From an optimization exercise on the open Yosys and OpenROAD flow, aimed at small area; shortcuts taken in it are not production practice.
Only simulation tests tie the RTL to the original design; equivalence was not proved.
Some runs may be left out. An edit can pass the tests and still lose a function that they never use.
The flow treats the clock pin as an ideal source, which a real chip does not have.

Run 1, sequential cells colored by netlist name:
Scale bar: 200 um. Other sequential cells in the stronger gray, the rest of the logic in the fainter gray.
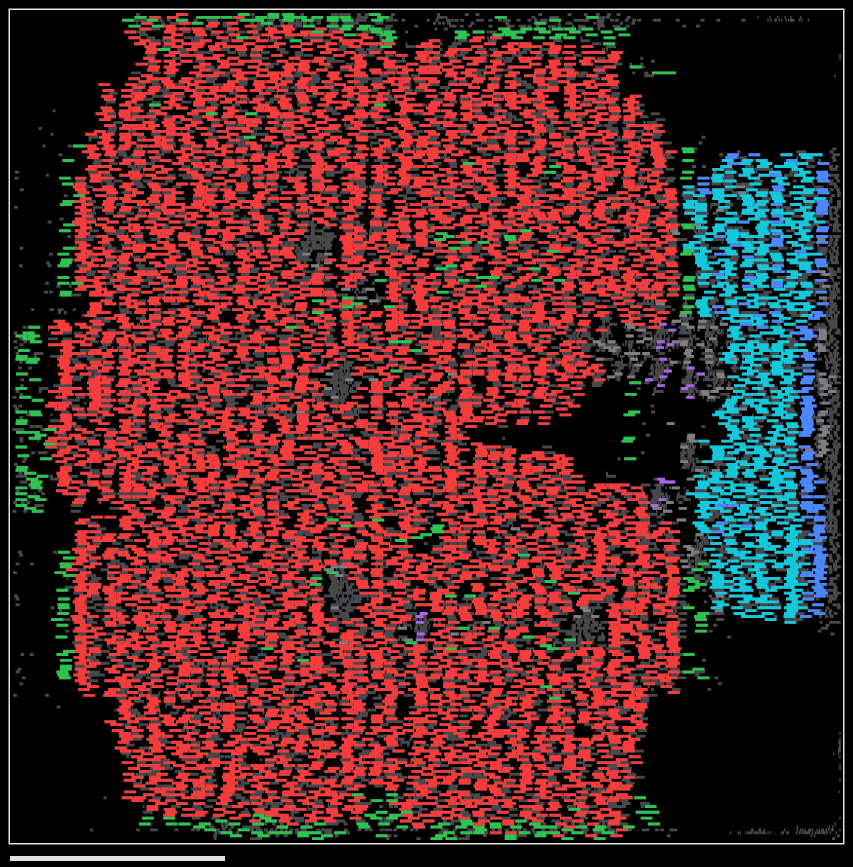
Run 1, cell placement:
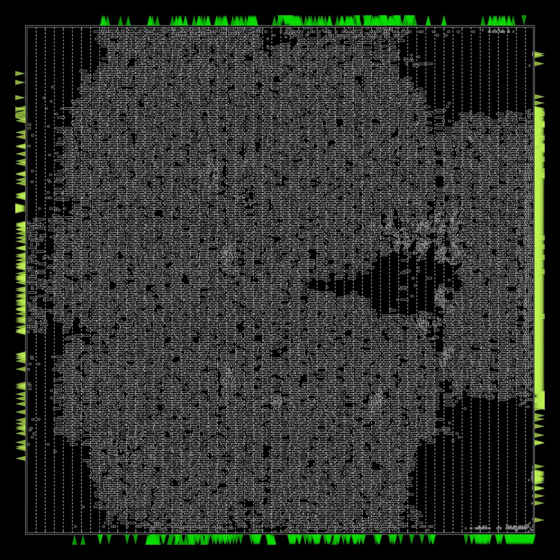
Run 1, signal wires on met3:
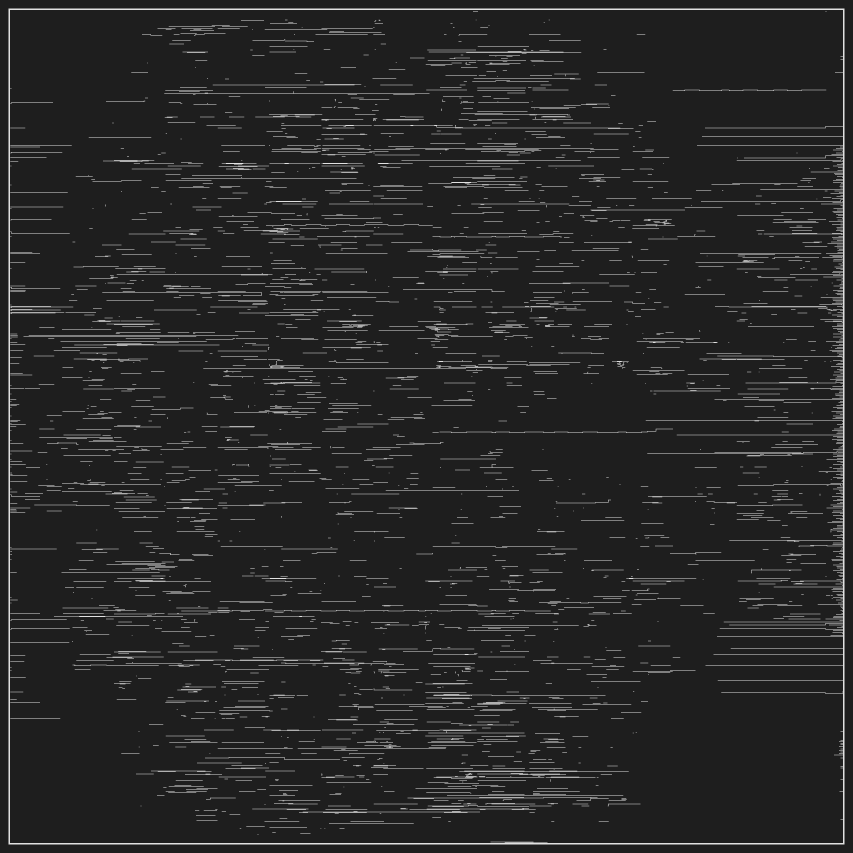
[design/flow/design.v]
`timescale 1ns/1ps
  module small_fifo
    #(parameter WIDTH = 72,
      parameter MAX_DEPTH_BITS = 3,
      parameter PROG_FULL_THRESHOLD = 2**MAX_DEPTH_BITS - 1
      )
    (
     input [WIDTH-1:0] din,      
     input          wr_en,    
     input          rd_en,    
     output reg [WIDTH-1:0]  dout,     
     output         full,
     output         nearly_full,
     output         prog_full,
     output         empty,
     input          reset,
     input          clk
     );
parameter MAX_DEPTH        = 2 ** MAX_DEPTH_BITS;
reg [WIDTH-1:0] queue [MAX_DEPTH - 1 : 0];
reg [MAX_DEPTH_BITS - 1 : 0] rd_ptr;
reg [MAX_DEPTH_BITS - 1 : 0] wr_ptr;
reg [MAX_DEPTH_BITS : 0] depth;
always @(posedge clk)
begin
   if (wr_en)
      queue[wr_ptr] <= din;
   if (rd_en)
      dout <=
	      queue[rd_ptr];
end
always @(posedge clk)
begin
   if (reset) begin
      rd_ptr <= 'h0;
      wr_ptr <= 'h0;
      depth  <= 'h0;
   end
   else begin
      if (wr_en) wr_ptr <= wr_ptr + 'h1;
      if (rd_en) rd_ptr <= rd_ptr + 'h1;
      if (wr_en & ~rd_en) depth <=
				   depth + 'h1;
      else if (~wr_en & rd_en) depth <=
				   depth - 'h1;
   end
end
assign full = depth == MAX_DEPTH;
assign prog_full = (depth >= PROG_FULL_THRESHOLD);
assign nearly_full = depth >= MAX_DEPTH-1;
assign empty = depth == 'h0;
always @(posedge clk)
begin
   if (wr_en && depth == MAX_DEPTH && !rd_en)
      $display($time, " ERROR: Attempt to write to full FIFO: %m");
   if (rd_en && depth == 'h0)
      $display($time, " ERROR: Attempt to read an empty FIFO: %m");
end
endmodule  
`timescale 1ns/1ps
  module fallthrough_small_fifo
    #(parameter WIDTH = 72,
      parameter MAX_DEPTH_BITS = 3,
      parameter PROG_FULL_THRESHOLD = 2**MAX_DEPTH_BITS - 1)
    (
     input [WIDTH-1:0] din,      
     input          wr_en,    
     input          rd_en,    
     output [WIDTH-1:0]  dout,     
     output         full,
     output         nearly_full,
     output         prog_full,
     output reg     empty,
     input          reset,
     input          clk
     );
   reg  fifo_rd_en, empty_nxt;
   small_fifo
     #(.WIDTH (WIDTH),
       .MAX_DEPTH_BITS (MAX_DEPTH_BITS),
       .PROG_FULL_THRESHOLD (PROG_FULL_THRESHOLD))
       fifo
        (.din           (din),
         .wr_en         (wr_en),
         .rd_en         (fifo_rd_en),
         .dout          (dout),
         .full          (full),
         .nearly_full   (nearly_full),
         .prog_full     (prog_full),
         .empty         (fifo_empty),
         .reset         (reset),
         .clk           (clk)
         );
   always @(*) begin
      empty_nxt  = empty;
      fifo_rd_en = 0;
      case (empty)
         1'b1: begin
            if(!fifo_empty) begin
               fifo_rd_en = 1;
               empty_nxt  = 0;
            end
         end
         1'b0: begin
            if(rd_en) begin
               if(fifo_empty) begin
                  empty_nxt = 1;
               end
               else begin
                  fifo_rd_en = 1;
               end
            end
         end
      endcase  
   end  
   always @(posedge clk) begin
      if(reset) begin
         empty <= 1'b1;
      end
      else begin
         empty <= empty_nxt;
      end
   end
   always @(posedge clk)
   begin
      if (wr_en && full) begin
         $display("%t ERROR: Attempt to write to full FIFO: %m", $time);
      end
      if (rd_en && empty) begin
         $display("%t ERROR: Attempt to read an empty FIFO: %m", $time);
      end
   end  
endmodule  
module bram_output_queues
#(
    parameter C_M_AXIS_DATA_WIDTH=64,
    parameter C_S_AXIS_DATA_WIDTH=64,
    parameter C_M_AXIS_TUSER_WIDTH=32,
    parameter C_S_AXIS_TUSER_WIDTH=32,
    parameter C_S_AXI_DATA_WIDTH=32,
    parameter NUM_QUEUES=5
)
(
    input axi_aclk,
    input axi_resetn,
    input [C_S_AXIS_DATA_WIDTH - 1:0] s_axis_tdata,
    input [((C_S_AXIS_DATA_WIDTH / 8)) - 1:0] s_axis_tstrb,
    input [C_S_AXIS_TUSER_WIDTH-1:0] s_axis_tuser,
    input s_axis_tvalid,
    output reg s_axis_tready,
    input s_axis_tlast,
    output [C_M_AXIS_DATA_WIDTH - 1:0] m_axis_tdata_0,
    output [((C_M_AXIS_DATA_WIDTH / 8)) - 1:0] m_axis_tstrb_0,
    output [C_M_AXIS_TUSER_WIDTH-1:0] m_axis_tuser_0,
    output  m_axis_tvalid_0,
    input m_axis_tready_0,
    output  m_axis_tlast_0,
    output [C_M_AXIS_DATA_WIDTH - 1:0] m_axis_tdata_1,
    output [((C_M_AXIS_DATA_WIDTH / 8)) - 1:0] m_axis_tstrb_1,
    output [C_M_AXIS_TUSER_WIDTH-1:0] m_axis_tuser_1,
    output  m_axis_tvalid_1,
    input m_axis_tready_1,
    output  m_axis_tlast_1,
    output [C_M_AXIS_DATA_WIDTH - 1:0] m_axis_tdata_2,
    output [((C_M_AXIS_DATA_WIDTH / 8)) - 1:0] m_axis_tstrb_2,
    output [C_M_AXIS_TUSER_WIDTH-1:0] m_axis_tuser_2,
    output  m_axis_tvalid_2,
    input m_axis_tready_2,
    output  m_axis_tlast_2,
    output [C_M_AXIS_DATA_WIDTH - 1:0] m_axis_tdata_3,
    output [((C_M_AXIS_DATA_WIDTH / 8)) - 1:0] m_axis_tstrb_3,
    output [C_M_AXIS_TUSER_WIDTH-1:0] m_axis_tuser_3,
    output  m_axis_tvalid_3,
    input m_axis_tready_3,
    output  m_axis_tlast_3,
    output [C_M_AXIS_DATA_WIDTH - 1:0] m_axis_tdata_4,
    output [((C_M_AXIS_DATA_WIDTH / 8)) - 1:0] m_axis_tstrb_4,
    output [C_M_AXIS_TUSER_WIDTH-1:0] m_axis_tuser_4,
    output  m_axis_tvalid_4,
    input m_axis_tready_4,
    output  m_axis_tlast_4,
    output reg  [C_S_AXI_DATA_WIDTH-1:0] bytes_stored,
    output reg  [NUM_QUEUES-1:0]         pkt_stored,
    output [C_S_AXI_DATA_WIDTH-1:0]  bytes_removed_0,
    output [C_S_AXI_DATA_WIDTH-1:0]  bytes_removed_1,
    output [C_S_AXI_DATA_WIDTH-1:0]  bytes_removed_2,
    output [C_S_AXI_DATA_WIDTH-1:0]  bytes_removed_3,
    output [C_S_AXI_DATA_WIDTH-1:0]  bytes_removed_4,
    output                           pkt_removed_0,
    output                           pkt_removed_1,
    output                           pkt_removed_2,
    output                           pkt_removed_3,
    output                           pkt_removed_4,
    output reg [C_S_AXI_DATA_WIDTH-1:0]  bytes_dropped,
    output reg [NUM_QUEUES-1:0]          pkt_dropped
);
   function integer log2;
      input integer number;
      begin
         log2=0;
         while(2**log2<number) begin
            log2=log2+1;
         end
      end
   endfunction  
   localparam NUM_QUEUES_WIDTH = log2(NUM_QUEUES);
   localparam BUFFER_SIZE         = 128;  
   localparam BUFFER_SIZE_WIDTH   = log2(BUFFER_SIZE/(C_M_AXIS_DATA_WIDTH/8));
   localparam MAX_PACKET_SIZE = 64;
   localparam BUFFER_THRESHOLD = (BUFFER_SIZE-MAX_PACKET_SIZE)/(C_M_AXIS_DATA_WIDTH/8);
   localparam NUM_STATES = 3;
   localparam IDLE = 0;
   localparam WR_PKT = 1;
   localparam DROP = 2;
   localparam NUM_METADATA_STATES = 2;
   localparam WAIT_HEADER = 0;
   localparam WAIT_EOP = 1;
   reg [NUM_QUEUES-1:0]                nearly_full;
   wire [NUM_QUEUES-1:0]               nearly_full_fifo;
   wire [NUM_QUEUES-1:0]               empty;
   reg [NUM_QUEUES-1:0]                metadata_nearly_full;
   wire [NUM_QUEUES-1:0]               metadata_nearly_full_fifo;
   wire [NUM_QUEUES-1:0]               metadata_empty;
   wire [C_M_AXIS_TUSER_WIDTH-1:0]             fifo_out_tuser[NUM_QUEUES-1:0];
   wire [C_M_AXIS_DATA_WIDTH-1:0]        fifo_out_tdata[NUM_QUEUES-1:0];
   wire [((C_M_AXIS_DATA_WIDTH/8))-1:0]  fifo_out_tstrb[NUM_QUEUES-1:0];
   wire [NUM_QUEUES-1:0] 	           fifo_out_tlast;
   wire [NUM_QUEUES-1:0]               rd_en;
   reg [NUM_QUEUES-1:0]                wr_en;
   reg [NUM_QUEUES-1:0]                metadata_rd_en;
   reg [NUM_QUEUES-1:0]                metadata_wr_en;
   reg [NUM_QUEUES-1:0]          cur_queue;
   reg [NUM_QUEUES-1:0]          cur_queue_next;
   wire [NUM_QUEUES-1:0]         oq;
   reg [NUM_STATES-1:0]                state;
   reg [NUM_STATES-1:0]                state_next;
   reg [NUM_METADATA_STATES-1:0]       metadata_state[NUM_QUEUES-1:0];
   reg [NUM_METADATA_STATES-1:0]       metadata_state_next[NUM_QUEUES-1:0];
   reg								   first_word, first_word_next;
   reg [NUM_QUEUES-1:0] pkt_stored_next;
   reg [C_S_AXI_DATA_WIDTH-1:0] bytes_stored_next;
   reg [NUM_QUEUES-1:0] pkt_dropped_next;
   reg [C_S_AXI_DATA_WIDTH-1:0] bytes_dropped_next;
   reg [NUM_QUEUES-1:0] pkt_removed;
   reg [C_S_AXI_DATA_WIDTH-1:0] bytes_removed[NUM_QUEUES-1:0];
   generate
   genvar i;
   for(i=0; i<NUM_QUEUES; i=i+1) begin: output_queues
      fallthrough_small_fifo
        #( .WIDTH(C_M_AXIS_DATA_WIDTH+C_M_AXIS_DATA_WIDTH/8+1),
           .MAX_DEPTH_BITS(BUFFER_SIZE_WIDTH),
           .PROG_FULL_THRESHOLD(BUFFER_THRESHOLD))
      output_fifo
        ( 
         .dout                           ({fifo_out_tlast[i], fifo_out_tstrb[i], fifo_out_tdata[i]}),
         .full                           (),
         .nearly_full                    (),
	 	 .prog_full                      (nearly_full_fifo[i]),
         .empty                          (empty[i]),
         .din                            ({s_axis_tlast, s_axis_tstrb, s_axis_tdata}),
         .wr_en                          (wr_en[i]),
         .rd_en                          (rd_en[i]),
         .reset                          (~axi_resetn),
         .clk                            (axi_aclk));
      fallthrough_small_fifo
        #( .WIDTH(C_M_AXIS_TUSER_WIDTH),
           .MAX_DEPTH_BITS(2))
      metadata_fifo
        ( 
         .dout                           (fifo_out_tuser[i]),
         .full                           (),
         .nearly_full                    (metadata_nearly_full_fifo[i]),
	 	 .prog_full                      (),
         .empty                          (metadata_empty[i]),
         .din                            (s_axis_tuser),
         .wr_en                          (metadata_wr_en[i]),
         .rd_en                          (metadata_rd_en[i]),
         .reset                          (~axi_resetn),
         .clk                            (axi_aclk));
   always @(*) begin
        metadata_rd_en[i] = 1'b0;
        pkt_removed[i]= 1'b0;
	bytes_removed[i]=32'b0;
	metadata_state_next[i] = metadata_state[i];
      	case(metadata_state[i])
      		WAIT_HEADER: begin
      			if(rd_en[i]) begin
      				metadata_state_next[i] = fifo_out_tlast[i] ? WAIT_HEADER : WAIT_EOP;
      				metadata_rd_en[i] = 1'b1;
				pkt_removed[i]= 1'b1;
				bytes_removed[i]=fifo_out_tuser[i][15:0];
      			end
      		end
      		WAIT_EOP: begin
      			if(rd_en[i] & fifo_out_tlast[i]) begin
      				metadata_state_next[i] = WAIT_HEADER;
      			end
      		end
        endcase
      end
      always @(posedge axi_aclk) begin
      	if(~axi_resetn) begin
         	metadata_state[i] <= WAIT_HEADER;
      	end
      	else begin
         	metadata_state[i] <= metadata_state_next[i];
      	end
      end
   end 
   endgenerate
   localparam DST_POS = 24;
   assign oq = s_axis_tuser[DST_POS] |
   			   (s_axis_tuser[DST_POS + 2] << 1) |
   			   (s_axis_tuser[DST_POS + 4] << 2) |
   			   (s_axis_tuser[DST_POS + 6] << 3) |
   			   ((s_axis_tuser[DST_POS + 1] | s_axis_tuser[DST_POS + 3] | s_axis_tuser[DST_POS + 5] | s_axis_tuser[DST_POS + 7]) << 4);
   always @(*) begin
      state_next     = state;
      cur_queue_next = cur_queue;
      wr_en          = 0;
      metadata_wr_en = 0;
      s_axis_tready  = 0;
      first_word_next = first_word;
      bytes_stored_next = 0;
      pkt_stored_next = 0;
      pkt_dropped_next = 0;
      bytes_dropped_next = 0;
      case(state)
        IDLE: begin
           cur_queue_next = oq;
           if(s_axis_tvalid) begin
              if(~|((nearly_full | metadata_nearly_full) & oq)) begin  
                  state_next = WR_PKT;
                  first_word_next = 1'b1;
		  pkt_stored_next = oq;
		  bytes_stored_next = s_axis_tuser[15:0];
              end
              else begin
              	  state_next = DROP;
	          pkt_dropped_next = oq;
		  bytes_dropped_next = s_axis_tuser[15:0];
              end
           end
        end
        WR_PKT: begin
           s_axis_tready = 1;
           if(s_axis_tvalid) begin
           		first_word_next = 1'b0;
				wr_en = cur_queue;
				if(first_word) begin
					metadata_wr_en = cur_queue;
				end
				if(s_axis_tlast) begin
					state_next = IDLE;
				end
           end
        end  
        DROP: begin
           s_axis_tready = 1;
           if(s_axis_tvalid & s_axis_tlast) begin
           	  state_next = IDLE;
           end
        end
      endcase  
   end  
   always @(posedge axi_aclk) begin
      if(~axi_resetn) begin
         state <= IDLE;
         cur_queue <= 0;
         first_word <= 0;
 	 bytes_stored <= 0;
         pkt_stored <= 0;
         pkt_dropped <=0;
         bytes_dropped <=0;
      end
      else begin
         state <= state_next;
         cur_queue <= cur_queue_next;
         first_word <= first_word_next;
	 bytes_stored <= bytes_stored_next;
         pkt_stored <= pkt_stored_next;
         pkt_dropped<= pkt_dropped_next;
         bytes_dropped<= bytes_dropped_next;
      end
      nearly_full <= nearly_full_fifo;
      metadata_nearly_full <= metadata_nearly_full_fifo;
   end
   assign m_axis_tdata_0	 = fifo_out_tdata[0];
   assign m_axis_tstrb_0	 = fifo_out_tstrb[0];
   assign m_axis_tuser_0	 = fifo_out_tuser[0];
   assign m_axis_tlast_0	 = fifo_out_tlast[0];
   assign m_axis_tvalid_0	 = ~empty[0];
   assign rd_en[0]		 = m_axis_tready_0 & ~empty[0];
   assign pkt_removed_0		 = pkt_removed[0];
   assign bytes_removed_0          = bytes_removed[0];
   assign m_axis_tdata_1	 = fifo_out_tdata[1];
   assign m_axis_tstrb_1	 = fifo_out_tstrb[1];
   assign m_axis_tuser_1	 = fifo_out_tuser[1];
   assign m_axis_tlast_1	 = fifo_out_tlast[1];
   assign m_axis_tvalid_1	 = ~empty[1];
   assign rd_en[1]		 = m_axis_tready_1 & ~empty[1];
   assign pkt_removed_1          = pkt_removed[1];
   assign bytes_removed_1          = bytes_removed[1];
   assign m_axis_tdata_2	 = fifo_out_tdata[2];
   assign m_axis_tstrb_2	 = fifo_out_tstrb[2];
   assign m_axis_tuser_2	 = fifo_out_tuser[2];
   assign m_axis_tlast_2	 = fifo_out_tlast[2];
   assign m_axis_tvalid_2	 = ~empty[2];
   assign rd_en[2]		 = m_axis_tready_2 & ~empty[2];
   assign pkt_removed_2          = pkt_removed[2];
   assign bytes_removed_2          = bytes_removed[2];
   assign m_axis_tdata_3	 = fifo_out_tdata[3];
   assign m_axis_tstrb_3	 = fifo_out_tstrb[3];
   assign m_axis_tuser_3	 = fifo_out_tuser[3];
   assign m_axis_tlast_3	 = fifo_out_tlast[3];
   assign m_axis_tvalid_3	 = ~empty[3];
   assign rd_en[3]		 = m_axis_tready_3 & ~empty[3];
   assign pkt_removed_3          = pkt_removed[3];
   assign bytes_removed_3          = bytes_removed[3];
   assign m_axis_tdata_4	 = fifo_out_tdata[4];
   assign m_axis_tstrb_4	 = fifo_out_tstrb[4];
   assign m_axis_tuser_4	 = fifo_out_tuser[4];
   assign m_axis_tlast_4	 = fifo_out_tlast[4];
   assign m_axis_tvalid_4	 = ~empty[4];
   assign rd_en[4]		 = m_axis_tready_4 & ~empty[4];
   assign pkt_removed_4          = pkt_removed[4];
   assign bytes_removed_4          = bytes_removed[4];
endmodule
[design/flow/config.mk]
export PLATFORM = sky130hd
export DESIGN_NAME = bram_output_queues
export DESIGN_NICKNAME = bram_output_queues
export VERILOG_FILES = /design/flow/design.v
export SDC_FILE = /design/flow/constraint.sdc
export NUM_CORES = 4
export LEC_CHECK = 0
export CAP_MARGIN = 20
export CORE_MARGIN = 2
export CORE_UTILIZATION = 45
export SLEW_MARGIN = 20
[design/flow/run.sh]
#!/bin/bash
# synth_recipe.tcl (not shown) runs the flow's synth.tcl, then flattens the netlist and writes it again
# the make line also repeats each setting of config.mk as NAME=value (left out here)
make -C /OpenROAD-flow-scripts/flow DESIGN_CONFIG=/design/flow/config.mk WORK_HOME=/design/flow/orfs CLKGATE_MAP_FILE= SYNTH_SCRIPT=/design/flow/synth_recipe.tcl finish
[design/flow/constraint.sdc]
create_clock -name core_clock -period 5.0 [get_ports {axi_aclk}]
set_input_delay 1.0000 -clock core_clock [delete_from_list [all_inputs] [get_ports {axi_aclk}]]
set_output_delay 1.0000 -clock core_clock [all_outputs]
set_load 0.01 [all_outputs]
==> impl_summary.txt, run 1 <==
----------------------------------------------------
[Outcome]
  Result of the run ... timing/DRC/antenna clean

[CTS]
  Number of buffers created by CTS ... 715
  H-tree lvl count ... 6
  # clock sinks ... 7180
  Number of hold-repair buffers added at the cts stage ... 0
  Clock-pin slew of the registers on the worst-case setup and hold paths ... 60 ps
  Post-CTS repair timing setup buffer count ... 0
  Post-CTS sizing ... 0

[Yosys]
  Average cell area after synthesis ... 25.2 um2
  Distinct cell type count after synthesis ... 49
  Total number of yosys warnings ... 13
  Library cell with the highest instance count after synthesis ... edfxtp_1
  Number of enable-type register cells in the synthesized netlist ... 7005
  Largest family of logic cells by synthesized area ... multiplexers
  Post-Synthesis Cell Area ... 268000 um2
  Sequential fraction of the synthesis area ... 79.9%
  Most area-hungry cell type in the Yosys netlist ... edfxtp_1
  Complex-gate fraction of the synthesized area ... 0.270%
  Top area cells in the synthesized netlist ... edfxtp_1, mux4_2, dfxtp_1, buf_6, buf_4

[Critical path]
  Worst path max stage delay ... 710 ps
  Reg2reg start ... state[1]
  Count of cells along the worst register-to-register path ... 11
  Data required time at the worst endpoint ... 4000 ps
  Data arrival time of the critical path ... 2980 ps
  Category of the critical setup timing path ... reg2out

[Run]
  Max-capacitance violation count ... 0

[Timing]
  Hold violation count in the final report ... 0
  Fmax ... 251 MHz
  Clk_skew ... 63.4 ps
  Smallest hold slack ... 290 ps
  Post-route minimum period ... 3980 ps

[Floorplanning]
  Die width ... 775 um
  DIE AREA ... 601000 um2

[Routing]
  Total wire length ... 707000 um
  Number of detailed-routing iterations run before antenna repair ... 6
  Routed via count ... 120558
  Detail-routed net length per standard cell ... 34.6 um

[Min path]
  Path category of the worst min-delay check ... in2reg

[GRT]
  Vias in the first global route ... 122871

[Layout]
  Fill cell total of the finished layout ... 44861

[Place]
  Final weighted congestion in routability-driven placement ... 0.874

----------------------------------------------------
## Picture notes: 'sequential cells colored by netlist name'
Key: red = output_queues.output_fifo.fifo.queue [sequential cells 5840]; green = output_queues.output_fifo.fifo.dout [sequential cells 365, where all over the die]; cyan = output_queues.metadata_fifo.fifo.queue [sequential cells 640]; purple = output_queues.output_fifo.fifo.depth [sequential cells 25, where middle right]; blue = output_queues.metadata_fifo.fifo.dout [sequential cells 160]

## Picture notes: 'cell placement'
sequential cell count of the final layout: 7180
tap cell count: 7837

## Picture notes: 'signal wires on met3'
The layer carries 49.2 mm of wire. The longest straight run is 247 um.

-- run 1: through the flow --
| stage | cells | cell area [um2] | setup slack (ps) |
|---|---|---|---|
| 5_1_grt | 20428 | 310000 | 907 |
| 4_1_cts | 20421 | 310000 | 803 |
| 2_1_floorplan | 10746 | 268000 | -565 |
| 6_report | 20448 | 310000 | 1020 |
| 3_3_place_gp | 19113 | 287000 | 839 |
| 3_5_place_dp | 19113 | 287000 | 829 |
-- run 1: area by class of cell --
class | instances | share of cell area [%]
diodes | 22 | 0.0177
clock buffers | 920 | 6.11
clock inverters | 388 | 1.37
inverters | 64 | 0.0831
multi-input cells | 2888 | 16.4
flip-flops and latches | 7180 | 69.0
well taps | 7837 | 3.16
repair buffers | 1149 | 3.91
-- run 1: worst max path at each step --
stage / to / slack (ps) / depth (start not counted) / from
after CTS: s_axis_tready / 800 / 3 / state[1]
final: s_axis_tready / 1020 / 3 / state[1]
after global placement: output_queues[1].output_fifo.fifo.depth[4] / 840 / 10 / s_axis_tvalid
after detailed placement: output_queues[1].output_fifo.fifo.depth[4] / 830 / 10 / s_axis_tvalid
after global routing: s_axis_tready / 910 / 3 / state[1]
after floorplan: output_queues[4].output_fifo.fifo.queue[13][0] / -560 / 6 / s_axis_tvalid
-- run 1: sequential cells by signal (all words and copies together), names as in the netlist, 20 cells and up --
register,count
output_queues.output_fifo.fifo.wr_ptr,20
output_queues.output_fifo.fifo.depth,25
output_queues.metadata_fifo.fifo.queue,640
output_queues.output_fifo.fifo.dout,365
output_queues.output_fifo.fifo.rd_ptr,20
output_queues.metadata_fifo.fifo.dout,160
output_queues.output_fifo.fifo.queue,5840
-- run 1: worst max-delay path: cells and delay by family (launching register included) --
kind | cells | cell delay (ps)
adder cells (fa/ha/maj) | 1 | 660
buffers and inverters | 2 | 810
flip-flops | 1 | 400
-- run 1: metal layers --
metal / part of all wire, % / GRT usage [%]
met4: 3.2 / 6.38
met5: 0.0018 / 0
met2: 51 / 39.8
met1: 39 / 31.2
met3: 7.0 / 3.66
Run 1, wires at chosen ports, followed through buffers:
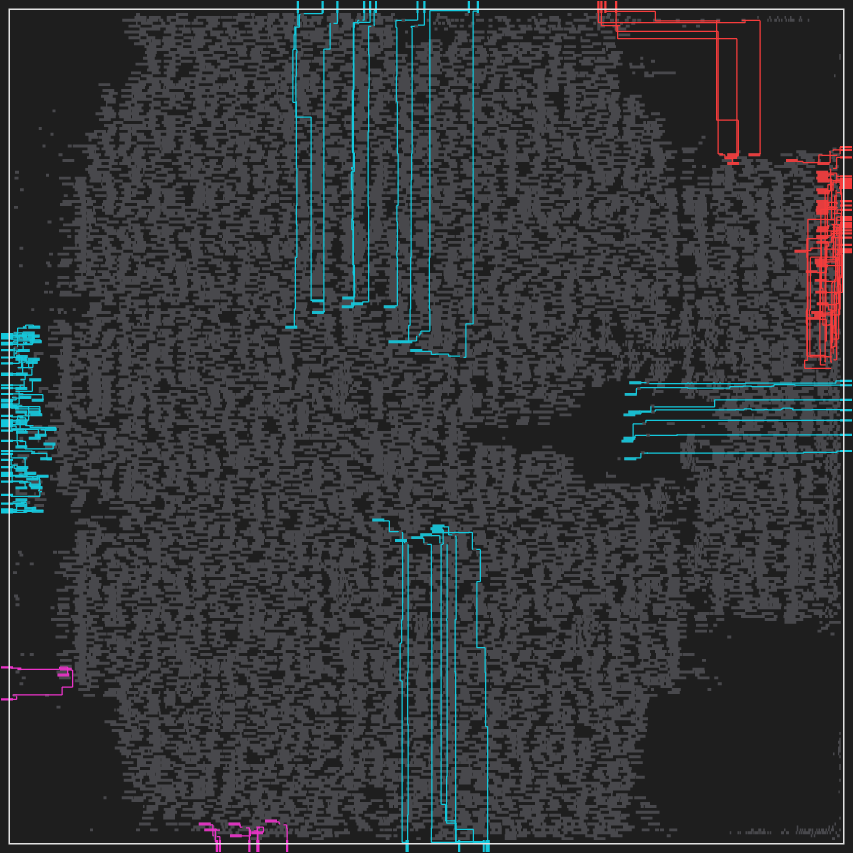

==> run 2: a larger rewrite; changed files in full <==
removed: design/flow/run.sh
==> design/flow/design.v <==
`timescale 1ns/1ps
module oq_queue
  #(parameter Q = 0)
   (
    input             clk,
    input             reset,
    input             wr_en,       
    input             mwr_en,      
    input [63:0]      din_data,
    input [2:0]       din_nb,      
    input             din_last,
    input [31:0]      din_user,
    input             tready,
    output [63:0]     tdata,
    output [7:0]      tstrb,
    output            tlast,
    output [31:0]     tuser,
    output            tvalid,
    output            prog_full,   
    output            meta_nf,     
    output            pkt_removed,
    output [31:0]     bytes_removed
    );
   localparam DROWS = 17;
   localparam MROWS = 5;
   reg [4:0] depth;     
   reg       empty;     
   wire      inner_empty = (depth == 5'd0);
   wire      rd_en = tready & ~empty;
   wire      fifo_rd = ~inner_empty & (empty | rd_en);
   always @(posedge clk) begin
      if (reset) begin
         depth <= 5'd0;
         empty <= 1'b1;
      end
      else begin
         depth <= depth + {4'd0, wr_en} - {4'd0, fifo_rd};
         if (empty | rd_en) empty <= inner_empty;
      end
   end
   assign prog_full = depth[4] | depth[3];
   assign tvalid = ~empty;
   reg [64:0] dmem [0:DROWS-1];
   reg [64:0] drd;
   integer r;
   always @(posedge clk)
      if (wr_en) begin
         dmem[0] <= {din_last, din_data};
         for (r = 1; r < DROWS; r = r + 1)
            dmem[r] <= dmem[r-1];
      end
   always @(*) begin
      drd = 65'd0;
      for (r = 0; r < DROWS; r = r + 1)
         drd = drd | (dmem[r] & {65{depth == r}});
   end
   assign tdata = drd[63:0];
   assign tlast = drd[64];
   localparam NROWS = 6;
   reg [2:0] nbmem [0:NROWS-1];
   reg [2:0] pkts;
   reg [2:0] nb;
   wire      last_wr = wr_en & din_last;
   always @(posedge clk) begin
      if (last_wr) begin
         nbmem[0] <= din_nb;
         for (r = 1; r < NROWS; r = r + 1)
            nbmem[r] <= nbmem[r-1];
      end
      if (reset)
         pkts <= 3'd0;
      else
         pkts <= pkts + {2'd0, last_wr} - {2'd0, rd_en & tlast};
   end
   always @(*) begin
      nb = 3'd0;
      for (r = 0; r < NROWS; r = r + 1)
         nb = nb | (nbmem[r] & {3{pkts == r + 1}});
   end
   assign tstrb = tlast ? {nb == 3'd7, nb >= 3'd6, nb >= 3'd5, nb >= 3'd4,
                           nb >= 3'd3, nb >= 3'd2, nb >= 3'd1, 1'b1}
                        : 8'hff;
   reg [2:0] mdepth;    
   reg       mempty;
   reg       in_pkt;    
   wire      mrd_en = rd_en & ~in_pkt;
   wire      minner_empty = (mdepth == 3'd0);
   wire      mfifo_rd = ~minner_empty & (mempty | mrd_en);
   always @(posedge clk) begin
      if (reset) begin
         mdepth <= 3'd0;
         mempty <= 1'b1;
         in_pkt <= 1'b0;
      end
      else begin
         mdepth <= mdepth + {2'd0, mwr_en} - {2'd0, mfifo_rd};
         if (mempty | mrd_en) mempty <= minner_empty;
         if (rd_en) in_pkt <= ~tlast;
      end
   end
   assign meta_nf = (mdepth >= 3'd3);
   reg [31:0] mmem [0:MROWS-1];
   reg [31:0] mrd;
   integer k;
   always @(posedge clk)
      if (mwr_en) begin
         mmem[0] <= din_user;
         for (k = 1; k < MROWS; k = k + 1)
            mmem[k] <= mmem[k-1];
      end
   always @(*) begin
      mrd = 32'd0;
      for (k = 0; k < MROWS; k = k + 1)
         mrd = mrd | (mmem[k] & {32{mdepth == k}});
   end
   generate
      if (Q < 4) begin : known_dst
         assign tuser = mrd | (32'd1 << (24 + 2*Q));
      end
      else begin : any_dst
         assign tuser = mrd;
      end
   endgenerate
   assign pkt_removed = mrd_en;
   assign bytes_removed = {16'd0, mrd[15:0] & {16{mrd_en}}};
endmodule
module bram_output_queues
#(
    parameter C_M_AXIS_DATA_WIDTH=64,
    parameter C_S_AXIS_DATA_WIDTH=64,
    parameter C_M_AXIS_TUSER_WIDTH=32,
    parameter C_S_AXIS_TUSER_WIDTH=32,
    parameter C_S_AXI_DATA_WIDTH=32,
    parameter NUM_QUEUES=5
)
(
    input axi_aclk,
    input axi_resetn,
    input [C_S_AXIS_DATA_WIDTH - 1:0] s_axis_tdata,
    input [((C_S_AXIS_DATA_WIDTH / 8)) - 1:0] s_axis_tstrb,
    input [C_S_AXIS_TUSER_WIDTH-1:0] s_axis_tuser,
    input s_axis_tvalid,
    output reg s_axis_tready,
    input s_axis_tlast,
    output [C_M_AXIS_DATA_WIDTH - 1:0] m_axis_tdata_0,
    output [((C_M_AXIS_DATA_WIDTH / 8)) - 1:0] m_axis_tstrb_0,
    output [C_M_AXIS_TUSER_WIDTH-1:0] m_axis_tuser_0,
    output  m_axis_tvalid_0,
    input m_axis_tready_0,
    output  m_axis_tlast_0,
    output [C_M_AXIS_DATA_WIDTH - 1:0] m_axis_tdata_1,
    output [((C_M_AXIS_DATA_WIDTH / 8)) - 1:0] m_axis_tstrb_1,
    output [C_M_AXIS_TUSER_WIDTH-1:0] m_axis_tuser_1,
    output  m_axis_tvalid_1,
    input m_axis_tready_1,
    output  m_axis_tlast_1,
    output [C_M_AXIS_DATA_WIDTH - 1:0] m_axis_tdata_2,
    output [((C_M_AXIS_DATA_WIDTH / 8)) - 1:0] m_axis_tstrb_2,
    output [C_M_AXIS_TUSER_WIDTH-1:0] m_axis_tuser_2,
    output  m_axis_tvalid_2,
    input m_axis_tready_2,
    output  m_axis_tlast_2,
    output [C_M_AXIS_DATA_WIDTH - 1:0] m_axis_tdata_3,
    output [((C_M_AXIS_DATA_WIDTH / 8)) - 1:0] m_axis_tstrb_3,
    output [C_M_AXIS_TUSER_WIDTH-1:0] m_axis_tuser_3,
    output  m_axis_tvalid_3,
    input m_axis_tready_3,
    output  m_axis_tlast_3,
    output [C_M_AXIS_DATA_WIDTH - 1:0] m_axis_tdata_4,
    output [((C_M_AXIS_DATA_WIDTH / 8)) - 1:0] m_axis_tstrb_4,
    output [C_M_AXIS_TUSER_WIDTH-1:0] m_axis_tuser_4,
    output  m_axis_tvalid_4,
    input m_axis_tready_4,
    output  m_axis_tlast_4,
    output reg  [C_S_AXI_DATA_WIDTH-1:0] bytes_stored,
    output reg  [NUM_QUEUES-1:0]         pkt_stored,
    output [C_S_AXI_DATA_WIDTH-1:0]  bytes_removed_0,
    output [C_S_AXI_DATA_WIDTH-1:0]  bytes_removed_1,
    output [C_S_AXI_DATA_WIDTH-1:0]  bytes_removed_2,
    output [C_S_AXI_DATA_WIDTH-1:0]  bytes_removed_3,
    output [C_S_AXI_DATA_WIDTH-1:0]  bytes_removed_4,
    output                           pkt_removed_0,
    output                           pkt_removed_1,
    output                           pkt_removed_2,
    output                           pkt_removed_3,
    output                           pkt_removed_4,
    output reg [C_S_AXI_DATA_WIDTH-1:0]  bytes_dropped,
    output reg [NUM_QUEUES-1:0]          pkt_dropped
);
   localparam IDLE   = 2'd0;
   localparam WR_PKT = 2'd1;
   localparam DROP   = 2'd2;
   reg [NUM_QUEUES-1:0]          nearly_full;
   wire [NUM_QUEUES-1:0]         prog_full;
   reg [NUM_QUEUES-1:0]          metadata_nearly_full;
   wire [NUM_QUEUES-1:0]         meta_nf;
   reg [NUM_QUEUES-1:0]          wr_en;
   reg [NUM_QUEUES-1:0]          metadata_wr_en;
   reg [NUM_QUEUES-1:0]          cur_queue;
   wire [NUM_QUEUES-1:0]         oq;
   reg [1:0]                     state;
   reg                           first_word;
   wire [C_M_AXIS_DATA_WIDTH-1:0]     q_tdata [NUM_QUEUES-1:0];
   wire [C_M_AXIS_DATA_WIDTH/8-1:0]   q_tstrb [NUM_QUEUES-1:0];
   wire [C_M_AXIS_TUSER_WIDTH-1:0]    q_tuser [NUM_QUEUES-1:0];
   wire [NUM_QUEUES-1:0]              q_tlast, q_tvalid, q_tready, q_removed;
   wire [C_S_AXI_DATA_WIDTH-1:0]      q_bytes_removed [NUM_QUEUES-1:0];
   wire [2:0] in_nb;
   assign in_nb[2] = s_axis_tstrb[4];
   assign in_nb[1] = s_axis_tstrb[6] | (~s_axis_tstrb[4] & s_axis_tstrb[2]);
   assign in_nb[0] = s_axis_tstrb[7] | (~s_axis_tstrb[6] & s_axis_tstrb[5]) |
                     (~s_axis_tstrb[4] & s_axis_tstrb[3]) | (~s_axis_tstrb[2] & s_axis_tstrb[1]);
   assign q_tready = {m_axis_tready_4, m_axis_tready_3, m_axis_tready_2,
                      m_axis_tready_1, m_axis_tready_0};
   generate
   genvar i;
   for(i=0; i<NUM_QUEUES; i=i+1) begin: output_queues
      oq_queue #(.Q(i)) queue
        (.clk           (axi_aclk),
         .reset         (~axi_resetn),
         .wr_en         (wr_en[i]),
         .mwr_en        (metadata_wr_en[i]),
         .din_data      (s_axis_tdata),
         .din_nb        (in_nb),
         .din_last      (s_axis_tlast),
         .din_user      (s_axis_tuser),
         .tready        (q_tready[i]),
         .tdata         (q_tdata[i]),
         .tstrb         (q_tstrb[i]),
         .tlast         (q_tlast[i]),
         .tuser         (q_tuser[i]),
         .tvalid        (q_tvalid[i]),
         .prog_full     (prog_full[i]),
         .meta_nf       (meta_nf[i]),
         .pkt_removed   (q_removed[i]),
         .bytes_removed (q_bytes_removed[i]));
   end
   endgenerate
   localparam DST_POS = 24;
   assign oq = {s_axis_tuser[DST_POS + 1] | s_axis_tuser[DST_POS + 3] |
                s_axis_tuser[DST_POS + 5] | s_axis_tuser[DST_POS + 7],
                s_axis_tuser[DST_POS + 6], s_axis_tuser[DST_POS + 4],
                s_axis_tuser[DST_POS + 2], s_axis_tuser[DST_POS]};
   wire admit = ~|((nearly_full | metadata_nearly_full) & oq);
   wire idle_start = (state == IDLE) & s_axis_tvalid;
   always @(*) begin
      s_axis_tready  = (state != IDLE);
      wr_en          = (state == WR_PKT && s_axis_tvalid) ? cur_queue : {NUM_QUEUES{1'b0}};
      metadata_wr_en = first_word ? wr_en : {NUM_QUEUES{1'b0}};
   end
   always @(posedge axi_aclk) begin
      if(~axi_resetn) begin
         state <= IDLE;
         cur_queue <= 0;
         first_word <= 0;
         bytes_stored <= 0;
         pkt_stored <= 0;
         pkt_dropped <= 0;
         bytes_dropped <= 0;
      end
      else begin
         bytes_stored  <= 0;
         pkt_stored    <= 0;
         pkt_dropped   <= 0;
         bytes_dropped <= 0;
         case (state)
           IDLE: begin
              cur_queue <= oq;
              if (s_axis_tvalid) begin
                 if (admit) begin
                    state <= WR_PKT;
                    first_word <= 1'b1;
                    pkt_stored <= oq;
                    bytes_stored <= {16'd0, s_axis_tuser[15:0]};
                 end
                 else begin
                    state <= DROP;
                    pkt_dropped <= oq;
                    bytes_dropped <= {16'd0, s_axis_tuser[15:0]};
                 end
              end
           end
           WR_PKT: begin
              if (s_axis_tvalid) begin
                 first_word <= 1'b0;
                 if (s_axis_tlast) state <= IDLE;
              end
           end
           default: begin
              if (s_axis_tvalid & s_axis_tlast) state <= IDLE;
           end
         endcase
      end
      nearly_full <= prog_full;
      metadata_nearly_full <= meta_nf;
   end
   assign m_axis_tdata_0  = q_tdata[0];
   assign m_axis_tstrb_0  = q_tstrb[0];
   assign m_axis_tuser_0  = q_tuser[0];
   assign m_axis_tlast_0  = q_tlast[0];
   assign m_axis_tvalid_0 = q_tvalid[0];
   assign pkt_removed_0   = q_removed[0];
   assign bytes_removed_0 = q_bytes_removed[0];
   assign m_axis_tdata_1  = q_tdata[1];
   assign m_axis_tstrb_1  = q_tstrb[1];
   assign m_axis_tuser_1  = q_tuser[1];
   assign m_axis_tlast_1  = q_tlast[1];
   assign m_axis_tvalid_1 = q_tvalid[1];
   assign pkt_removed_1   = q_removed[1];
   assign bytes_removed_1 = q_bytes_removed[1];
   assign m_axis_tdata_2  = q_tdata[2];
   assign m_axis_tstrb_2  = q_tstrb[2];
   assign m_axis_tuser_2  = q_tuser[2];
   assign m_axis_tlast_2  = q_tlast[2];
   assign m_axis_tvalid_2 = q_tvalid[2];
   assign pkt_removed_2   = q_removed[2];
   assign bytes_removed_2 = q_bytes_removed[2];
   assign m_axis_tdata_3  = q_tdata[3];
   assign m_axis_tstrb_3  = q_tstrb[3];
   assign m_axis_tuser_3  = q_tuser[3];
   assign m_axis_tlast_3  = q_tlast[3];
   assign m_axis_tvalid_3 = q_tvalid[3];
   assign pkt_removed_3   = q_removed[3];
   assign bytes_removed_3 = q_bytes_removed[3];
   assign m_axis_tdata_4  = q_tdata[4];
   assign m_axis_tstrb_4  = q_tstrb[4];
   assign m_axis_tuser_4  = q_tuser[4];
   assign m_axis_tlast_4  = q_tlast[4];
   assign m_axis_tvalid_4 = q_tvalid[4];
   assign pkt_removed_4   = q_removed[4];
   assign bytes_removed_4 = q_bytes_removed[4];
endmodule
==> design/flow/flow/run.sh <==
#!/bin/bash
# Standard layout, unchanged.
bash standard.sh > standard.log 2>&1
==> design/flow/standard.sh <==
#!/bin/bash
# synth_recipe.tcl (not shown) runs the flow's synth.tcl, then flattens the netlist and writes it again
# the make line also repeats each setting of config.mk as NAME=value (left out here)
make -C /OpenROAD-flow-scripts/flow DESIGN_CONFIG=/design/flow/config.mk WORK_HOME=/design/flow/orfs CLKGATE_MAP_FILE= SYNTH_SCRIPT=/design/flow/synth_recipe.tcl "${@:-finish}"
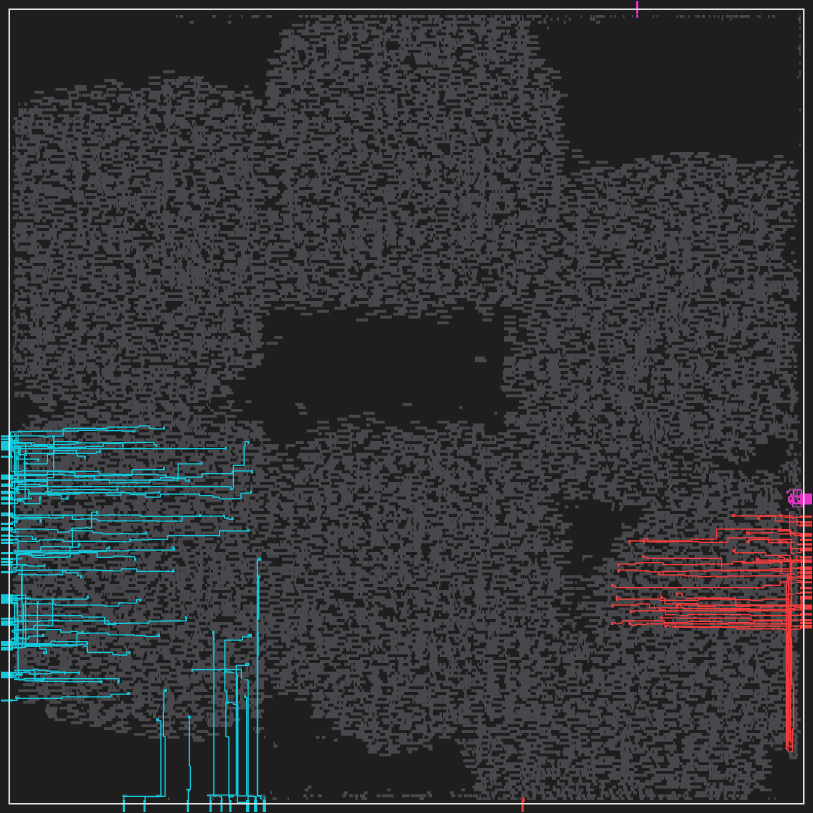
Run 2: wires at chosen ports, followed through buffers
Key: red = m_axis_tuser_3 [bits 32, direction output, edge 31 right, 1 bottom, end cells 32, buffers 36, wire 4450 um]; cyan = m_axis_tdata_2 [bits 64, direction output, edge 52 left, 12 bottom, end cells 64, buffers 66, wire 8770 um]; magenta = m_axis_tstrb_1 [bits 8, direction output, edge 7 right, 1 top, end cells 8, buffers 7, wire 110 um]

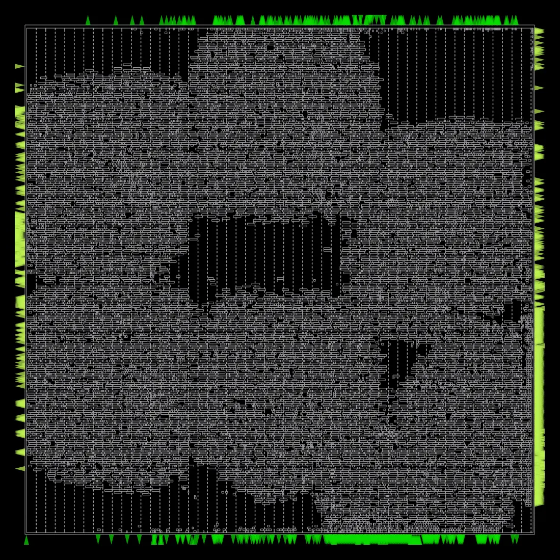
Run 2: cell placement
number of standard-cell rows in the floorplan: 269
tap cell count: 7181
final core area utilization: 53.4%
sequential cell count of the final layout: 6525
sequential cell area share: 67.8%

==> impl_summary.txt, run 2 <==
----------------------------------------------------
[Layout]
  Design area ... 287000 um2 (-7.4%)
  Number of flip-flops under the largest register name ... 5525 (-5.4%)
  Biggest registers after layout ... output_queues.queue.dmem x5525, output_queues.queue.mmem x780, output_queues.queue.nbmem x90

[GRT]
  Vias in the first global route ... 130644 (+6.3%)

[Routing]
  Number of detailed-routing iterations run before antenna repair ... 9 (+3)
  Detail-routed net length per standard cell ... 32.2 um (-6.9%)

[Yosys]
  Post-Synthesis Cell Area ... 243000 um2 (-9.2%)
  Total number of yosys warnings ... 21 (+8)
  Number of enable-type register cells in the synthesized netlist ... 6395 (-8.7%)
  Largest family of logic cells by synthesized area ... compound AO/OA/AOI/OAI gates
  Average cell area after synthesis ... 18.3 um2 (-27%)

[Floorplanning]
  DIE AREA ... 546000 um2 (-9.1%)
  Die width ... 739 um (-4.7%)

[Critical path]
  Sum of buffers and inverters on the critical path ... 2 (unchanged)
  Data arrival time of the critical path ... 3970 ps (+990 ps)
  Category of the critical setup timing path ... reg2out
  Worst path max stage delay ... 940 ps (+230 ps)

[Run]
  Max-capacitance violation count ... 0 (unchanged)

[CTS]
  Number of hold-repair buffers added at the cts stage ... 0 (unchanged)
  # clock sinks ... 6525 (-9.1%)
  H-tree lvl count ... 6 (unchanged)

[Outcome]
  Result of the run ... timing/DRC/antenna clean

[Timing]
  Fmax ... 201 MHz (-20%)

----------------------------------------------------
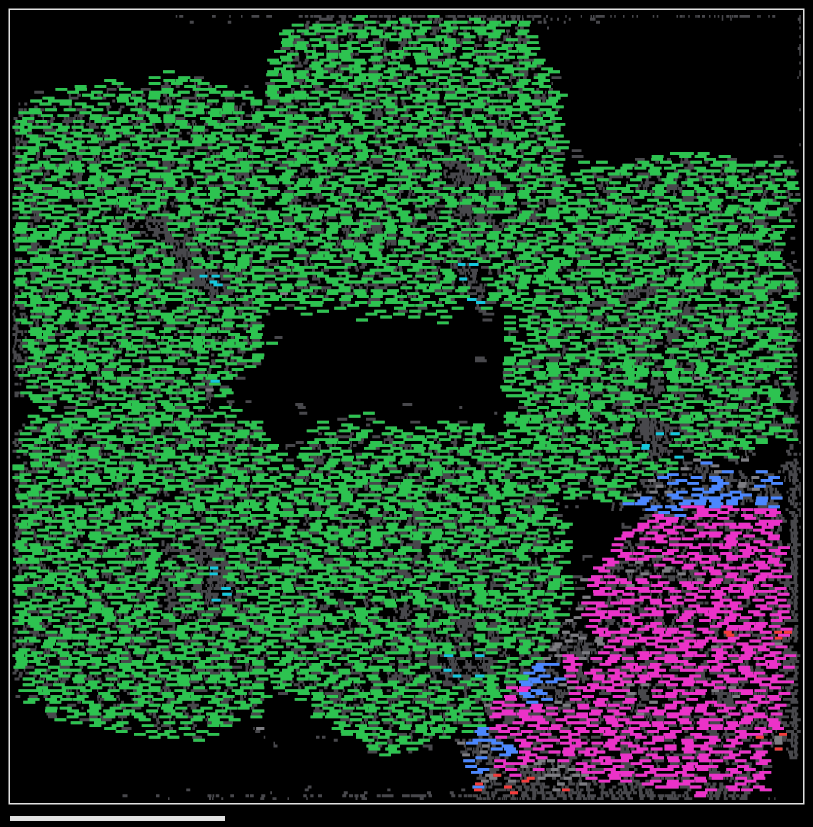
Run 2: sequential cells colored by netlist name
Scale bar: 200 um. Other sequential cells in the stronger gray, the rest of the logic in the fainter gray.
Key: red = bytes_dropped [sequential cells 16, where lower right]; blue = output_queues.queue.nbmem [sequential cells 90]; magenta = output_queues.queue.mmem [sequential cells 780, where lower right]; cyan = output_queues.queue.depth [sequential cells 25]; green = output_queues.queue.dmem [sequential cells 5525, where all over the die]

## run 2: cell count changes after synthesis, moves of 396 or more
cell / delta
a22oi_1: +714
nor2_1: +402
nand2_1: +396
mux4_2: -1880
edfxtp_1: -610
mux2i_1: +1065
## run 2: area by class of cell
| cell class | instances | area, um2 | share of cell area (%) |
|---|---|---|---|
| antenna | 102 | 255 | 0.0888 |
| multi-input combinational | 5928 | 46000 | 16.0 |
| tap | 7181 | 8980 | 3.13 |
| timing repair buffer | 1555 | 15800 | 5.50 |
| clock inverter | 393 | 3740 | 1.30 |
| inverter | 99 | 375 | 0.131 |
| sequential | 6525 | 195000 | 67.8 |
| clock buffer | 822 | 17400 | 6.07 |
## run 2: how the worst max path moves through the flow
stage / from / to / slack [ps] / depth (start not counted)
after detailed placement: output_queues[0].queue.depth[4] / m_axis_tdata_0[10] / 440 / 7
after CTS: output_queues[0].queue.depth[2] / m_axis_tdata_0[9] / -80 / 12
after floorplan: s_axis_tvalid / output_queues[4].queue.depth[4] / -5610 / 11
after global routing: output_queues[3].queue.depth[2] / m_axis_tdata_3[3] / -40 / 11
final: output_queues[3].queue.depth[1] / m_axis_tdata_3[35] / 30 / 6
after global placement: output_queues[0].queue.depth[4] / m_axis_tdata_0[10] / 490 / 7
## run 2: per-layer routing
metal | share of wire, % | vias to the layer above
li1 | - | 57304
met1 | 41 | 72665
met2 | 44 | 8245
met3 | 11 | 1054
met4 | 3.4 | 10
met5 | 0.0095 | -
## run 2: cells by family after synthesis
logic type,after synthesis
AND/OR/NAND/NOR,1830
multiplexers,1219
XOR/XNOR,23
other,2
adder cells (fa/ha/maj),85
flip-flops,6525
AO/OA/AOI/OAI,2646
buffers and inverters,925
## run 2: repair_timing
action / CTS / global route
setup endpoints to repair: 378 / 116
gates cloned: 14 / 2
pin swaps: 111 / 38
setup buffers: 141 / 13
gates resized for setup: 371 / 109
hold endpoints to repair: 0 / 0
Run 2, signal wires on met3:
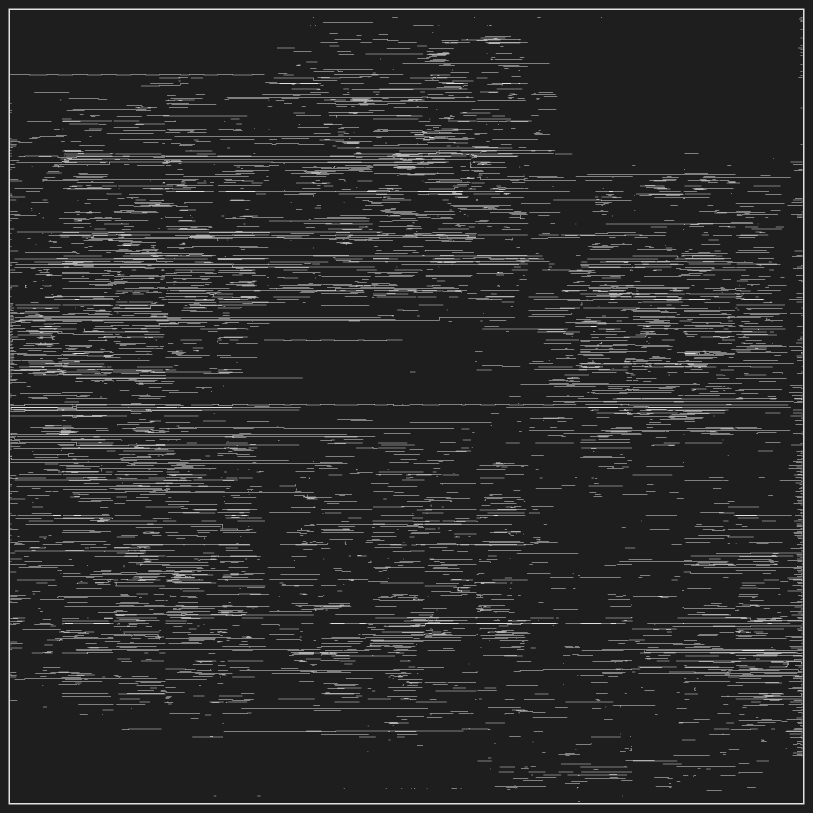

## Run 3: what changed since run 2
==> design/flow/flow/run.sh (replaced) <==
#!/bin/bash
# Layout flow: the standard ORFS flow (standard.sh) with two changes.
#  * Synthesis: the standard flow's synthesis script (synth_recipe.tcl) unchanged, except
#    that the final ABC technology mapping uses an area-oriented script
#    (flow/area.abc) instead of ORFS's speed script. Registers are mapped by
#    dfflibmap before ABC runs, so they are the standard synthesis's.
#  * CTS: ORFS's default clock_tree_synthesis arguments plus
#    -dont_use_dummy_load.
# Each tool's output goes to the ORFS logs under orfs/logs; make's output goes
# to flow.log in this folder.
set -euo pipefail
HERE=$(pwd)
sed -e "s#@ABC_SCRIPT@#$HERE/flow/area.abc#" flow/synth.tcl > synth_area.tcl
bash standard.sh SYNTH_SCRIPT=$HERE/synth_area.tcl \
  CTS_ARGS="-sink_clustering_enable -repair_clock_nets -dont_use_dummy_load" \
  finish > flow.log 2>&1
==> design/flow/flow/area.abc (new file) <==
&get -n
&st
&dch
&nf -R 1000 -F 8 -A 8 -C 32
&put
==> design/flow/flow/synth.tcl (new file) <==
# synth_recipe.tcl with the ABC mapping script replaced.
proc synth {args} { yosys synth -nofsm -noshare {*}$args }
proc abc {args} {
  set i [lsearch -exact $args -script]
  if {$i >= 0} { lset args [expr {$i + 1}] @ABC_SCRIPT@ }
  yosys abc {*}$args
}
source $::env(SCRIPTS_DIR)/synth.tcl
# left out here: clear keep_hierarchy, flatten, clean up, hide names made inside functions, write 1_2_yosys.v
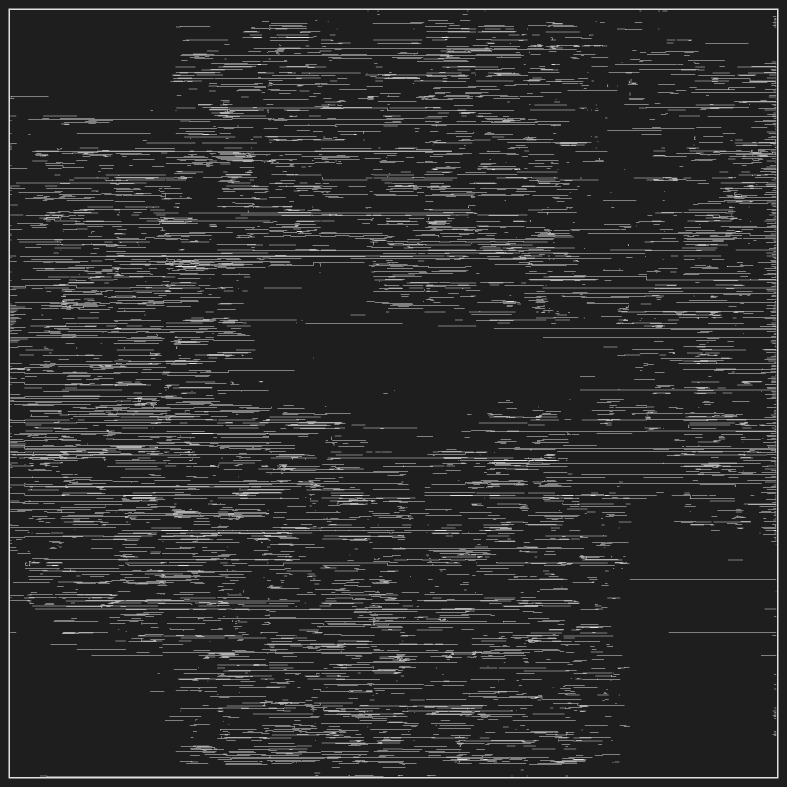
Run 3: signal wires on met3
The wires run mostly horizontal. The longest straight run is 391 um. The layer carries 85.5 mm of wire. The layer holds 13% of the routed length.
total wire length: 669000 um
routed via count: 129465
met3 Resource Use GR: 6.57%

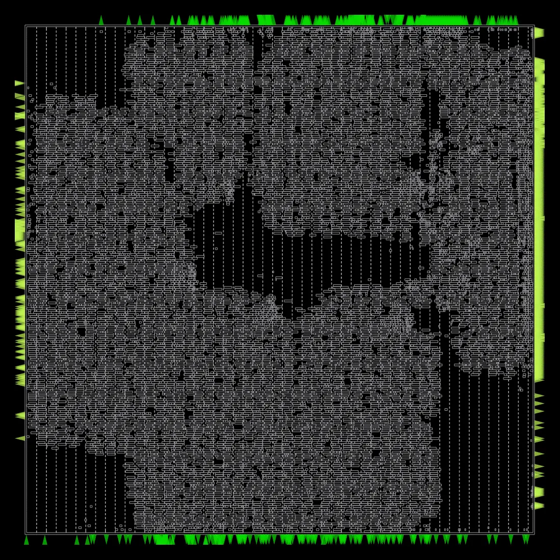
Run 3: cell placement
Core ar.: 505000 um2
number of standard-cell rows in the floorplan: 261
sequential cell area share: 73.1%
fill cell total of the finished layout: 38553

==> impl_summary.txt, run 3 <==
----------------------------------------------------
[Floorplanning]
  Die width ... 715 um (-3.2%)
  DIE AREA ... 511000 um2 (-6.3%)
  Starting density of the core ... 45.1%

[Timing]
  Final worst setup slack ... 91.9 ps
  Hold violation count in the final report ... 0
  Setup-failing EPs final ... 0
  Total count of max-transition violations in the final report ... 0
  Unrepaired setup endpoints after global routing ... true
  Fmax ... 204 MHz (+1.2%)
  Tightest Pin Transition ... 1120 ps
  Final clock period utilization by the worst path ... 98.2%

[Yosys]
  Synthesized instance count ... 10758
  Post-synthesis sequential element count ... 6525
  Top cells by instance count after synthesis ... edfxtp_1, a222oi_1, a22oi_1
  Number of enable-type register cells in the synthesized netlist ... 6395 (unchanged)
  Average cell area after synthesis ... 21.2 um2 (+15%)
  Primary FF master, synth ... edfxtp_1
  Library cell with the highest instance count after synthesis ... edfxtp_1
  Distinct cell type count after synthesis ... 36
  Total number of yosys warnings ... 21 (unchanged)
  Post-Synthesis Cell Area ... 228000 um2 (-6.4%)
  Sequential fraction of the synthesis area ... 85.5%
  Top area cells in the synthesized netlist ... edfxtp_1, a222oi_1, a22oi_1, and4_1, dfxtp_1

[Layout]
  NumNets Final ... 12813
  Design area ... 266000 um2 (-7.4%)
  Most frequent cells in the layout ... edfxtp_1, a222oi_1, clkbuf_16
  Biggest registers after layout ... output_queues.queue.dmem x5525, output_queues.queue.mmem x780, output_queues.queue.nbmem x90
  Area overhead of the layout relative to synthesis ... 16.9%
  Number of flip-flops under the largest register name ... 5525 (unchanged)
  Fraction of final layout cells sized beyond drive strength 1 ... 10.7%

[Outcome]
  Result of the run ... timing/DRC/antenna clean

[GRT]
  Vias in the first global route ... 124581 (-4.6%)
  Wire length of the first global-routing pass ... 923000 um

[Critical path]
  Data required time at the worst endpoint ... 4000 ps
  Count of cells along the worst register-to-register path ... 18
  Data arrival time of the critical path ... 3910 ps (-60 ps)
  Category of the critical setup timing path ... reg2out
  Maximum fanout encountered on the critical timing path ... 52
  Source of the critical timing path ... output_queues[0].queue.depth[2]
  Category of the worst setup path capture point ... output pin
  Worst Setup EP ... m_axis_tdata_0[26]

[Place]
  Setup WS pre-CTS ... 416 ps
  Final weighted congestion in routability-driven placement ... 0.828

[CTS]
  # clock sinks ... 6525 (unchanged)
  Clock-pin slew of the registers on the worst-case setup and hold paths ... 60 ps

[Routing]
  Post-route DRC ... 0
  Number of detailed-routing iterations run before antenna repair ... 13 (+4)
  Detail-routed net length per standard cell ... 34.4 um (+6.9%)

[Run]
  Max-capacitance violation count ... 0 (unchanged)

[Min path]
  Path category of the worst min-delay check ... reg2reg

----------------------------------------------------
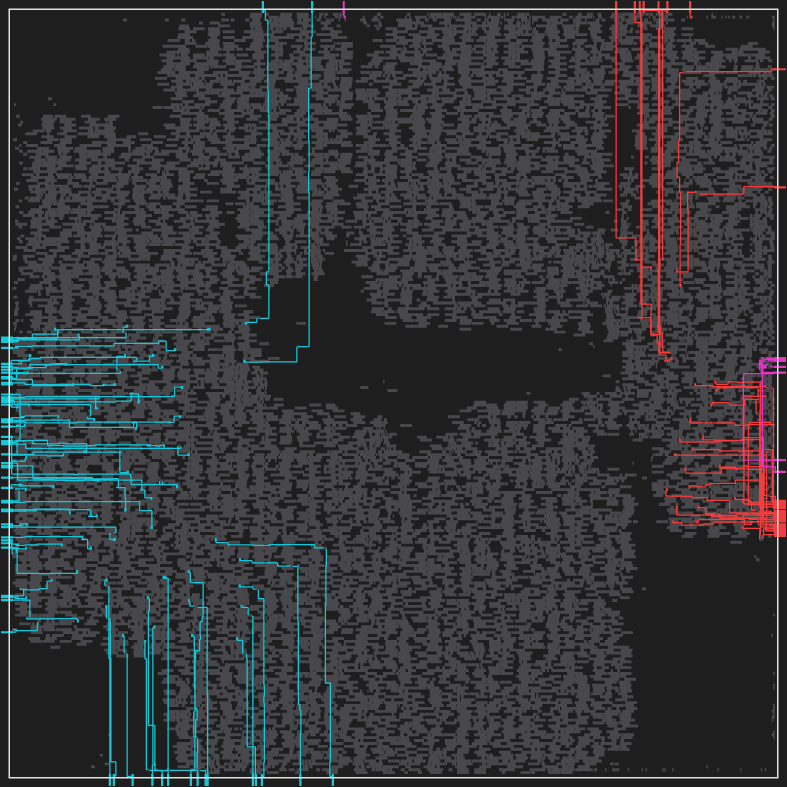
Run 3: wires at chosen ports, followed through buffers
Key: red = m_axis_tuser_3 [bits 32, direction output, edge 25 right, 7 top, end cells 32, buffers 31, wire 5140 um]; magenta = m_axis_tstrb_1 [bits 8, direction output, edge 7 right, 1 top, end cells 8, buffers 7, wire 332 um]; cyan = m_axis_tdata_2 [bits 64, direction output, edge 47 left, 15 bottom, 2 top, end cells 64, buffers 64, wire 8050 um]
Port Buf Inserts: 760
count of boundary I/O pins: 883

## run 3: area by class of cell
class                   instances  area [um2]  area share, %
diodes                         95         238         0.0893
clock buffers                 655       16400           6.16
inverters                     117         462          0.173
multi-input cells            4116       33200           12.5
flip-flops and latches       6525      195000           73.1
well taps                    6706        8390           3.15
repair buffers               1200       12800           4.82
## run 3: kinds of logic after synthesis
logic type,after synthesis,share of synthesized area (%)
and+or+nand+nor,1477,3.69
xor gates and xnor gates,5,0.0192
adders and majority gates,85,0.517
other,2,0.00330
DFF,6525,85.5
AOI/OAI and AO/OA,2426,9.66
buffers and inverters,238,0.592
## run 3: how the worst min path moves through the flow
stage	start	end	slack [ps]	depth (start not counted)
after floorplan	output_queues[0].queue.dmem[10][0]	output_queues[0].queue.dmem[11][0]	430	0
after global placement	output_queues[2].queue.dmem[0][11]	output_queues[2].queue.dmem[1][11]	430	0
after detailed placement	output_queues[0].queue.dmem[9][30]	output_queues[0].queue.dmem[10][30]	430	0
after CTS	axi_resetn	output_queues[4].queue.empty	290	2
after global routing	axi_resetn	output_queues[4].queue.empty	350	2
final	output_queues[1].queue.dmem[15][32]	output_queues[1].queue.dmem[16][32]	370	0
## run 3: per-stage QoR
stage	std cells	util, %
detailed placement	18598	49.2
floorplan	10877	-
global placement	18598	49.2
global route	19341	52.7
finish	19414	52.8
CTS	19305	52.6
## run 3: worst max-delay path, stage by stage, from the launching register on
cell,delay (ps)
dfxtp_1,340
clkinv_1,100
ha_1,210
nand2_1,90
nor3_2,350
buf_12,410
a222oi_1,160
and4_1,260
nand4_1,100
clkdlybuf4s50_1,810
## run 3: timing repair
| item | CTS | global route |
|---|---|---|
| resized for setup | 198 | 73 |
| endpoints found under the setup margin | 342 | 110 |
| pin swaps | 27 | 15 |
| setup buffers | 45 | 10 |
| hold buffers | 0 | 0 |
| gates cloned | 7 | 4 |
## run 3: layer usage
layer / vias up / wire length, um / track usage [%]
met4: 16 / 26000 / 10.3
met1: 66760 / 247000 / 33.5
met3: 1079 / 85500 / 6.57
met5: - / 105 / 0
li1: 51808 / - / -
met2: 9802 / 310000 / 38.7
## Run 4: what changed since run 3
--- a/design/flow/design.v
+++ b/design/flow/design.v
@@ -172,8 +172,8 @@
     output  m_axis_tvalid_4,
     input m_axis_tready_4,
     output  m_axis_tlast_4,
-    output reg  [C_S_AXI_DATA_WIDTH-1:0] bytes_stored,
-    output reg  [NUM_QUEUES-1:0]         pkt_stored,
+    output      [C_S_AXI_DATA_WIDTH-1:0] bytes_stored,
+    output      [NUM_QUEUES-1:0]         pkt_stored,
     output [C_S_AXI_DATA_WIDTH-1:0]  bytes_removed_0,
     output [C_S_AXI_DATA_WIDTH-1:0]  bytes_removed_1,
     output [C_S_AXI_DATA_WIDTH-1:0]  bytes_removed_2,
@@ -184,8 +184,8 @@
     output                           pkt_removed_2,
     output                           pkt_removed_3,
     output                           pkt_removed_4,
-    output reg [C_S_AXI_DATA_WIDTH-1:0]  bytes_dropped,
-    output reg [NUM_QUEUES-1:0]          pkt_dropped
+    output     [C_S_AXI_DATA_WIDTH-1:0]  bytes_dropped,
+    output     [NUM_QUEUES-1:0]          pkt_dropped
 );
    localparam IDLE   = 2'd0;
    localparam WR_PKT = 2'd1;
@@ -248,21 +248,23 @@
       wr_en          = (state == WR_PKT && s_axis_tvalid) ? cur_queue : {NUM_QUEUES{1'b0}};
       metadata_wr_en = first_word ? wr_en : {NUM_QUEUES{1'b0}};
    end
+   reg        stored_flag, dropped_flag;
+   reg [15:0] last_bytes;
+   assign pkt_stored    = cur_queue & {NUM_QUEUES{stored_flag}};
+   assign pkt_dropped   = cur_queue & {NUM_QUEUES{dropped_flag}};
+   assign bytes_stored  = {16'd0, last_bytes & {16{stored_flag}}};
+   assign bytes_dropped = {16'd0, last_bytes & {16{dropped_flag}}};
    always @(posedge axi_aclk) begin
       if(~axi_resetn) begin
          state <= IDLE;
          cur_queue <= 0;
          first_word <= 0;
-         bytes_stored <= 0;
-         pkt_stored <= 0;
-         pkt_dropped <= 0;
-         bytes_dropped <= 0;
+         stored_flag <= 0;
+         dropped_flag <= 0;
       end
       else begin
-         bytes_stored  <= 0;
-         pkt_stored    <= 0;
-         pkt_dropped   <= 0;
-         bytes_dropped <= 0;
+         stored_flag  <= idle_start & admit;
+         dropped_flag <= idle_start & ~admit;
          case (state)
            IDLE: begin
               cur_queue <= oq;
@@ -270,13 +272,9 @@
                  if (admit) begin
                     state <= WR_PKT;
                     first_word <= 1'b1;
-                    pkt_stored <= oq;
-                    bytes_stored <= {16'd0, s_axis_tuser[15:0]};
                  end
                  else begin
                     state <= DROP;
-                    pkt_dropped <= oq;
-                    bytes_dropped <= {16'd0, s_axis_tuser[15:0]};
                  end
               end
            end
@@ -291,6 +289,7 @@
            end
          endcase
       end
+      last_bytes <= s_axis_tuser[15:0];
       nearly_full <= prog_full;
       metadata_nearly_full <= meta_nf;
    end
==> design/flow/flow/run.sh (replaced) <==
#!/bin/bash
# Layout flow: the standard ORFS flow (standard.sh) with these changes.
#  * Synthesis: the standard flow's synthesis script (synth_recipe.tcl) unchanged, except
#    that the final ABC technology mapping uses an area-oriented script
#    (flow/area.abc) instead of ORFS's speed script. Registers are mapped by
#    dfflibmap before ABC runs, so they are the standard synthesis's.
#  * Port buffers: every input and output port still gets a buffer, but a
#    buf_1 rather than the cell buffer_ports picks by itself.
#  * CTS: no dummy loads; clusters of at most 18 sinks driven by clkbuf_8.
# Each tool's output goes to the ORFS logs under orfs/logs; make's output goes
# to flow.log in this folder.
set -euo pipefail
HERE=$(pwd)
sed -e "s#@ABC_SCRIPT@#$HERE/flow/area.abc#" flow/synth.tcl > synth_area.tcl
bash standard.sh SYNTH_SCRIPT=$HERE/synth_area.tcl \
  "BUFFER_PORTS_ARGS=-buffer_cell sky130_fd_sc_hd__buf_1" \
  "CTS_ARGS=-sink_clustering_enable -repair_clock_nets -dont_use_dummy_load -sink_clustering_size 18 -sink_clustering_max_diameter 50 -buf_list {sky130_fd_sc_hd__clkbuf_8}" \
  finish > flow.log 2>&1
--- a/design/flow/config.mk
+++ b/design/flow/config.mk
@@ -5,7 +5,7 @@
 export SDC_FILE = /design/flow/constraint.sdc
 export NUM_CORES = 4
 export LEC_CHECK = 0
-export CAP_MARGIN = 20
+export CAP_MARGIN = 0
 export CORE_MARGIN = 2
 export CORE_UTILIZATION = 45
-export SLEW_MARGIN = 20
+export SLEW_MARGIN = 0
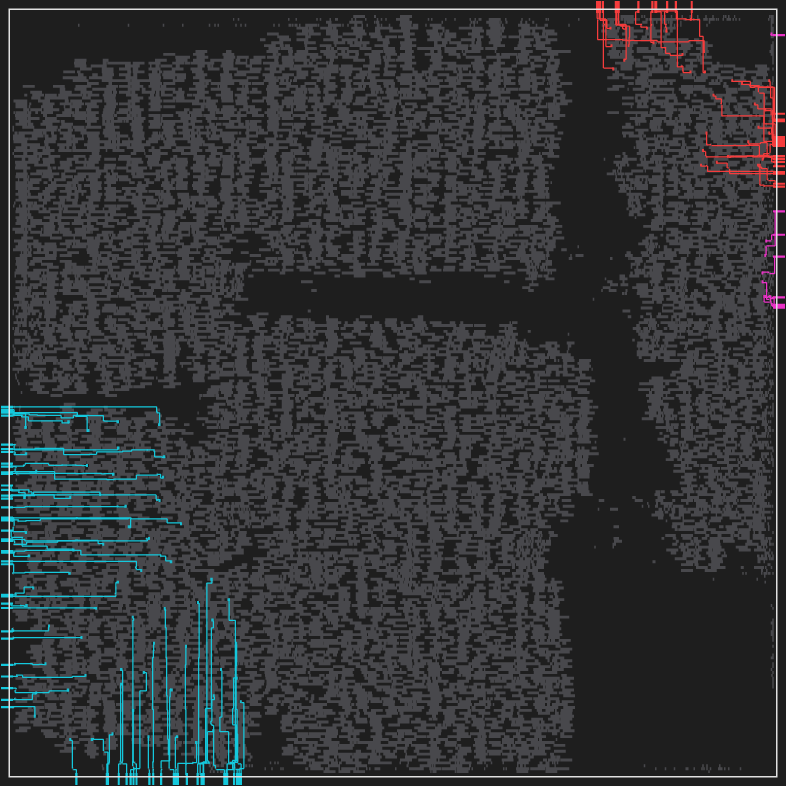
Run 4: wires at chosen ports, followed through buffers
Key: magenta = m_axis_tstrb_1 [bits 8, direction output, edge right, end cells 8, buffers 7, wire 173 um]; red = m_axis_tuser_3 [bits 32, direction output, edge 18 right, 14 top, end cells 32, buffers 31, wire 1700 um]; cyan = m_axis_tdata_2 [bits 64, direction output, edge 38 left, 26 bottom, end cells 64, buffers 64, wire 5680 um]

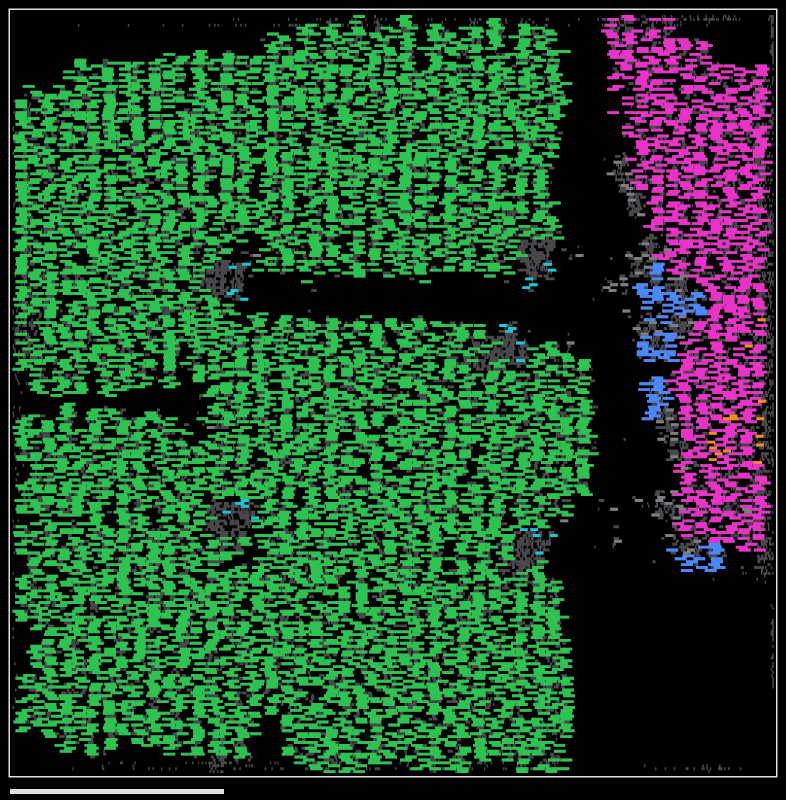
Run 4: sequential cells colored by netlist name
Scale bar: 200 um. Other sequential cells in the stronger gray, the rest of the logic in the fainter gray.
Key: orange = last_bytes [sequential cells 16, where middle right]; green = output_queues.queue.dmem [sequential cells 5525]; cyan = output_queues.queue.depth [sequential cells 25]; magenta = output_queues.queue.mmem [sequential cells 780]; blue = output_queues.queue.nbmem [sequential cells 90, where middle right]
Another 65 sequential cells are not colored.

==> impl_summary.txt, run 4 <==
----------------------------------------------------
[Critical path]
  Standard cell with the maximum stage delay on the critical path ... buf_6
  Data required time at the worst endpoint ... 4000 ps (about the same)
  Largest delay contributor family on the critical path ... buffers and inverters
  Category of the critical setup timing path ... reg2out
  Source of the critical timing path ... output_queues[0].queue.depth[3]
  Cells along the critical path ... inv_2 > ha_2 > nand2_1 > nor3_4 > buf_6 > a222oi_1 > and4_1 > nand4_1 > buf_1

[Timing]
  Hold violation count in the final report ... 0 (unchanged)
  Fmax ... 205 MHz (+0.58%)
  Final clock period utilization by the worst path ... 97.6% (-0.57 points)
  Setup-failing EPs final ... 0 (unchanged)

[Outcome]
  Result of the run ... timing/DRC/antenna clean

[Run]
  Max-capacitance violation count ... 0 (unchanged)

[Layout]
  Fraction of final layout cells sized beyond drive strength 1 ... 9.23% (-1.4 points)
  Number of flip-flops under the largest register name ... 5525 (unchanged)
  Area overhead of the layout relative to synthesis ... 10.5%
  Most frequent cells in the layout ... edfxtp_1, a222oi_1, buf_1
  Biggest registers after layout ... output_queues.queue.dmem x5525, output_queues.queue.mmem x780, output_queues.queue.nbmem x90

[Yosys]
  Sequential fraction of the synthesis area ... 85.5% (about the same)
  Library cell with the highest instance count after synthesis ... edfxtp_1
  Post-Synthesis Cell Area ... 227000 um2 (-0.17%)
  Post-synthesis sequential element count ... 6501 (-0.37%)
  Top area cells in the synthesized netlist ... edfxtp_1, a222oi_1, a22oi_1, and4_1, dfxtp_1

[Place]
  Setup WS pre-CTS ... 589 ps (+174 ps)
  Final weighted congestion in routability-driven placement ... 0.831 (+0.29%)

[Routing]
  Routed length on met1 ... 241000 um (-2.4%)
  Highest metal layer with signal wires ... met5

[GRT]
  Met1 track demand over resource in global routing ... 32.1% (-1.3 points)
  Wire length of the first global-routing pass ... 911000 um (-1.3%)
  Met3 Resource Use GR ... 6.75% (+0.18 points)

[Min path]
  Path category of the worst min-delay check ... in2reg

----------------------------------------------------
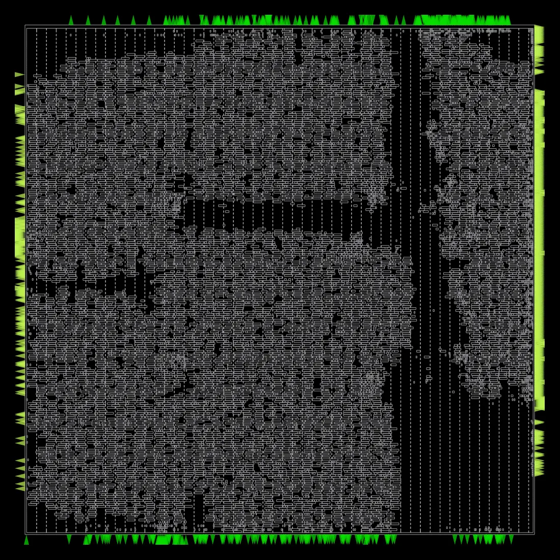
Run 4: cell placement
sequential cell count of the final layout: 6501
tap cell count: 6681
Core ar.: 502000 um2

[run 4: changes by cell type in the layout (fill, tap and decap cells not counted), moves of 31 or more]
cell	before	now
a22oi_1	659	692
buf_1	0	705
dlygate4sd2_1	71	0
diode_2	95	132
buf_4	271	211
buf_2	37	4
nand3_1	159	223
clkbuf_2	3	34
clkbuf_8	0	560
and2_0	128	95
clkbuf_16	660	1
a222oi_1	1601	1555
clkdlybuf4s50_1	613	0
buf_12	144	104
[run 4: worst paths after layout]
check                           cells past startpoint                                  end  slack (ps)
worst min-delay path                                3                         dropped_flag         150
worst max-delay path                                9                   m_axis_tdata_0[16]         120
worst max register to register                     17       output_queues[1].queue.pkts[2]        1320
worst min register to register                      0  output_queues[1].queue.dmem[13][57]         350
[run 4: per-stage QoR]
step	std cells	area, um2
CTS	19088	251000
floorplan	10884	228000
global route	19119	251000
detailed placement	18517	242000
finish	19222	251000
global placement	18517	242000
[run 4: what timing repair did]
| item | CTS | global route |
|---|---|---|
| pin swaps | 8 | 9 |
| hold endpoints to repair | 1 | 0 |
| endpoints found under the setup margin | 219 | 43 |
| resized for setup | 80 | 43 |
| gates cloned | 4 | 2 |
| setup buffers | 6 | 0 |
| hold buffers | 1 | 0 |
[run 4: kinds of logic (layout without fill, tap and decap cells)]
logic type | Yosys count | count (layout) | synth area share, %
xor+xnor | 15 | 15 | 0.0578
fa+ha+maj | 85 | 85 | 0.518
simple gates | 1466 | 1466 | 3.61
buf+inv | 230 | 1755 | 0.580
compound gates | 2466 | 2466 | 9.78
other cells | 2 | 253 | 0.00331
flops | 6501 | 6501 | 85.5
[run 4: final cells by class]
cell class / count / area [um2] / share of cell area (%)
multi-input cells: 4153 / 33200 / 13.2
inverters: 109 / 432 / 0.172
well taps: 6681 / 8360 / 3.33
diodes: 132 / 330 / 0.132
repair buffers: 1086 / 6940 / 2.76
flip-flops and latches: 6501 / 194000 / 77.3
clock buffers: 560 / 7710 / 3.07
## Run 5: what changed since run 4
--- a/design/flow/design.v
+++ b/design/flow/design.v
@@ -28,13 +28,17 @@
    wire      inner_empty = (depth == 5'd0);
    wire      rd_en = tready & ~empty;
    wire      fifo_rd = ~inner_empty & (empty | rd_en);
+   wire [4:0]       depth_n = depth + {4'd0, wr_en} - {4'd0, fifo_rd};
+   reg [DROWS-1:0]  dsel;
    always @(posedge clk) begin
       if (reset) begin
          depth <= 5'd0;
+         dsel  <= {{DROWS-1{1'b0}}, 1'b1};
          empty <= 1'b1;
       end
       else begin
-         depth <= depth + {4'd0, wr_en} - {4'd0, fifo_rd};
+         depth <= depth_n;
+         dsel  <= {{DROWS-1{1'b0}}, 1'b1} << depth_n;
          if (empty | rd_en) empty <= inner_empty;
       end
    end
@@ -52,30 +56,37 @@
    always @(*) begin
       drd = 65'd0;
       for (r = 0; r < DROWS; r = r + 1)
-         drd = drd | (dmem[r] & {65{depth == r}});
+         drd = drd | (dmem[r] & {65{dsel[r]}});
    end
    assign tdata = drd[63:0];
    assign tlast = drd[64];
    localparam NROWS = 6;
    reg [2:0] nbmem [0:NROWS-1];
    reg [2:0] pkts;
+   reg [NROWS-1:0] psel;    
    reg [2:0] nb;
    wire      last_wr = wr_en & din_last;
+   wire [2:0] pkts_n = pkts + {2'd0, last_wr} - {2'd0, rd_en & tlast};
+   wire [NROWS:0] pkts_oh = {{NROWS{1'b0}}, 1'b1} << pkts_n;
    always @(posedge clk) begin
       if (last_wr) begin
          nbmem[0] <= din_nb;
          for (r = 1; r < NROWS; r = r + 1)
             nbmem[r] <= nbmem[r-1];
       end
-      if (reset)
+      if (reset) begin
          pkts <= 3'd0;
-      else
-         pkts <= pkts + {2'd0, last_wr} - {2'd0, rd_en & tlast};
+         psel <= {NROWS{1'b0}};
+      end
+      else begin
+         pkts <= pkts_n;
+         psel <= pkts_oh[NROWS:1];
+      end
    end
    always @(*) begin
       nb = 3'd0;
       for (r = 0; r < NROWS; r = r + 1)
-         nb = nb | (nbmem[r] & {3{pkts == r + 1}});
+         nb = nb | (nbmem[r] & {3{psel[r]}});
    end
    assign tstrb = tlast ? {nb == 3'd7, nb >= 3'd6, nb >= 3'd5, nb >= 3'd4,
                            nb >= 3'd3, nb >= 3'd2, nb >= 3'd1, 1'b1}
@@ -86,14 +97,18 @@
    wire      mrd_en = rd_en & ~in_pkt;
    wire      minner_empty = (mdepth == 3'd0);
    wire      mfifo_rd = ~minner_empty & (mempty | mrd_en);
+   wire [2:0]       mdepth_n = mdepth + {2'd0, mwr_en} - {2'd0, mfifo_rd};
+   reg [MROWS-1:0]  msel;    
    always @(posedge clk) begin
       if (reset) begin
          mdepth <= 3'd0;
+         msel   <= {{MROWS-1{1'b0}}, 1'b1};
          mempty <= 1'b1;
          in_pkt <= 1'b0;
       end
       else begin
-         mdepth <= mdepth + {2'd0, mwr_en} - {2'd0, mfifo_rd};
+         mdepth <= mdepth_n;
+         msel   <= {{MROWS-1{1'b0}}, 1'b1} << mdepth_n;
          if (mempty | mrd_en) mempty <= minner_empty;
          if (rd_en) in_pkt <= ~tlast;
       end
@@ -111,7 +126,7 @@
    always @(*) begin
       mrd = 32'd0;
       for (k = 0; k < MROWS; k = k + 1)
-         mrd = mrd | (mmem[k] & {32{mdepth == k}});
+         mrd = mrd | (mmem[k] & {32{msel[k]}});
    end
    generate
       if (Q < 4) begin : known_dst
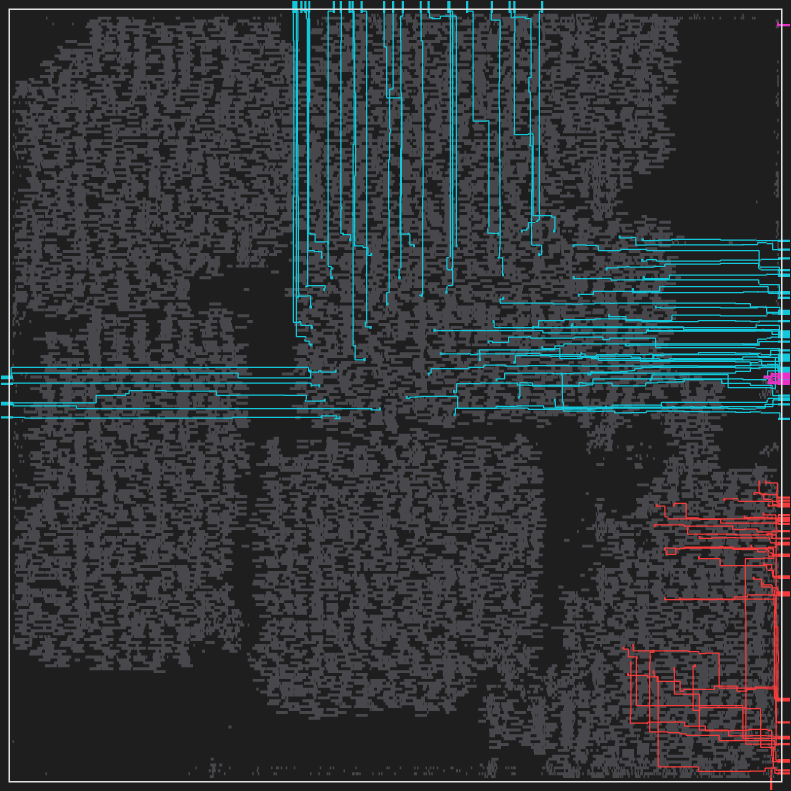
Run 5: wires at chosen ports, followed through buffers
Key: cyan = m_axis_tdata_2 [bits 64, direction output, edge 35 right, 23 top, 6 left, end cells 64, buffers 64, wire 16000 um]; red = m_axis_tuser_3 [bits 32, direction output, edge 31 right, 1 bottom, end cells 32, buffers 31, wire 3750 um]; magenta = m_axis_tstrb_1 [bits 8, direction output, edge right, end cells 8, buffers 7, wire 84.1 um]

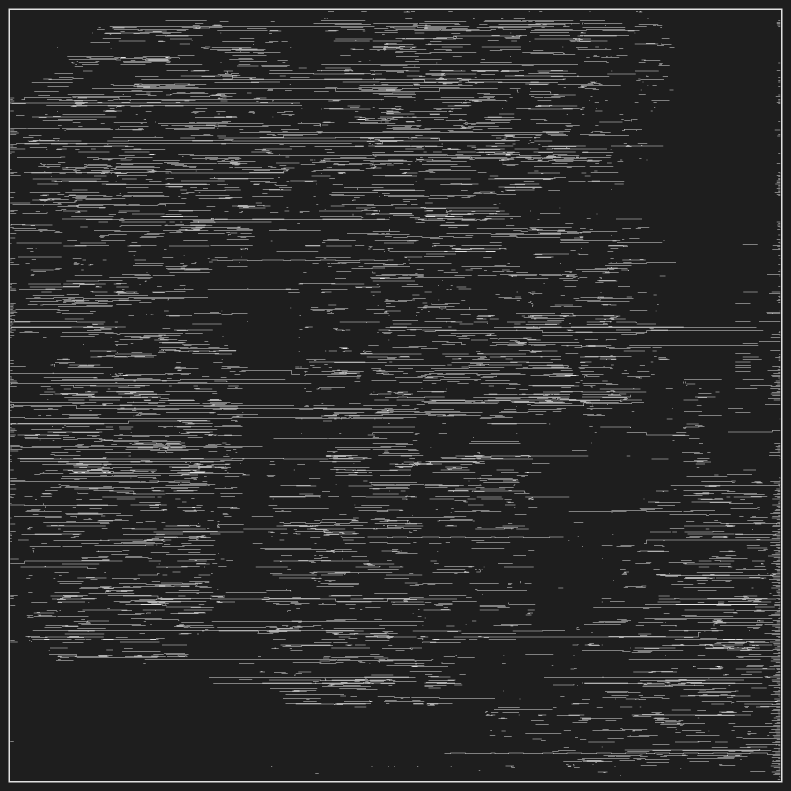
Run 5: signal wires on met3
The layer carries 77.2 mm of wire. The wires run mostly horizontal. The layer holds 12% of the routed length. 2443 nets have wire on it.
met3 Resource Use GR: 5.66%
total wire length: 649000 um
routed via count: 127322

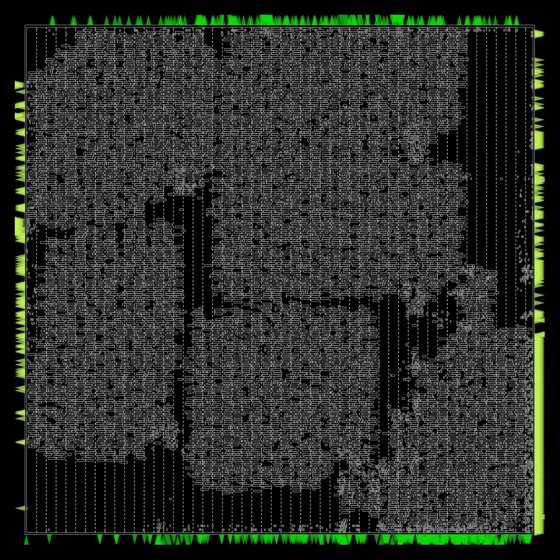
Run 5: cell placement
number of standard cells in the final layout excluding fillers: 19251
number of standard-cell rows in the floorplan: 262
sequential cell area share: 78.2%
tap cell count: 6732
final core area utilization: 49.5%

==> impl_summary.txt, run 5 <==
----------------------------------------------------
[Outcome]
  Result of the run ... timing/DRC/antenna clean

[Yosys]
  Post-Synthesis Cell Area ... 230000 um2 (+1.2%)
  Primary FF master, synth ... edfxtp_1
  Library cell with the highest instance count after synthesis ... edfxtp_1
  Synthesized instance count ... 10809
  Post-synth top area share ... 83.5%
  Sequential fraction of the synthesis area ... 85.7% (+0.20 points)
  Total number of yosys warnings ... 21
  Post-synthesis sequential element count ... 6641 (+2.2%)
  Top cells by instance count after synthesis ... edfxtp_1, a222oi_1, a22oi_1
  FFs w/ async S/R, synth ... 0%
  Top area cells in the synthesized netlist ... edfxtp_1, a222oi_1, dfxtp_1, a22oi_1, and4_1

[Layout]
  Area overhead of the layout relative to synthesis ... 9.65%
  Number of flip-flops under the largest register name ... 5525 (unchanged)
  Fill cell total of the finished layout ... 40785
  Biggest registers after layout ... output_queues.queue.dmem x5525, output_queues.queue.mmem x780, output_queues.queue.nbmem x90
  Fraction of final layout cells sized beyond drive strength 1 ... 8.34% (-0.89 points)
  NumNets Final ... 12597
  Most frequent cells in the layout ... edfxtp_1, a222oi_1, buf_1

[Routing]
  Via-to-Cell Ratio ... 6.61
  Antenna-violating nets left ... 0
  Post-route DRC ... 0
  Iteration-0 DRC Markers ... 27269

[GRT]
  Antenna violations before repair ... 98
  Vias in the first global route ... 122320
  Wire length of the first global-routing pass ... 905000 um (-0.68%)
  Total congestion overflow after global routing ... 0

[Floorplanning]
  Core ar. ... 509000 um2 (+1.4%)
  DIE AREA ... 517000 um2
  Die width ... 719 um

[Min path]
  Path category of the worst min-delay check ... in2reg

[Place]
  Port Buf Inserts ... 760
  Final weighted congestion in routability-driven placement ... 0.812 (-2.3%)
  DP Cell Count ... 18568 (+0.28%)
  Setup WS pre-CTS ... 926 ps (+337 ps)
  Post-detailed-placement half-perimeter wirelength ... 362000 um

[Timing]
  Setup-failing EPs final ... 0 (unchanged)
  Final clock period utilization by the worst path ... 97.1% (-0.48 points)
  Hold violation count in the final report ... 0 (unchanged)
  Final total negative setup slack ... 0 ps
  Fmax ... 206 MHz (+0.50%)

[Critical path]
  Cells along the critical path ... buf_4 > buf_4 > a222oi_1 > and4_1 > nand3_1 > buf_1
  Largest delay contributor family on the critical path ... buffers and inverters
  Data required time at the worst endpoint ... 4000 ps (about the same)
  Sum of buffers and inverters on the critical path ... 3
  Worst path max stage delay ... 810 ps
  Standard cell with the maximum stage delay on the critical path ... buf_4
  Category of the critical setup timing path ... reg2out

[Run]
  Max-capacitance violation count ... 0 (unchanged)

[CTS]
  Clock latency of the later-clocked register in the worst-skew pair ... 1290 ps
  Clock-pin slew of the registers on the worst-case setup and hold paths ... 110 ps

----------------------------------------------------
-- run 5: cell count changes in the layout (fill, tap and decap cells not counted), moves of 58 or more --
| cell | before | now |
|---|---|---|
| a22oi_1 | 692 | 596 |
| and2_0 | 95 | 164 |
| dfxtp_4 | 3 | 61 |
| a222oi_1 | 1555 | 1686 |
| nor2_4 | 60 | 0 |
-- run 5: kinds of logic (layout without fill, tap and decap cells) --
kind of cell / count (synthesis) / in the layout / synth area share, %
buffers and inverters: 235 / 1714 / 0.581
AOI/OAI and AO/OA: 2357 / 2357 / 9.48
DFF: 6641 / 6641 / 85.7
and+or+nand+nor: 1464 / 1464 / 3.69
other: 2 / 233 / 0.00327
adders and majority gates: 75 / 75 / 0.457
xor gates and xnor gates: 35 / 35 / 0.133
-- run 5: per-stage QoR --
| step | hold WS [ps] | instance area [um2] |
|---|---|---|
| 2_1_floorplan | 423 | 231000 |
| 6_report | 155 | 252000 |
| 3_5_place_dp | 431 | 244000 |
| 3_3_place_gp | 427 | 244000 |
| 4_1_cts | 4.91 | 252000 |
| 5_1_grt | 35.5 | 252000 |
-- run 5: cell type report --
cell class	instances	area, um2	share of cell area, %
Sequential cell	6641	197000	78.2
Multi-Input combinational cell	4052	32400	12.9
Tap cell	6732	8420	3.34
Clock buffer	558	7680	3.05
Timing Repair Buffer	1042	5700	2.26
Inverter	114	428	0.170
Antenna cell	112	280	0.111
-- run 5: metal layers --
metal  global-route usage [%]  share of wire (%)
met1                     32.8                 38
met3                     5.66                 12
met4                     8.50                3.5
met5                        0              0.012
met2                     37.7                 47
-- run 5: final timing paths --
path / from / end / slack, ps / depth (start not counted)
setup / recovery: output_queues[1].queue.dsel[4] / m_axis_tdata_1[32] / 140 / 6
hold / removal: s_axis_tuser[1] / last_bytes[1] / 160 / 1
setup reg to reg: output_queues[3].queue.dsel[4] / output_queues[3].queue.psel[3] / 1020 / 17
hold reg to reg: output_queues[4].queue.dmem[1][8] / output_queues[4].queue.dmem[2][8] / 360 / 0
-- run 5: repair_timing --
action                                 CTS  global route
endpoints found under the hold margin   17             0
setup endpoints to repair                6             1
hold buffers                            12             0
setup buffers                            0             1
resized for setup                        3             1
==> run 6: a larger rewrite; changed files in full <==
removed: design/flow/flow/run.sh
removed: design/flow/flow/area.abc
removed: design/flow/flow/synth.tcl
removed: design/flow/standard.sh
==> design/flow/design.v <==
`timescale 1ns/1ps
module oq_queue
  #(parameter Q = 0)
   (
    input             clk,
    input             reset,
    input             wr_en,       
    input             mwr_en,      
    input [63:0]      din_data,
    input [2:0]       din_nb,      
    input             din_last,
    input [31:0]      din_user,
    input             tready,
    output [63:0]     tdata,
    output [7:0]      tstrb,
    output            tlast,
    output [31:0]     tuser,
    output            tvalid,
    output            prog_full,   
    output            meta_nf,     
    output            pkt_removed,
    output [31:0]     bytes_removed
    );
   localparam DROWS = 17;
   localparam MROWS = 5;
   reg [4:0] depth;     
   reg       empty;     
   reg [4:0] wptr, rptr;
   wire      inner_empty = (depth == 5'd0);
   wire      rd_en = tready & ~empty;
   wire      fifo_rd = ~inner_empty & (empty | rd_en);
   always @(posedge clk) begin
      if (reset) begin
         depth <= 5'd0;
         empty <= 1'b1;
         wptr  <= 5'd0;
         rptr  <= 5'd0;
      end
      else begin
         depth <= depth + {4'd0, wr_en} - {4'd0, fifo_rd};
         if (empty | rd_en) empty <= inner_empty;
         if (wr_en) wptr <= (wptr == DROWS-1) ? 5'd0 : wptr + 5'd1;
         if (rd_en) rptr <= (rptr == DROWS-1) ? 5'd0 : rptr + 5'd1;
      end
   end
   assign prog_full = depth[4] | depth[3];
   assign tvalid = ~empty;
   reg [67:0] dmem [0:DROWS-1];
   reg [67:0] drd;
   integer r;
   always @(posedge clk)
      for (r = 0; r < DROWS; r = r + 1)
         if (wr_en && wptr == r) dmem[r] <= {din_last, din_nb, din_data};
   always @(*) begin
      drd = 68'd0;
      for (r = 0; r < DROWS; r = r + 1)
         drd = drd | (dmem[r] & {68{rptr == r}});
   end
   wire [2:0]  nb = drd[66:64];
   assign tdata = drd[63:0];
   assign tlast = drd[67];
   assign tstrb = {nb == 3'd7, nb >= 3'd6, nb >= 3'd5, nb >= 3'd4,
                   nb >= 3'd3, nb >= 3'd2, nb >= 3'd1, 1'b1};
   reg [2:0] mdepth;    
   reg       mempty;
   reg [2:0] mwptr;
   reg [2:0] mhead;     
   reg       in_pkt;    
   wire      mrd_en = rd_en & ~in_pkt;
   wire      minner_empty = (mdepth == 3'd0);
   wire      mfifo_rd = ~minner_empty & (mempty | mrd_en);
   always @(posedge clk) begin
      if (reset) begin
         mdepth <= 3'd0;
         mempty <= 1'b1;
         mwptr  <= 3'd0;
         mhead  <= MROWS-1;
         in_pkt <= 1'b0;
      end
      else begin
         mdepth <= mdepth + {2'd0, mwr_en} - {2'd0, mfifo_rd};
         if (mempty | mrd_en) mempty <= minner_empty;
         if (mwr_en) mwptr <= (mwptr == MROWS-1) ? 3'd0 : mwptr + 3'd1;
         if (mfifo_rd) mhead <= (mhead == MROWS-1) ? 3'd0 : mhead + 3'd1;
         if (rd_en) in_pkt <= ~tlast;
      end
   end
   assign meta_nf = (mdepth >= 3'd3);
   reg [31:0] mmem [0:MROWS-1];
   reg [31:0] mrd;
   integer k;
   always @(posedge clk)
      for (k = 0; k < MROWS; k = k + 1)
         if (mwr_en && mwptr == k) mmem[k] <= din_user;
   always @(*) begin
      mrd = 32'd0;
      for (k = 0; k < MROWS; k = k + 1)
         mrd = mrd | (mmem[k] & {32{mhead == k}});
   end
   generate
      if (Q < 4) begin : known_dst
         assign tuser = mrd | (32'd1 << (24 + 2*Q));
      end
      else begin : any_dst
         assign tuser = mrd;
      end
   endgenerate
   assign pkt_removed = mrd_en;
   assign bytes_removed = {16'd0, mrd[15:0] & {16{mrd_en}}};
endmodule
module bram_output_queues
#(
    parameter C_M_AXIS_DATA_WIDTH=64,
    parameter C_S_AXIS_DATA_WIDTH=64,
    parameter C_M_AXIS_TUSER_WIDTH=32,
    parameter C_S_AXIS_TUSER_WIDTH=32,
    parameter C_S_AXI_DATA_WIDTH=32,
    parameter NUM_QUEUES=5
)
(
    input axi_aclk,
    input axi_resetn,
    input [C_S_AXIS_DATA_WIDTH - 1:0] s_axis_tdata,
    input [((C_S_AXIS_DATA_WIDTH / 8)) - 1:0] s_axis_tstrb,
    input [C_S_AXIS_TUSER_WIDTH-1:0] s_axis_tuser,
    input s_axis_tvalid,
    output reg s_axis_tready,
    input s_axis_tlast,
    output [C_M_AXIS_DATA_WIDTH - 1:0] m_axis_tdata_0,
    output [((C_M_AXIS_DATA_WIDTH / 8)) - 1:0] m_axis_tstrb_0,
    output [C_M_AXIS_TUSER_WIDTH-1:0] m_axis_tuser_0,
    output  m_axis_tvalid_0,
    input m_axis_tready_0,
    output  m_axis_tlast_0,
    output [C_M_AXIS_DATA_WIDTH - 1:0] m_axis_tdata_1,
    output [((C_M_AXIS_DATA_WIDTH / 8)) - 1:0] m_axis_tstrb_1,
    output [C_M_AXIS_TUSER_WIDTH-1:0] m_axis_tuser_1,
    output  m_axis_tvalid_1,
    input m_axis_tready_1,
    output  m_axis_tlast_1,
    output [C_M_AXIS_DATA_WIDTH - 1:0] m_axis_tdata_2,
    output [((C_M_AXIS_DATA_WIDTH / 8)) - 1:0] m_axis_tstrb_2,
    output [C_M_AXIS_TUSER_WIDTH-1:0] m_axis_tuser_2,
    output  m_axis_tvalid_2,
    input m_axis_tready_2,
    output  m_axis_tlast_2,
    output [C_M_AXIS_DATA_WIDTH - 1:0] m_axis_tdata_3,
    output [((C_M_AXIS_DATA_WIDTH / 8)) - 1:0] m_axis_tstrb_3,
    output [C_M_AXIS_TUSER_WIDTH-1:0] m_axis_tuser_3,
    output  m_axis_tvalid_3,
    input m_axis_tready_3,
    output  m_axis_tlast_3,
    output [C_M_AXIS_DATA_WIDTH - 1:0] m_axis_tdata_4,
    output [((C_M_AXIS_DATA_WIDTH / 8)) - 1:0] m_axis_tstrb_4,
    output [C_M_AXIS_TUSER_WIDTH-1:0] m_axis_tuser_4,
    output  m_axis_tvalid_4,
    input m_axis_tready_4,
    output  m_axis_tlast_4,
    output reg  [C_S_AXI_DATA_WIDTH-1:0] bytes_stored,
    output reg  [NUM_QUEUES-1:0]         pkt_stored,
    output [C_S_AXI_DATA_WIDTH-1:0]  bytes_removed_0,
    output [C_S_AXI_DATA_WIDTH-1:0]  bytes_removed_1,
    output [C_S_AXI_DATA_WIDTH-1:0]  bytes_removed_2,
    output [C_S_AXI_DATA_WIDTH-1:0]  bytes_removed_3,
    output [C_S_AXI_DATA_WIDTH-1:0]  bytes_removed_4,
    output                           pkt_removed_0,
    output                           pkt_removed_1,
    output                           pkt_removed_2,
    output                           pkt_removed_3,
    output                           pkt_removed_4,
    output reg [C_S_AXI_DATA_WIDTH-1:0]  bytes_dropped,
    output reg [NUM_QUEUES-1:0]          pkt_dropped
);
   localparam IDLE   = 2'd0;
   localparam WR_PKT = 2'd1;
   localparam DROP   = 2'd2;
   reg [NUM_QUEUES-1:0]          nearly_full;
   wire [NUM_QUEUES-1:0]         prog_full;
   reg [NUM_QUEUES-1:0]          metadata_nearly_full;
   wire [NUM_QUEUES-1:0]         meta_nf;
   reg [NUM_QUEUES-1:0]          wr_en;
   reg [NUM_QUEUES-1:0]          metadata_wr_en;
   reg [NUM_QUEUES-1:0]          cur_queue;
   wire [NUM_QUEUES-1:0]         oq;
   reg [1:0]                     state;
   reg                           first_word;
   wire [C_M_AXIS_DATA_WIDTH-1:0]     q_tdata [NUM_QUEUES-1:0];
   wire [C_M_AXIS_DATA_WIDTH/8-1:0]   q_tstrb [NUM_QUEUES-1:0];
   wire [C_M_AXIS_TUSER_WIDTH-1:0]    q_tuser [NUM_QUEUES-1:0];
   wire [NUM_QUEUES-1:0]              q_tlast, q_tvalid, q_tready, q_removed;
   wire [C_S_AXI_DATA_WIDTH-1:0]      q_bytes_removed [NUM_QUEUES-1:0];
   wire [2:0] in_nb;
   assign in_nb[2] = s_axis_tstrb[4];
   assign in_nb[1] = s_axis_tstrb[6] | (~s_axis_tstrb[4] & s_axis_tstrb[2]);
   assign in_nb[0] = s_axis_tstrb[7] | (~s_axis_tstrb[6] & s_axis_tstrb[5]) |
                     (~s_axis_tstrb[4] & s_axis_tstrb[3]) | (~s_axis_tstrb[2] & s_axis_tstrb[1]);
   assign q_tready = {m_axis_tready_4, m_axis_tready_3, m_axis_tready_2,
                      m_axis_tready_1, m_axis_tready_0};
   generate
   genvar i;
   for(i=0; i<NUM_QUEUES; i=i+1) begin: output_queues
      oq_queue #(.Q(i)) queue
        (.clk           (axi_aclk),
         .reset         (~axi_resetn),
         .wr_en         (wr_en[i]),
         .mwr_en        (metadata_wr_en[i]),
         .din_data      (s_axis_tdata),
         .din_nb        (in_nb),
         .din_last      (s_axis_tlast),
         .din_user      (s_axis_tuser),
         .tready        (q_tready[i]),
         .tdata         (q_tdata[i]),
         .tstrb         (q_tstrb[i]),
         .tlast         (q_tlast[i]),
         .tuser         (q_tuser[i]),
         .tvalid        (q_tvalid[i]),
         .prog_full     (prog_full[i]),
         .meta_nf       (meta_nf[i]),
         .pkt_removed   (q_removed[i]),
         .bytes_removed (q_bytes_removed[i]));
   end
   endgenerate
   localparam DST_POS = 24;
   assign oq = {s_axis_tuser[DST_POS + 1] | s_axis_tuser[DST_POS + 3] |
                s_axis_tuser[DST_POS + 5] | s_axis_tuser[DST_POS + 7],
                s_axis_tuser[DST_POS + 6], s_axis_tuser[DST_POS + 4],
                s_axis_tuser[DST_POS + 2], s_axis_tuser[DST_POS]};
   wire admit = ~|((nearly_full | metadata_nearly_full) & oq);
   wire idle_start = (state == IDLE) & s_axis_tvalid;
   always @(*) begin
      s_axis_tready  = (state != IDLE);
      wr_en          = (state == WR_PKT && s_axis_tvalid) ? cur_queue : {NUM_QUEUES{1'b0}};
      metadata_wr_en = first_word ? wr_en : {NUM_QUEUES{1'b0}};
   end
   always @(posedge axi_aclk) begin
      if(~axi_resetn) begin
         state <= IDLE;
         cur_queue <= 0;
         first_word <= 0;
         bytes_stored <= 0;
         pkt_stored <= 0;
         pkt_dropped <= 0;
         bytes_dropped <= 0;
      end
      else begin
         bytes_stored  <= 0;
         pkt_stored    <= 0;
         pkt_dropped   <= 0;
         bytes_dropped <= 0;
         case (state)
           IDLE: begin
              cur_queue <= oq;
              if (s_axis_tvalid) begin
                 if (admit) begin
                    state <= WR_PKT;
                    first_word <= 1'b1;
                    pkt_stored <= oq;
                    bytes_stored <= {16'd0, s_axis_tuser[15:0]};
                 end
                 else begin
                    state <= DROP;
                    pkt_dropped <= oq;
                    bytes_dropped <= {16'd0, s_axis_tuser[15:0]};
                 end
              end
           end
           WR_PKT: begin
              if (s_axis_tvalid) begin
                 first_word <= 1'b0;
                 if (s_axis_tlast) state <= IDLE;
              end
           end
           default: begin
              if (s_axis_tvalid & s_axis_tlast) state <= IDLE;
           end
         endcase
      end
      nearly_full <= prog_full;
      metadata_nearly_full <= meta_nf;
   end
   assign m_axis_tdata_0  = q_tdata[0];
   assign m_axis_tstrb_0  = q_tstrb[0];
   assign m_axis_tuser_0  = q_tuser[0];
   assign m_axis_tlast_0  = q_tlast[0];
   assign m_axis_tvalid_0 = q_tvalid[0];
   assign pkt_removed_0   = q_removed[0];
   assign bytes_removed_0 = q_bytes_removed[0];
   assign m_axis_tdata_1  = q_tdata[1];
   assign m_axis_tstrb_1  = q_tstrb[1];
   assign m_axis_tuser_1  = q_tuser[1];
   assign m_axis_tlast_1  = q_tlast[1];
   assign m_axis_tvalid_1 = q_tvalid[1];
   assign pkt_removed_1   = q_removed[1];
   assign bytes_removed_1 = q_bytes_removed[1];
   assign m_axis_tdata_2  = q_tdata[2];
   assign m_axis_tstrb_2  = q_tstrb[2];
   assign m_axis_tuser_2  = q_tuser[2];
   assign m_axis_tlast_2  = q_tlast[2];
   assign m_axis_tvalid_2 = q_tvalid[2];
   assign pkt_removed_2   = q_removed[2];
   assign bytes_removed_2 = q_bytes_removed[2];
   assign m_axis_tdata_3  = q_tdata[3];
   assign m_axis_tstrb_3  = q_tstrb[3];
   assign m_axis_tuser_3  = q_tuser[3];
   assign m_axis_tlast_3  = q_tlast[3];
   assign m_axis_tvalid_3 = q_tvalid[3];
   assign pkt_removed_3   = q_removed[3];
   assign bytes_removed_3 = q_bytes_removed[3];
   assign m_axis_tdata_4  = q_tdata[4];
   assign m_axis_tstrb_4  = q_tstrb[4];
   assign m_axis_tuser_4  = q_tuser[4];
   assign m_axis_tlast_4  = q_tlast[4];
   assign m_axis_tvalid_4 = q_tvalid[4];
   assign pkt_removed_4   = q_removed[4];
   assign bytes_removed_4 = q_bytes_removed[4];
endmodule
==> design/flow/run.sh <==
#!/bin/bash
# synth_recipe.tcl (not shown) runs the flow's synth.tcl, then flattens the netlist and writes it again
# the make line also repeats each setting of config.mk as NAME=value (left out here)
make -C /OpenROAD-flow-scripts/flow DESIGN_CONFIG=/design/flow/config.mk WORK_HOME=/design/flow/orfs CLKGATE_MAP_FILE= SYNTH_SCRIPT=/design/flow/synth_recipe.tcl finish
==> design/flow/config.mk <==
export PLATFORM = sky130hd
export DESIGN_NAME = bram_output_queues
export DESIGN_NICKNAME = bram_output_queues
export VERILOG_FILES = /design/flow/design.v
export SDC_FILE = /design/flow/constraint.sdc
export NUM_CORES = 4
export LEC_CHECK = 0
export CAP_MARGIN = 20
export CORE_MARGIN = 2
export CORE_UTILIZATION = 45
export SLEW_MARGIN = 20
==> impl_summary.txt, run 6 <==
----------------------------------------------------
[Outcome]
  Result of the run ... timing/DRC/antenna clean

[Place]
  Post-detailed-placement half-perimeter wirelength ... 453000 um (+25%)
  Final weighted congestion in routability-driven placement ... 0.806 (-0.67%)
  Port Buf Inserts ... 760 (unchanged)
  Setup WS pre-CTS ... -126 ps (-1050 ps)

[CTS]
  Clock latency of the later-clocked register in the worst-skew pair ... 1140 ps (-150 ps)

[Critical path]
  Data required time at the worst endpoint ... 4000 ps (about the same)
  Sum of buffers and inverters on the critical path ... 4 (+1)
  Source of the critical timing path ... output_queues[1].queue.rptr[0]
  Reg2reg start ... state[1]
  Standard cell with the maximum stage delay on the critical path ... nor4bb_4

[GRT]
  Antenna violations before repair ... 69 (-30%)
  Total congestion overflow after global routing ... 0 (unchanged)
  Vias in the first global route ... 136898 (+12%)

[Routing]
  Total wire length ... 823000 um (+27%)
  Routed via count ... 146452 (+15%)
  Post-route DRC ... 0 (unchanged)
  Antenna-violating nets left ... 0 (unchanged)
  Via-to-Cell Ratio ... 6.38 (-3.5%)
  Iteration-0 DRC Markers ... 22248 (-18%)

[Min path]
  Hold wc startpoint ... s_axis_tdata[16]
  Path category of the worst min-delay check ... in2reg

[Layout]
  Fraction of final layout cells sized beyond drive strength 1 ... 16.2% (+7.8 points)
  Area overhead of the layout relative to synthesis ... 20.1%
  Number of flip-flops under the largest register name ... 5780 (+4.6%)
  NumNets Final ... 15384 (+22%)
  Most frequent cells in the layout ... edfxtp_1, a22oi_1, clkbuf_16
  Biggest registers after layout ... output_queues.queue.dmem x5780, output_queues.queue.mmem x780

[Yosys]
  Total number of yosys warnings ... 16 (-24%)
  Synthesized instance count ... 13440 (+24%)
  Sequential fraction of the synthesis area ... 81.3% (-4.4 points)
  Post-synth top area share ... 79.7% (-3.8 points)
  Library cell with the highest instance count after synthesis ... edfxtp_1
  Primary FF master, synth ... edfxtp_1
  Post-synthesis sequential element count ... 6755 (+1.7%)
  Top area cells in the synthesized netlist ... edfxtp_1, a22oi_1, a222oi_1, dfxtp_1, a221oi_1

[Floorplanning]
  DIE AREA ... 555000 um2 (+7.5%)
  Die width ... 745 um (+3.7%)
  Number of standard-cell rows in the floorplan ... 272 (+3.8%)

[Timing]
  Final clock period utilization by the worst path ... 99.1% (+2.0 points)
  Fmax ... 202 MHz (-2.0%)
  Hold violation count in the final report ... 0 (unchanged)
  Setup-failing EPs final ... 0 (unchanged)

[Run]
  Max-capacitance violation count ... 0 (unchanged)

----------------------------------------------------
[run 6: cell count changes after synthesis, sizes merged, moves of 251 or more]
cell    change
and4      -251
a221oi    +431
clkbuf    +464
a22oi     +773
a222oi   -1234
a22o      +367
buf       +328
[run 6: cell families after synthesis]
family,synth area share [%]
DFF,81.3
AOI/OAI and AO/OA,10.3
and+or+nand+nor,4.22
buffers and inverters,1.96
muxes,1.28
adders and majority gates,0.840
xor gates and xnor gates,0.113
other,0.00304
[run 6: timing repair]
item,in CTS,in global routing
gates resized for setup,518,131
setup endpoints to repair,382,158
setup buffers,184,40
cloned,42,18
pin swaps,117,48
[run 6: layout make-up]
type | count | area share (%)
Antenna cell | 47 | 0.0396
Clock buffer | 892 | 6.06
Clock inverter | 316 | 1.09
Inverter | 162 | 0.205
Multi-Input combinational cell | 5743 | 15.2
Sequential cell | 6755 | 67.7
Tap cell | 7261 | 3.06
Timing Repair Buffer | 1771 | 6.64
[run 6: path summary, 6_finish.rpt]
check,endpoint,slack (ps),depth (start not counted)
setup reg to reg,output_queues[3].queue.mdepth[2],1230,10
hold / removal,output_queues[4].queue.dmem[11][16],140,1
setup / recovery,m_axis_tdata_1[58],50,8
hold reg to reg,metadata_nearly_full[1],450,2
[run 6: per-stage QoR]
| step | area (um2) | TNS [ps] | std cells | hold slack (ps) |
|---|---|---|---|---|
| after floorplan | 248000 | -904880 | 13559 | 411 |
| after global placement | 270000 | -6950 | 21409 | 435 |
| after detailed placement | 270000 | -18020 | 21410 | 433 |
| after CTS | 296000 | -194 | 22843 | 76.0 |
| after global routing | 297000 | -623 | 22912 | 113 |
| final | 297000 | 0 | 22947 | 143 |
[run 6: layer usage]
metal	share of wire, %	vias up	track usage (%)
met5	0.010	-	0
met4	4.1	12	9.89
met3	11	1231	5.23
met2	46	9537	45.4
met1	39	76504	39.5
li1	-	59168	-
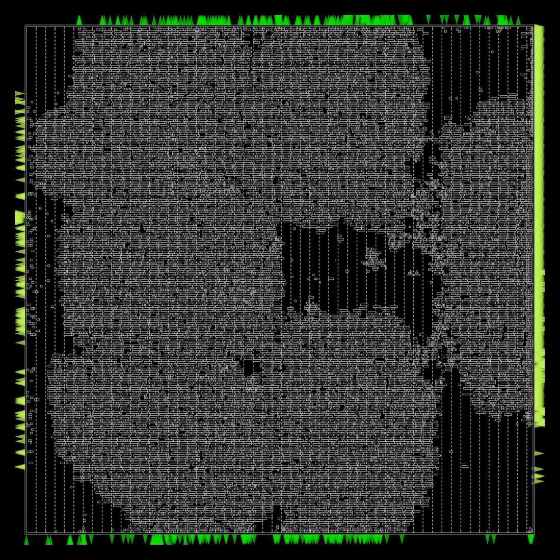
Run 6: cell placement
fill cell total of the finished layout: 42442
final core area utilization: 54.2%
sequential cell count of the final layout: 6755
Core ar.: 548000 um2

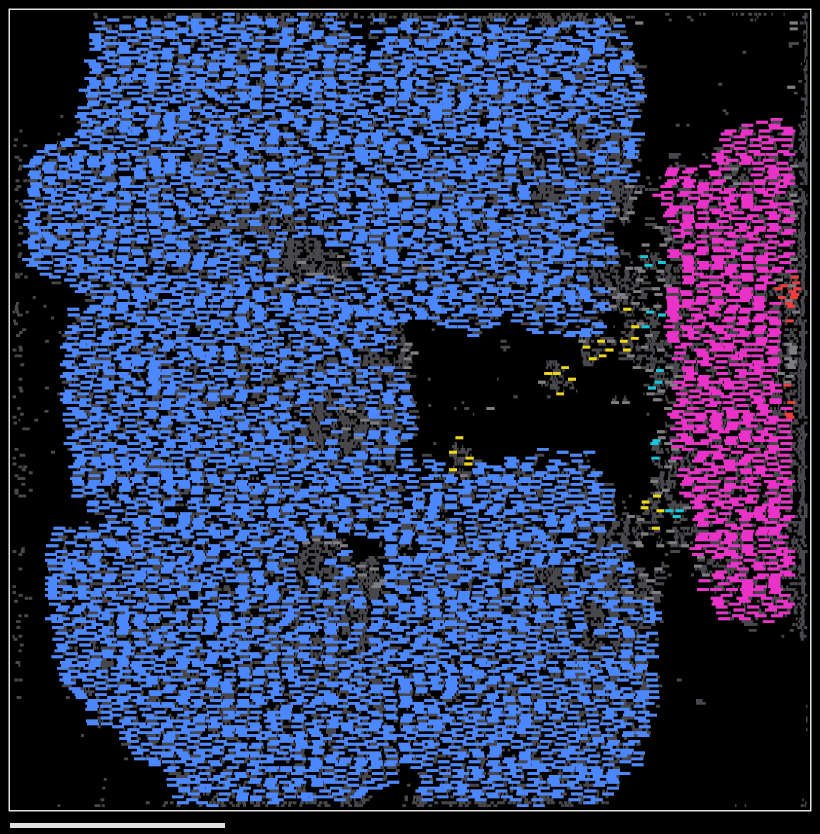
Run 6: sequential cells colored by netlist name
Scale bar: 200 um. Other sequential cells in the stronger gray, the rest of the logic in the fainter gray.
Key: cyan = output_queues.queue.mdepth [sequential cells 15, where middle right]; red = bytes_dropped [sequential cells 16]; magenta = output_queues.queue.mmem [sequential cells 780]; yellow = output_queues.queue.depth [sequential cells 25, where middle right]; blue = output_queues.queue.dmem [sequential cells 5780]
Another 139 sequential cells are not colored.

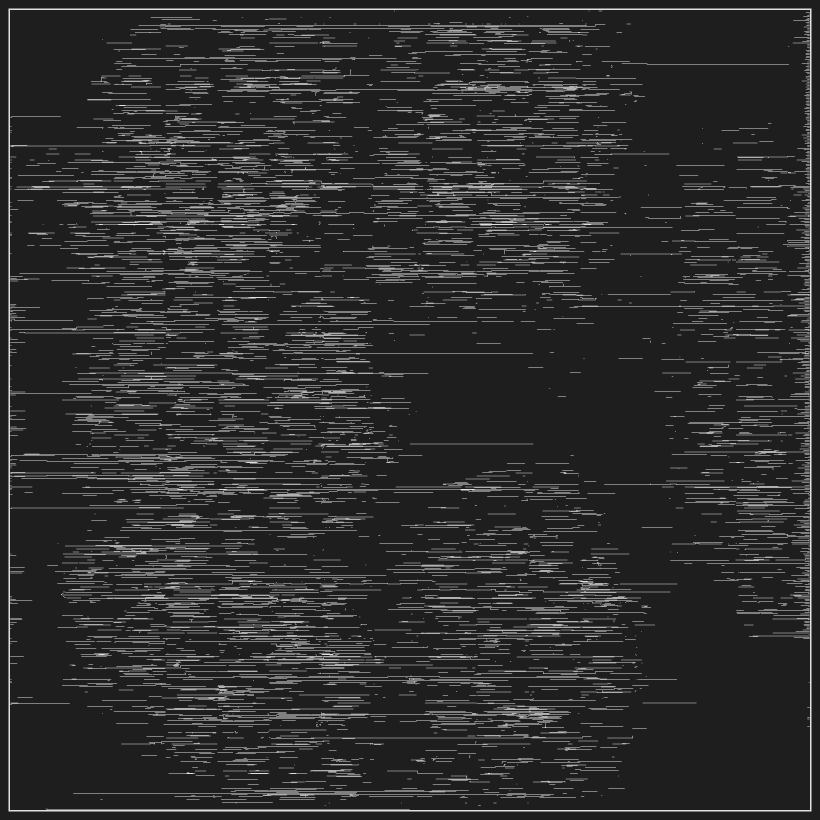
Run 6: signal wires on met3
2230 nets have wire on it. The wires run mostly horizontal. The layer holds 11% of the routed length.

-- port drivers added, routing unchanged --
The results above use ideal ports. As a check the final layouts listed here were re-extracted and re-timed, cells and wires unchanged. Step 1 (the two cells are an assumption about what drives the block):
set clk [get_ports {axi_aclk}]
set_driving_cell -lib_cell sky130_fd_sc_hd__clkbuf_16 $clk
set_driving_cell -lib_cell sky130_fd_sc_hd__buf_2 [delete_from_list [all_inputs] $clk]
Step 2 moves the port delays by t, midway between the first and last clock arrival at a register: inputs arrive t later, outputs are due t later. That takes back most of the time a late clock gives input paths. a / b / c = ideal / step 1 / step 2; a / b = the first two.
| run | t (ns) | setup WS [ns] | clock arrival spread, ns |
|---|---|---|---|
| run 1 | 1.244 | 1.022 / 0.864 / 0.626 | 0.090 / 0.089 |
| run 2 | 1.205 | 0.033 / -0.080 / 0.728 | 0.103 / 0.103 |
| run 3 | 1.163 | 0.092 / -0.024 / 0.350 | 0.152 / 0.151 |
| run 4 | 1.308 | 0.120 / -0.005 / 0.275 | 0.211 / 0.211 |
| run 5 | 1.359 | 0.144 / 0.009 / 0.280 | 0.177 / 0.177 |
| run 6 | 1.246 | 0.045 / -0.085 / -0.179 | 0.084 / 0.084 |
Met with ideal ports but missed after step 2: setup timing in run 6. For run 1, which loses most, drivers alone change the setup slack by -0.158 ns; drivers and shift together by -0.396 ns.
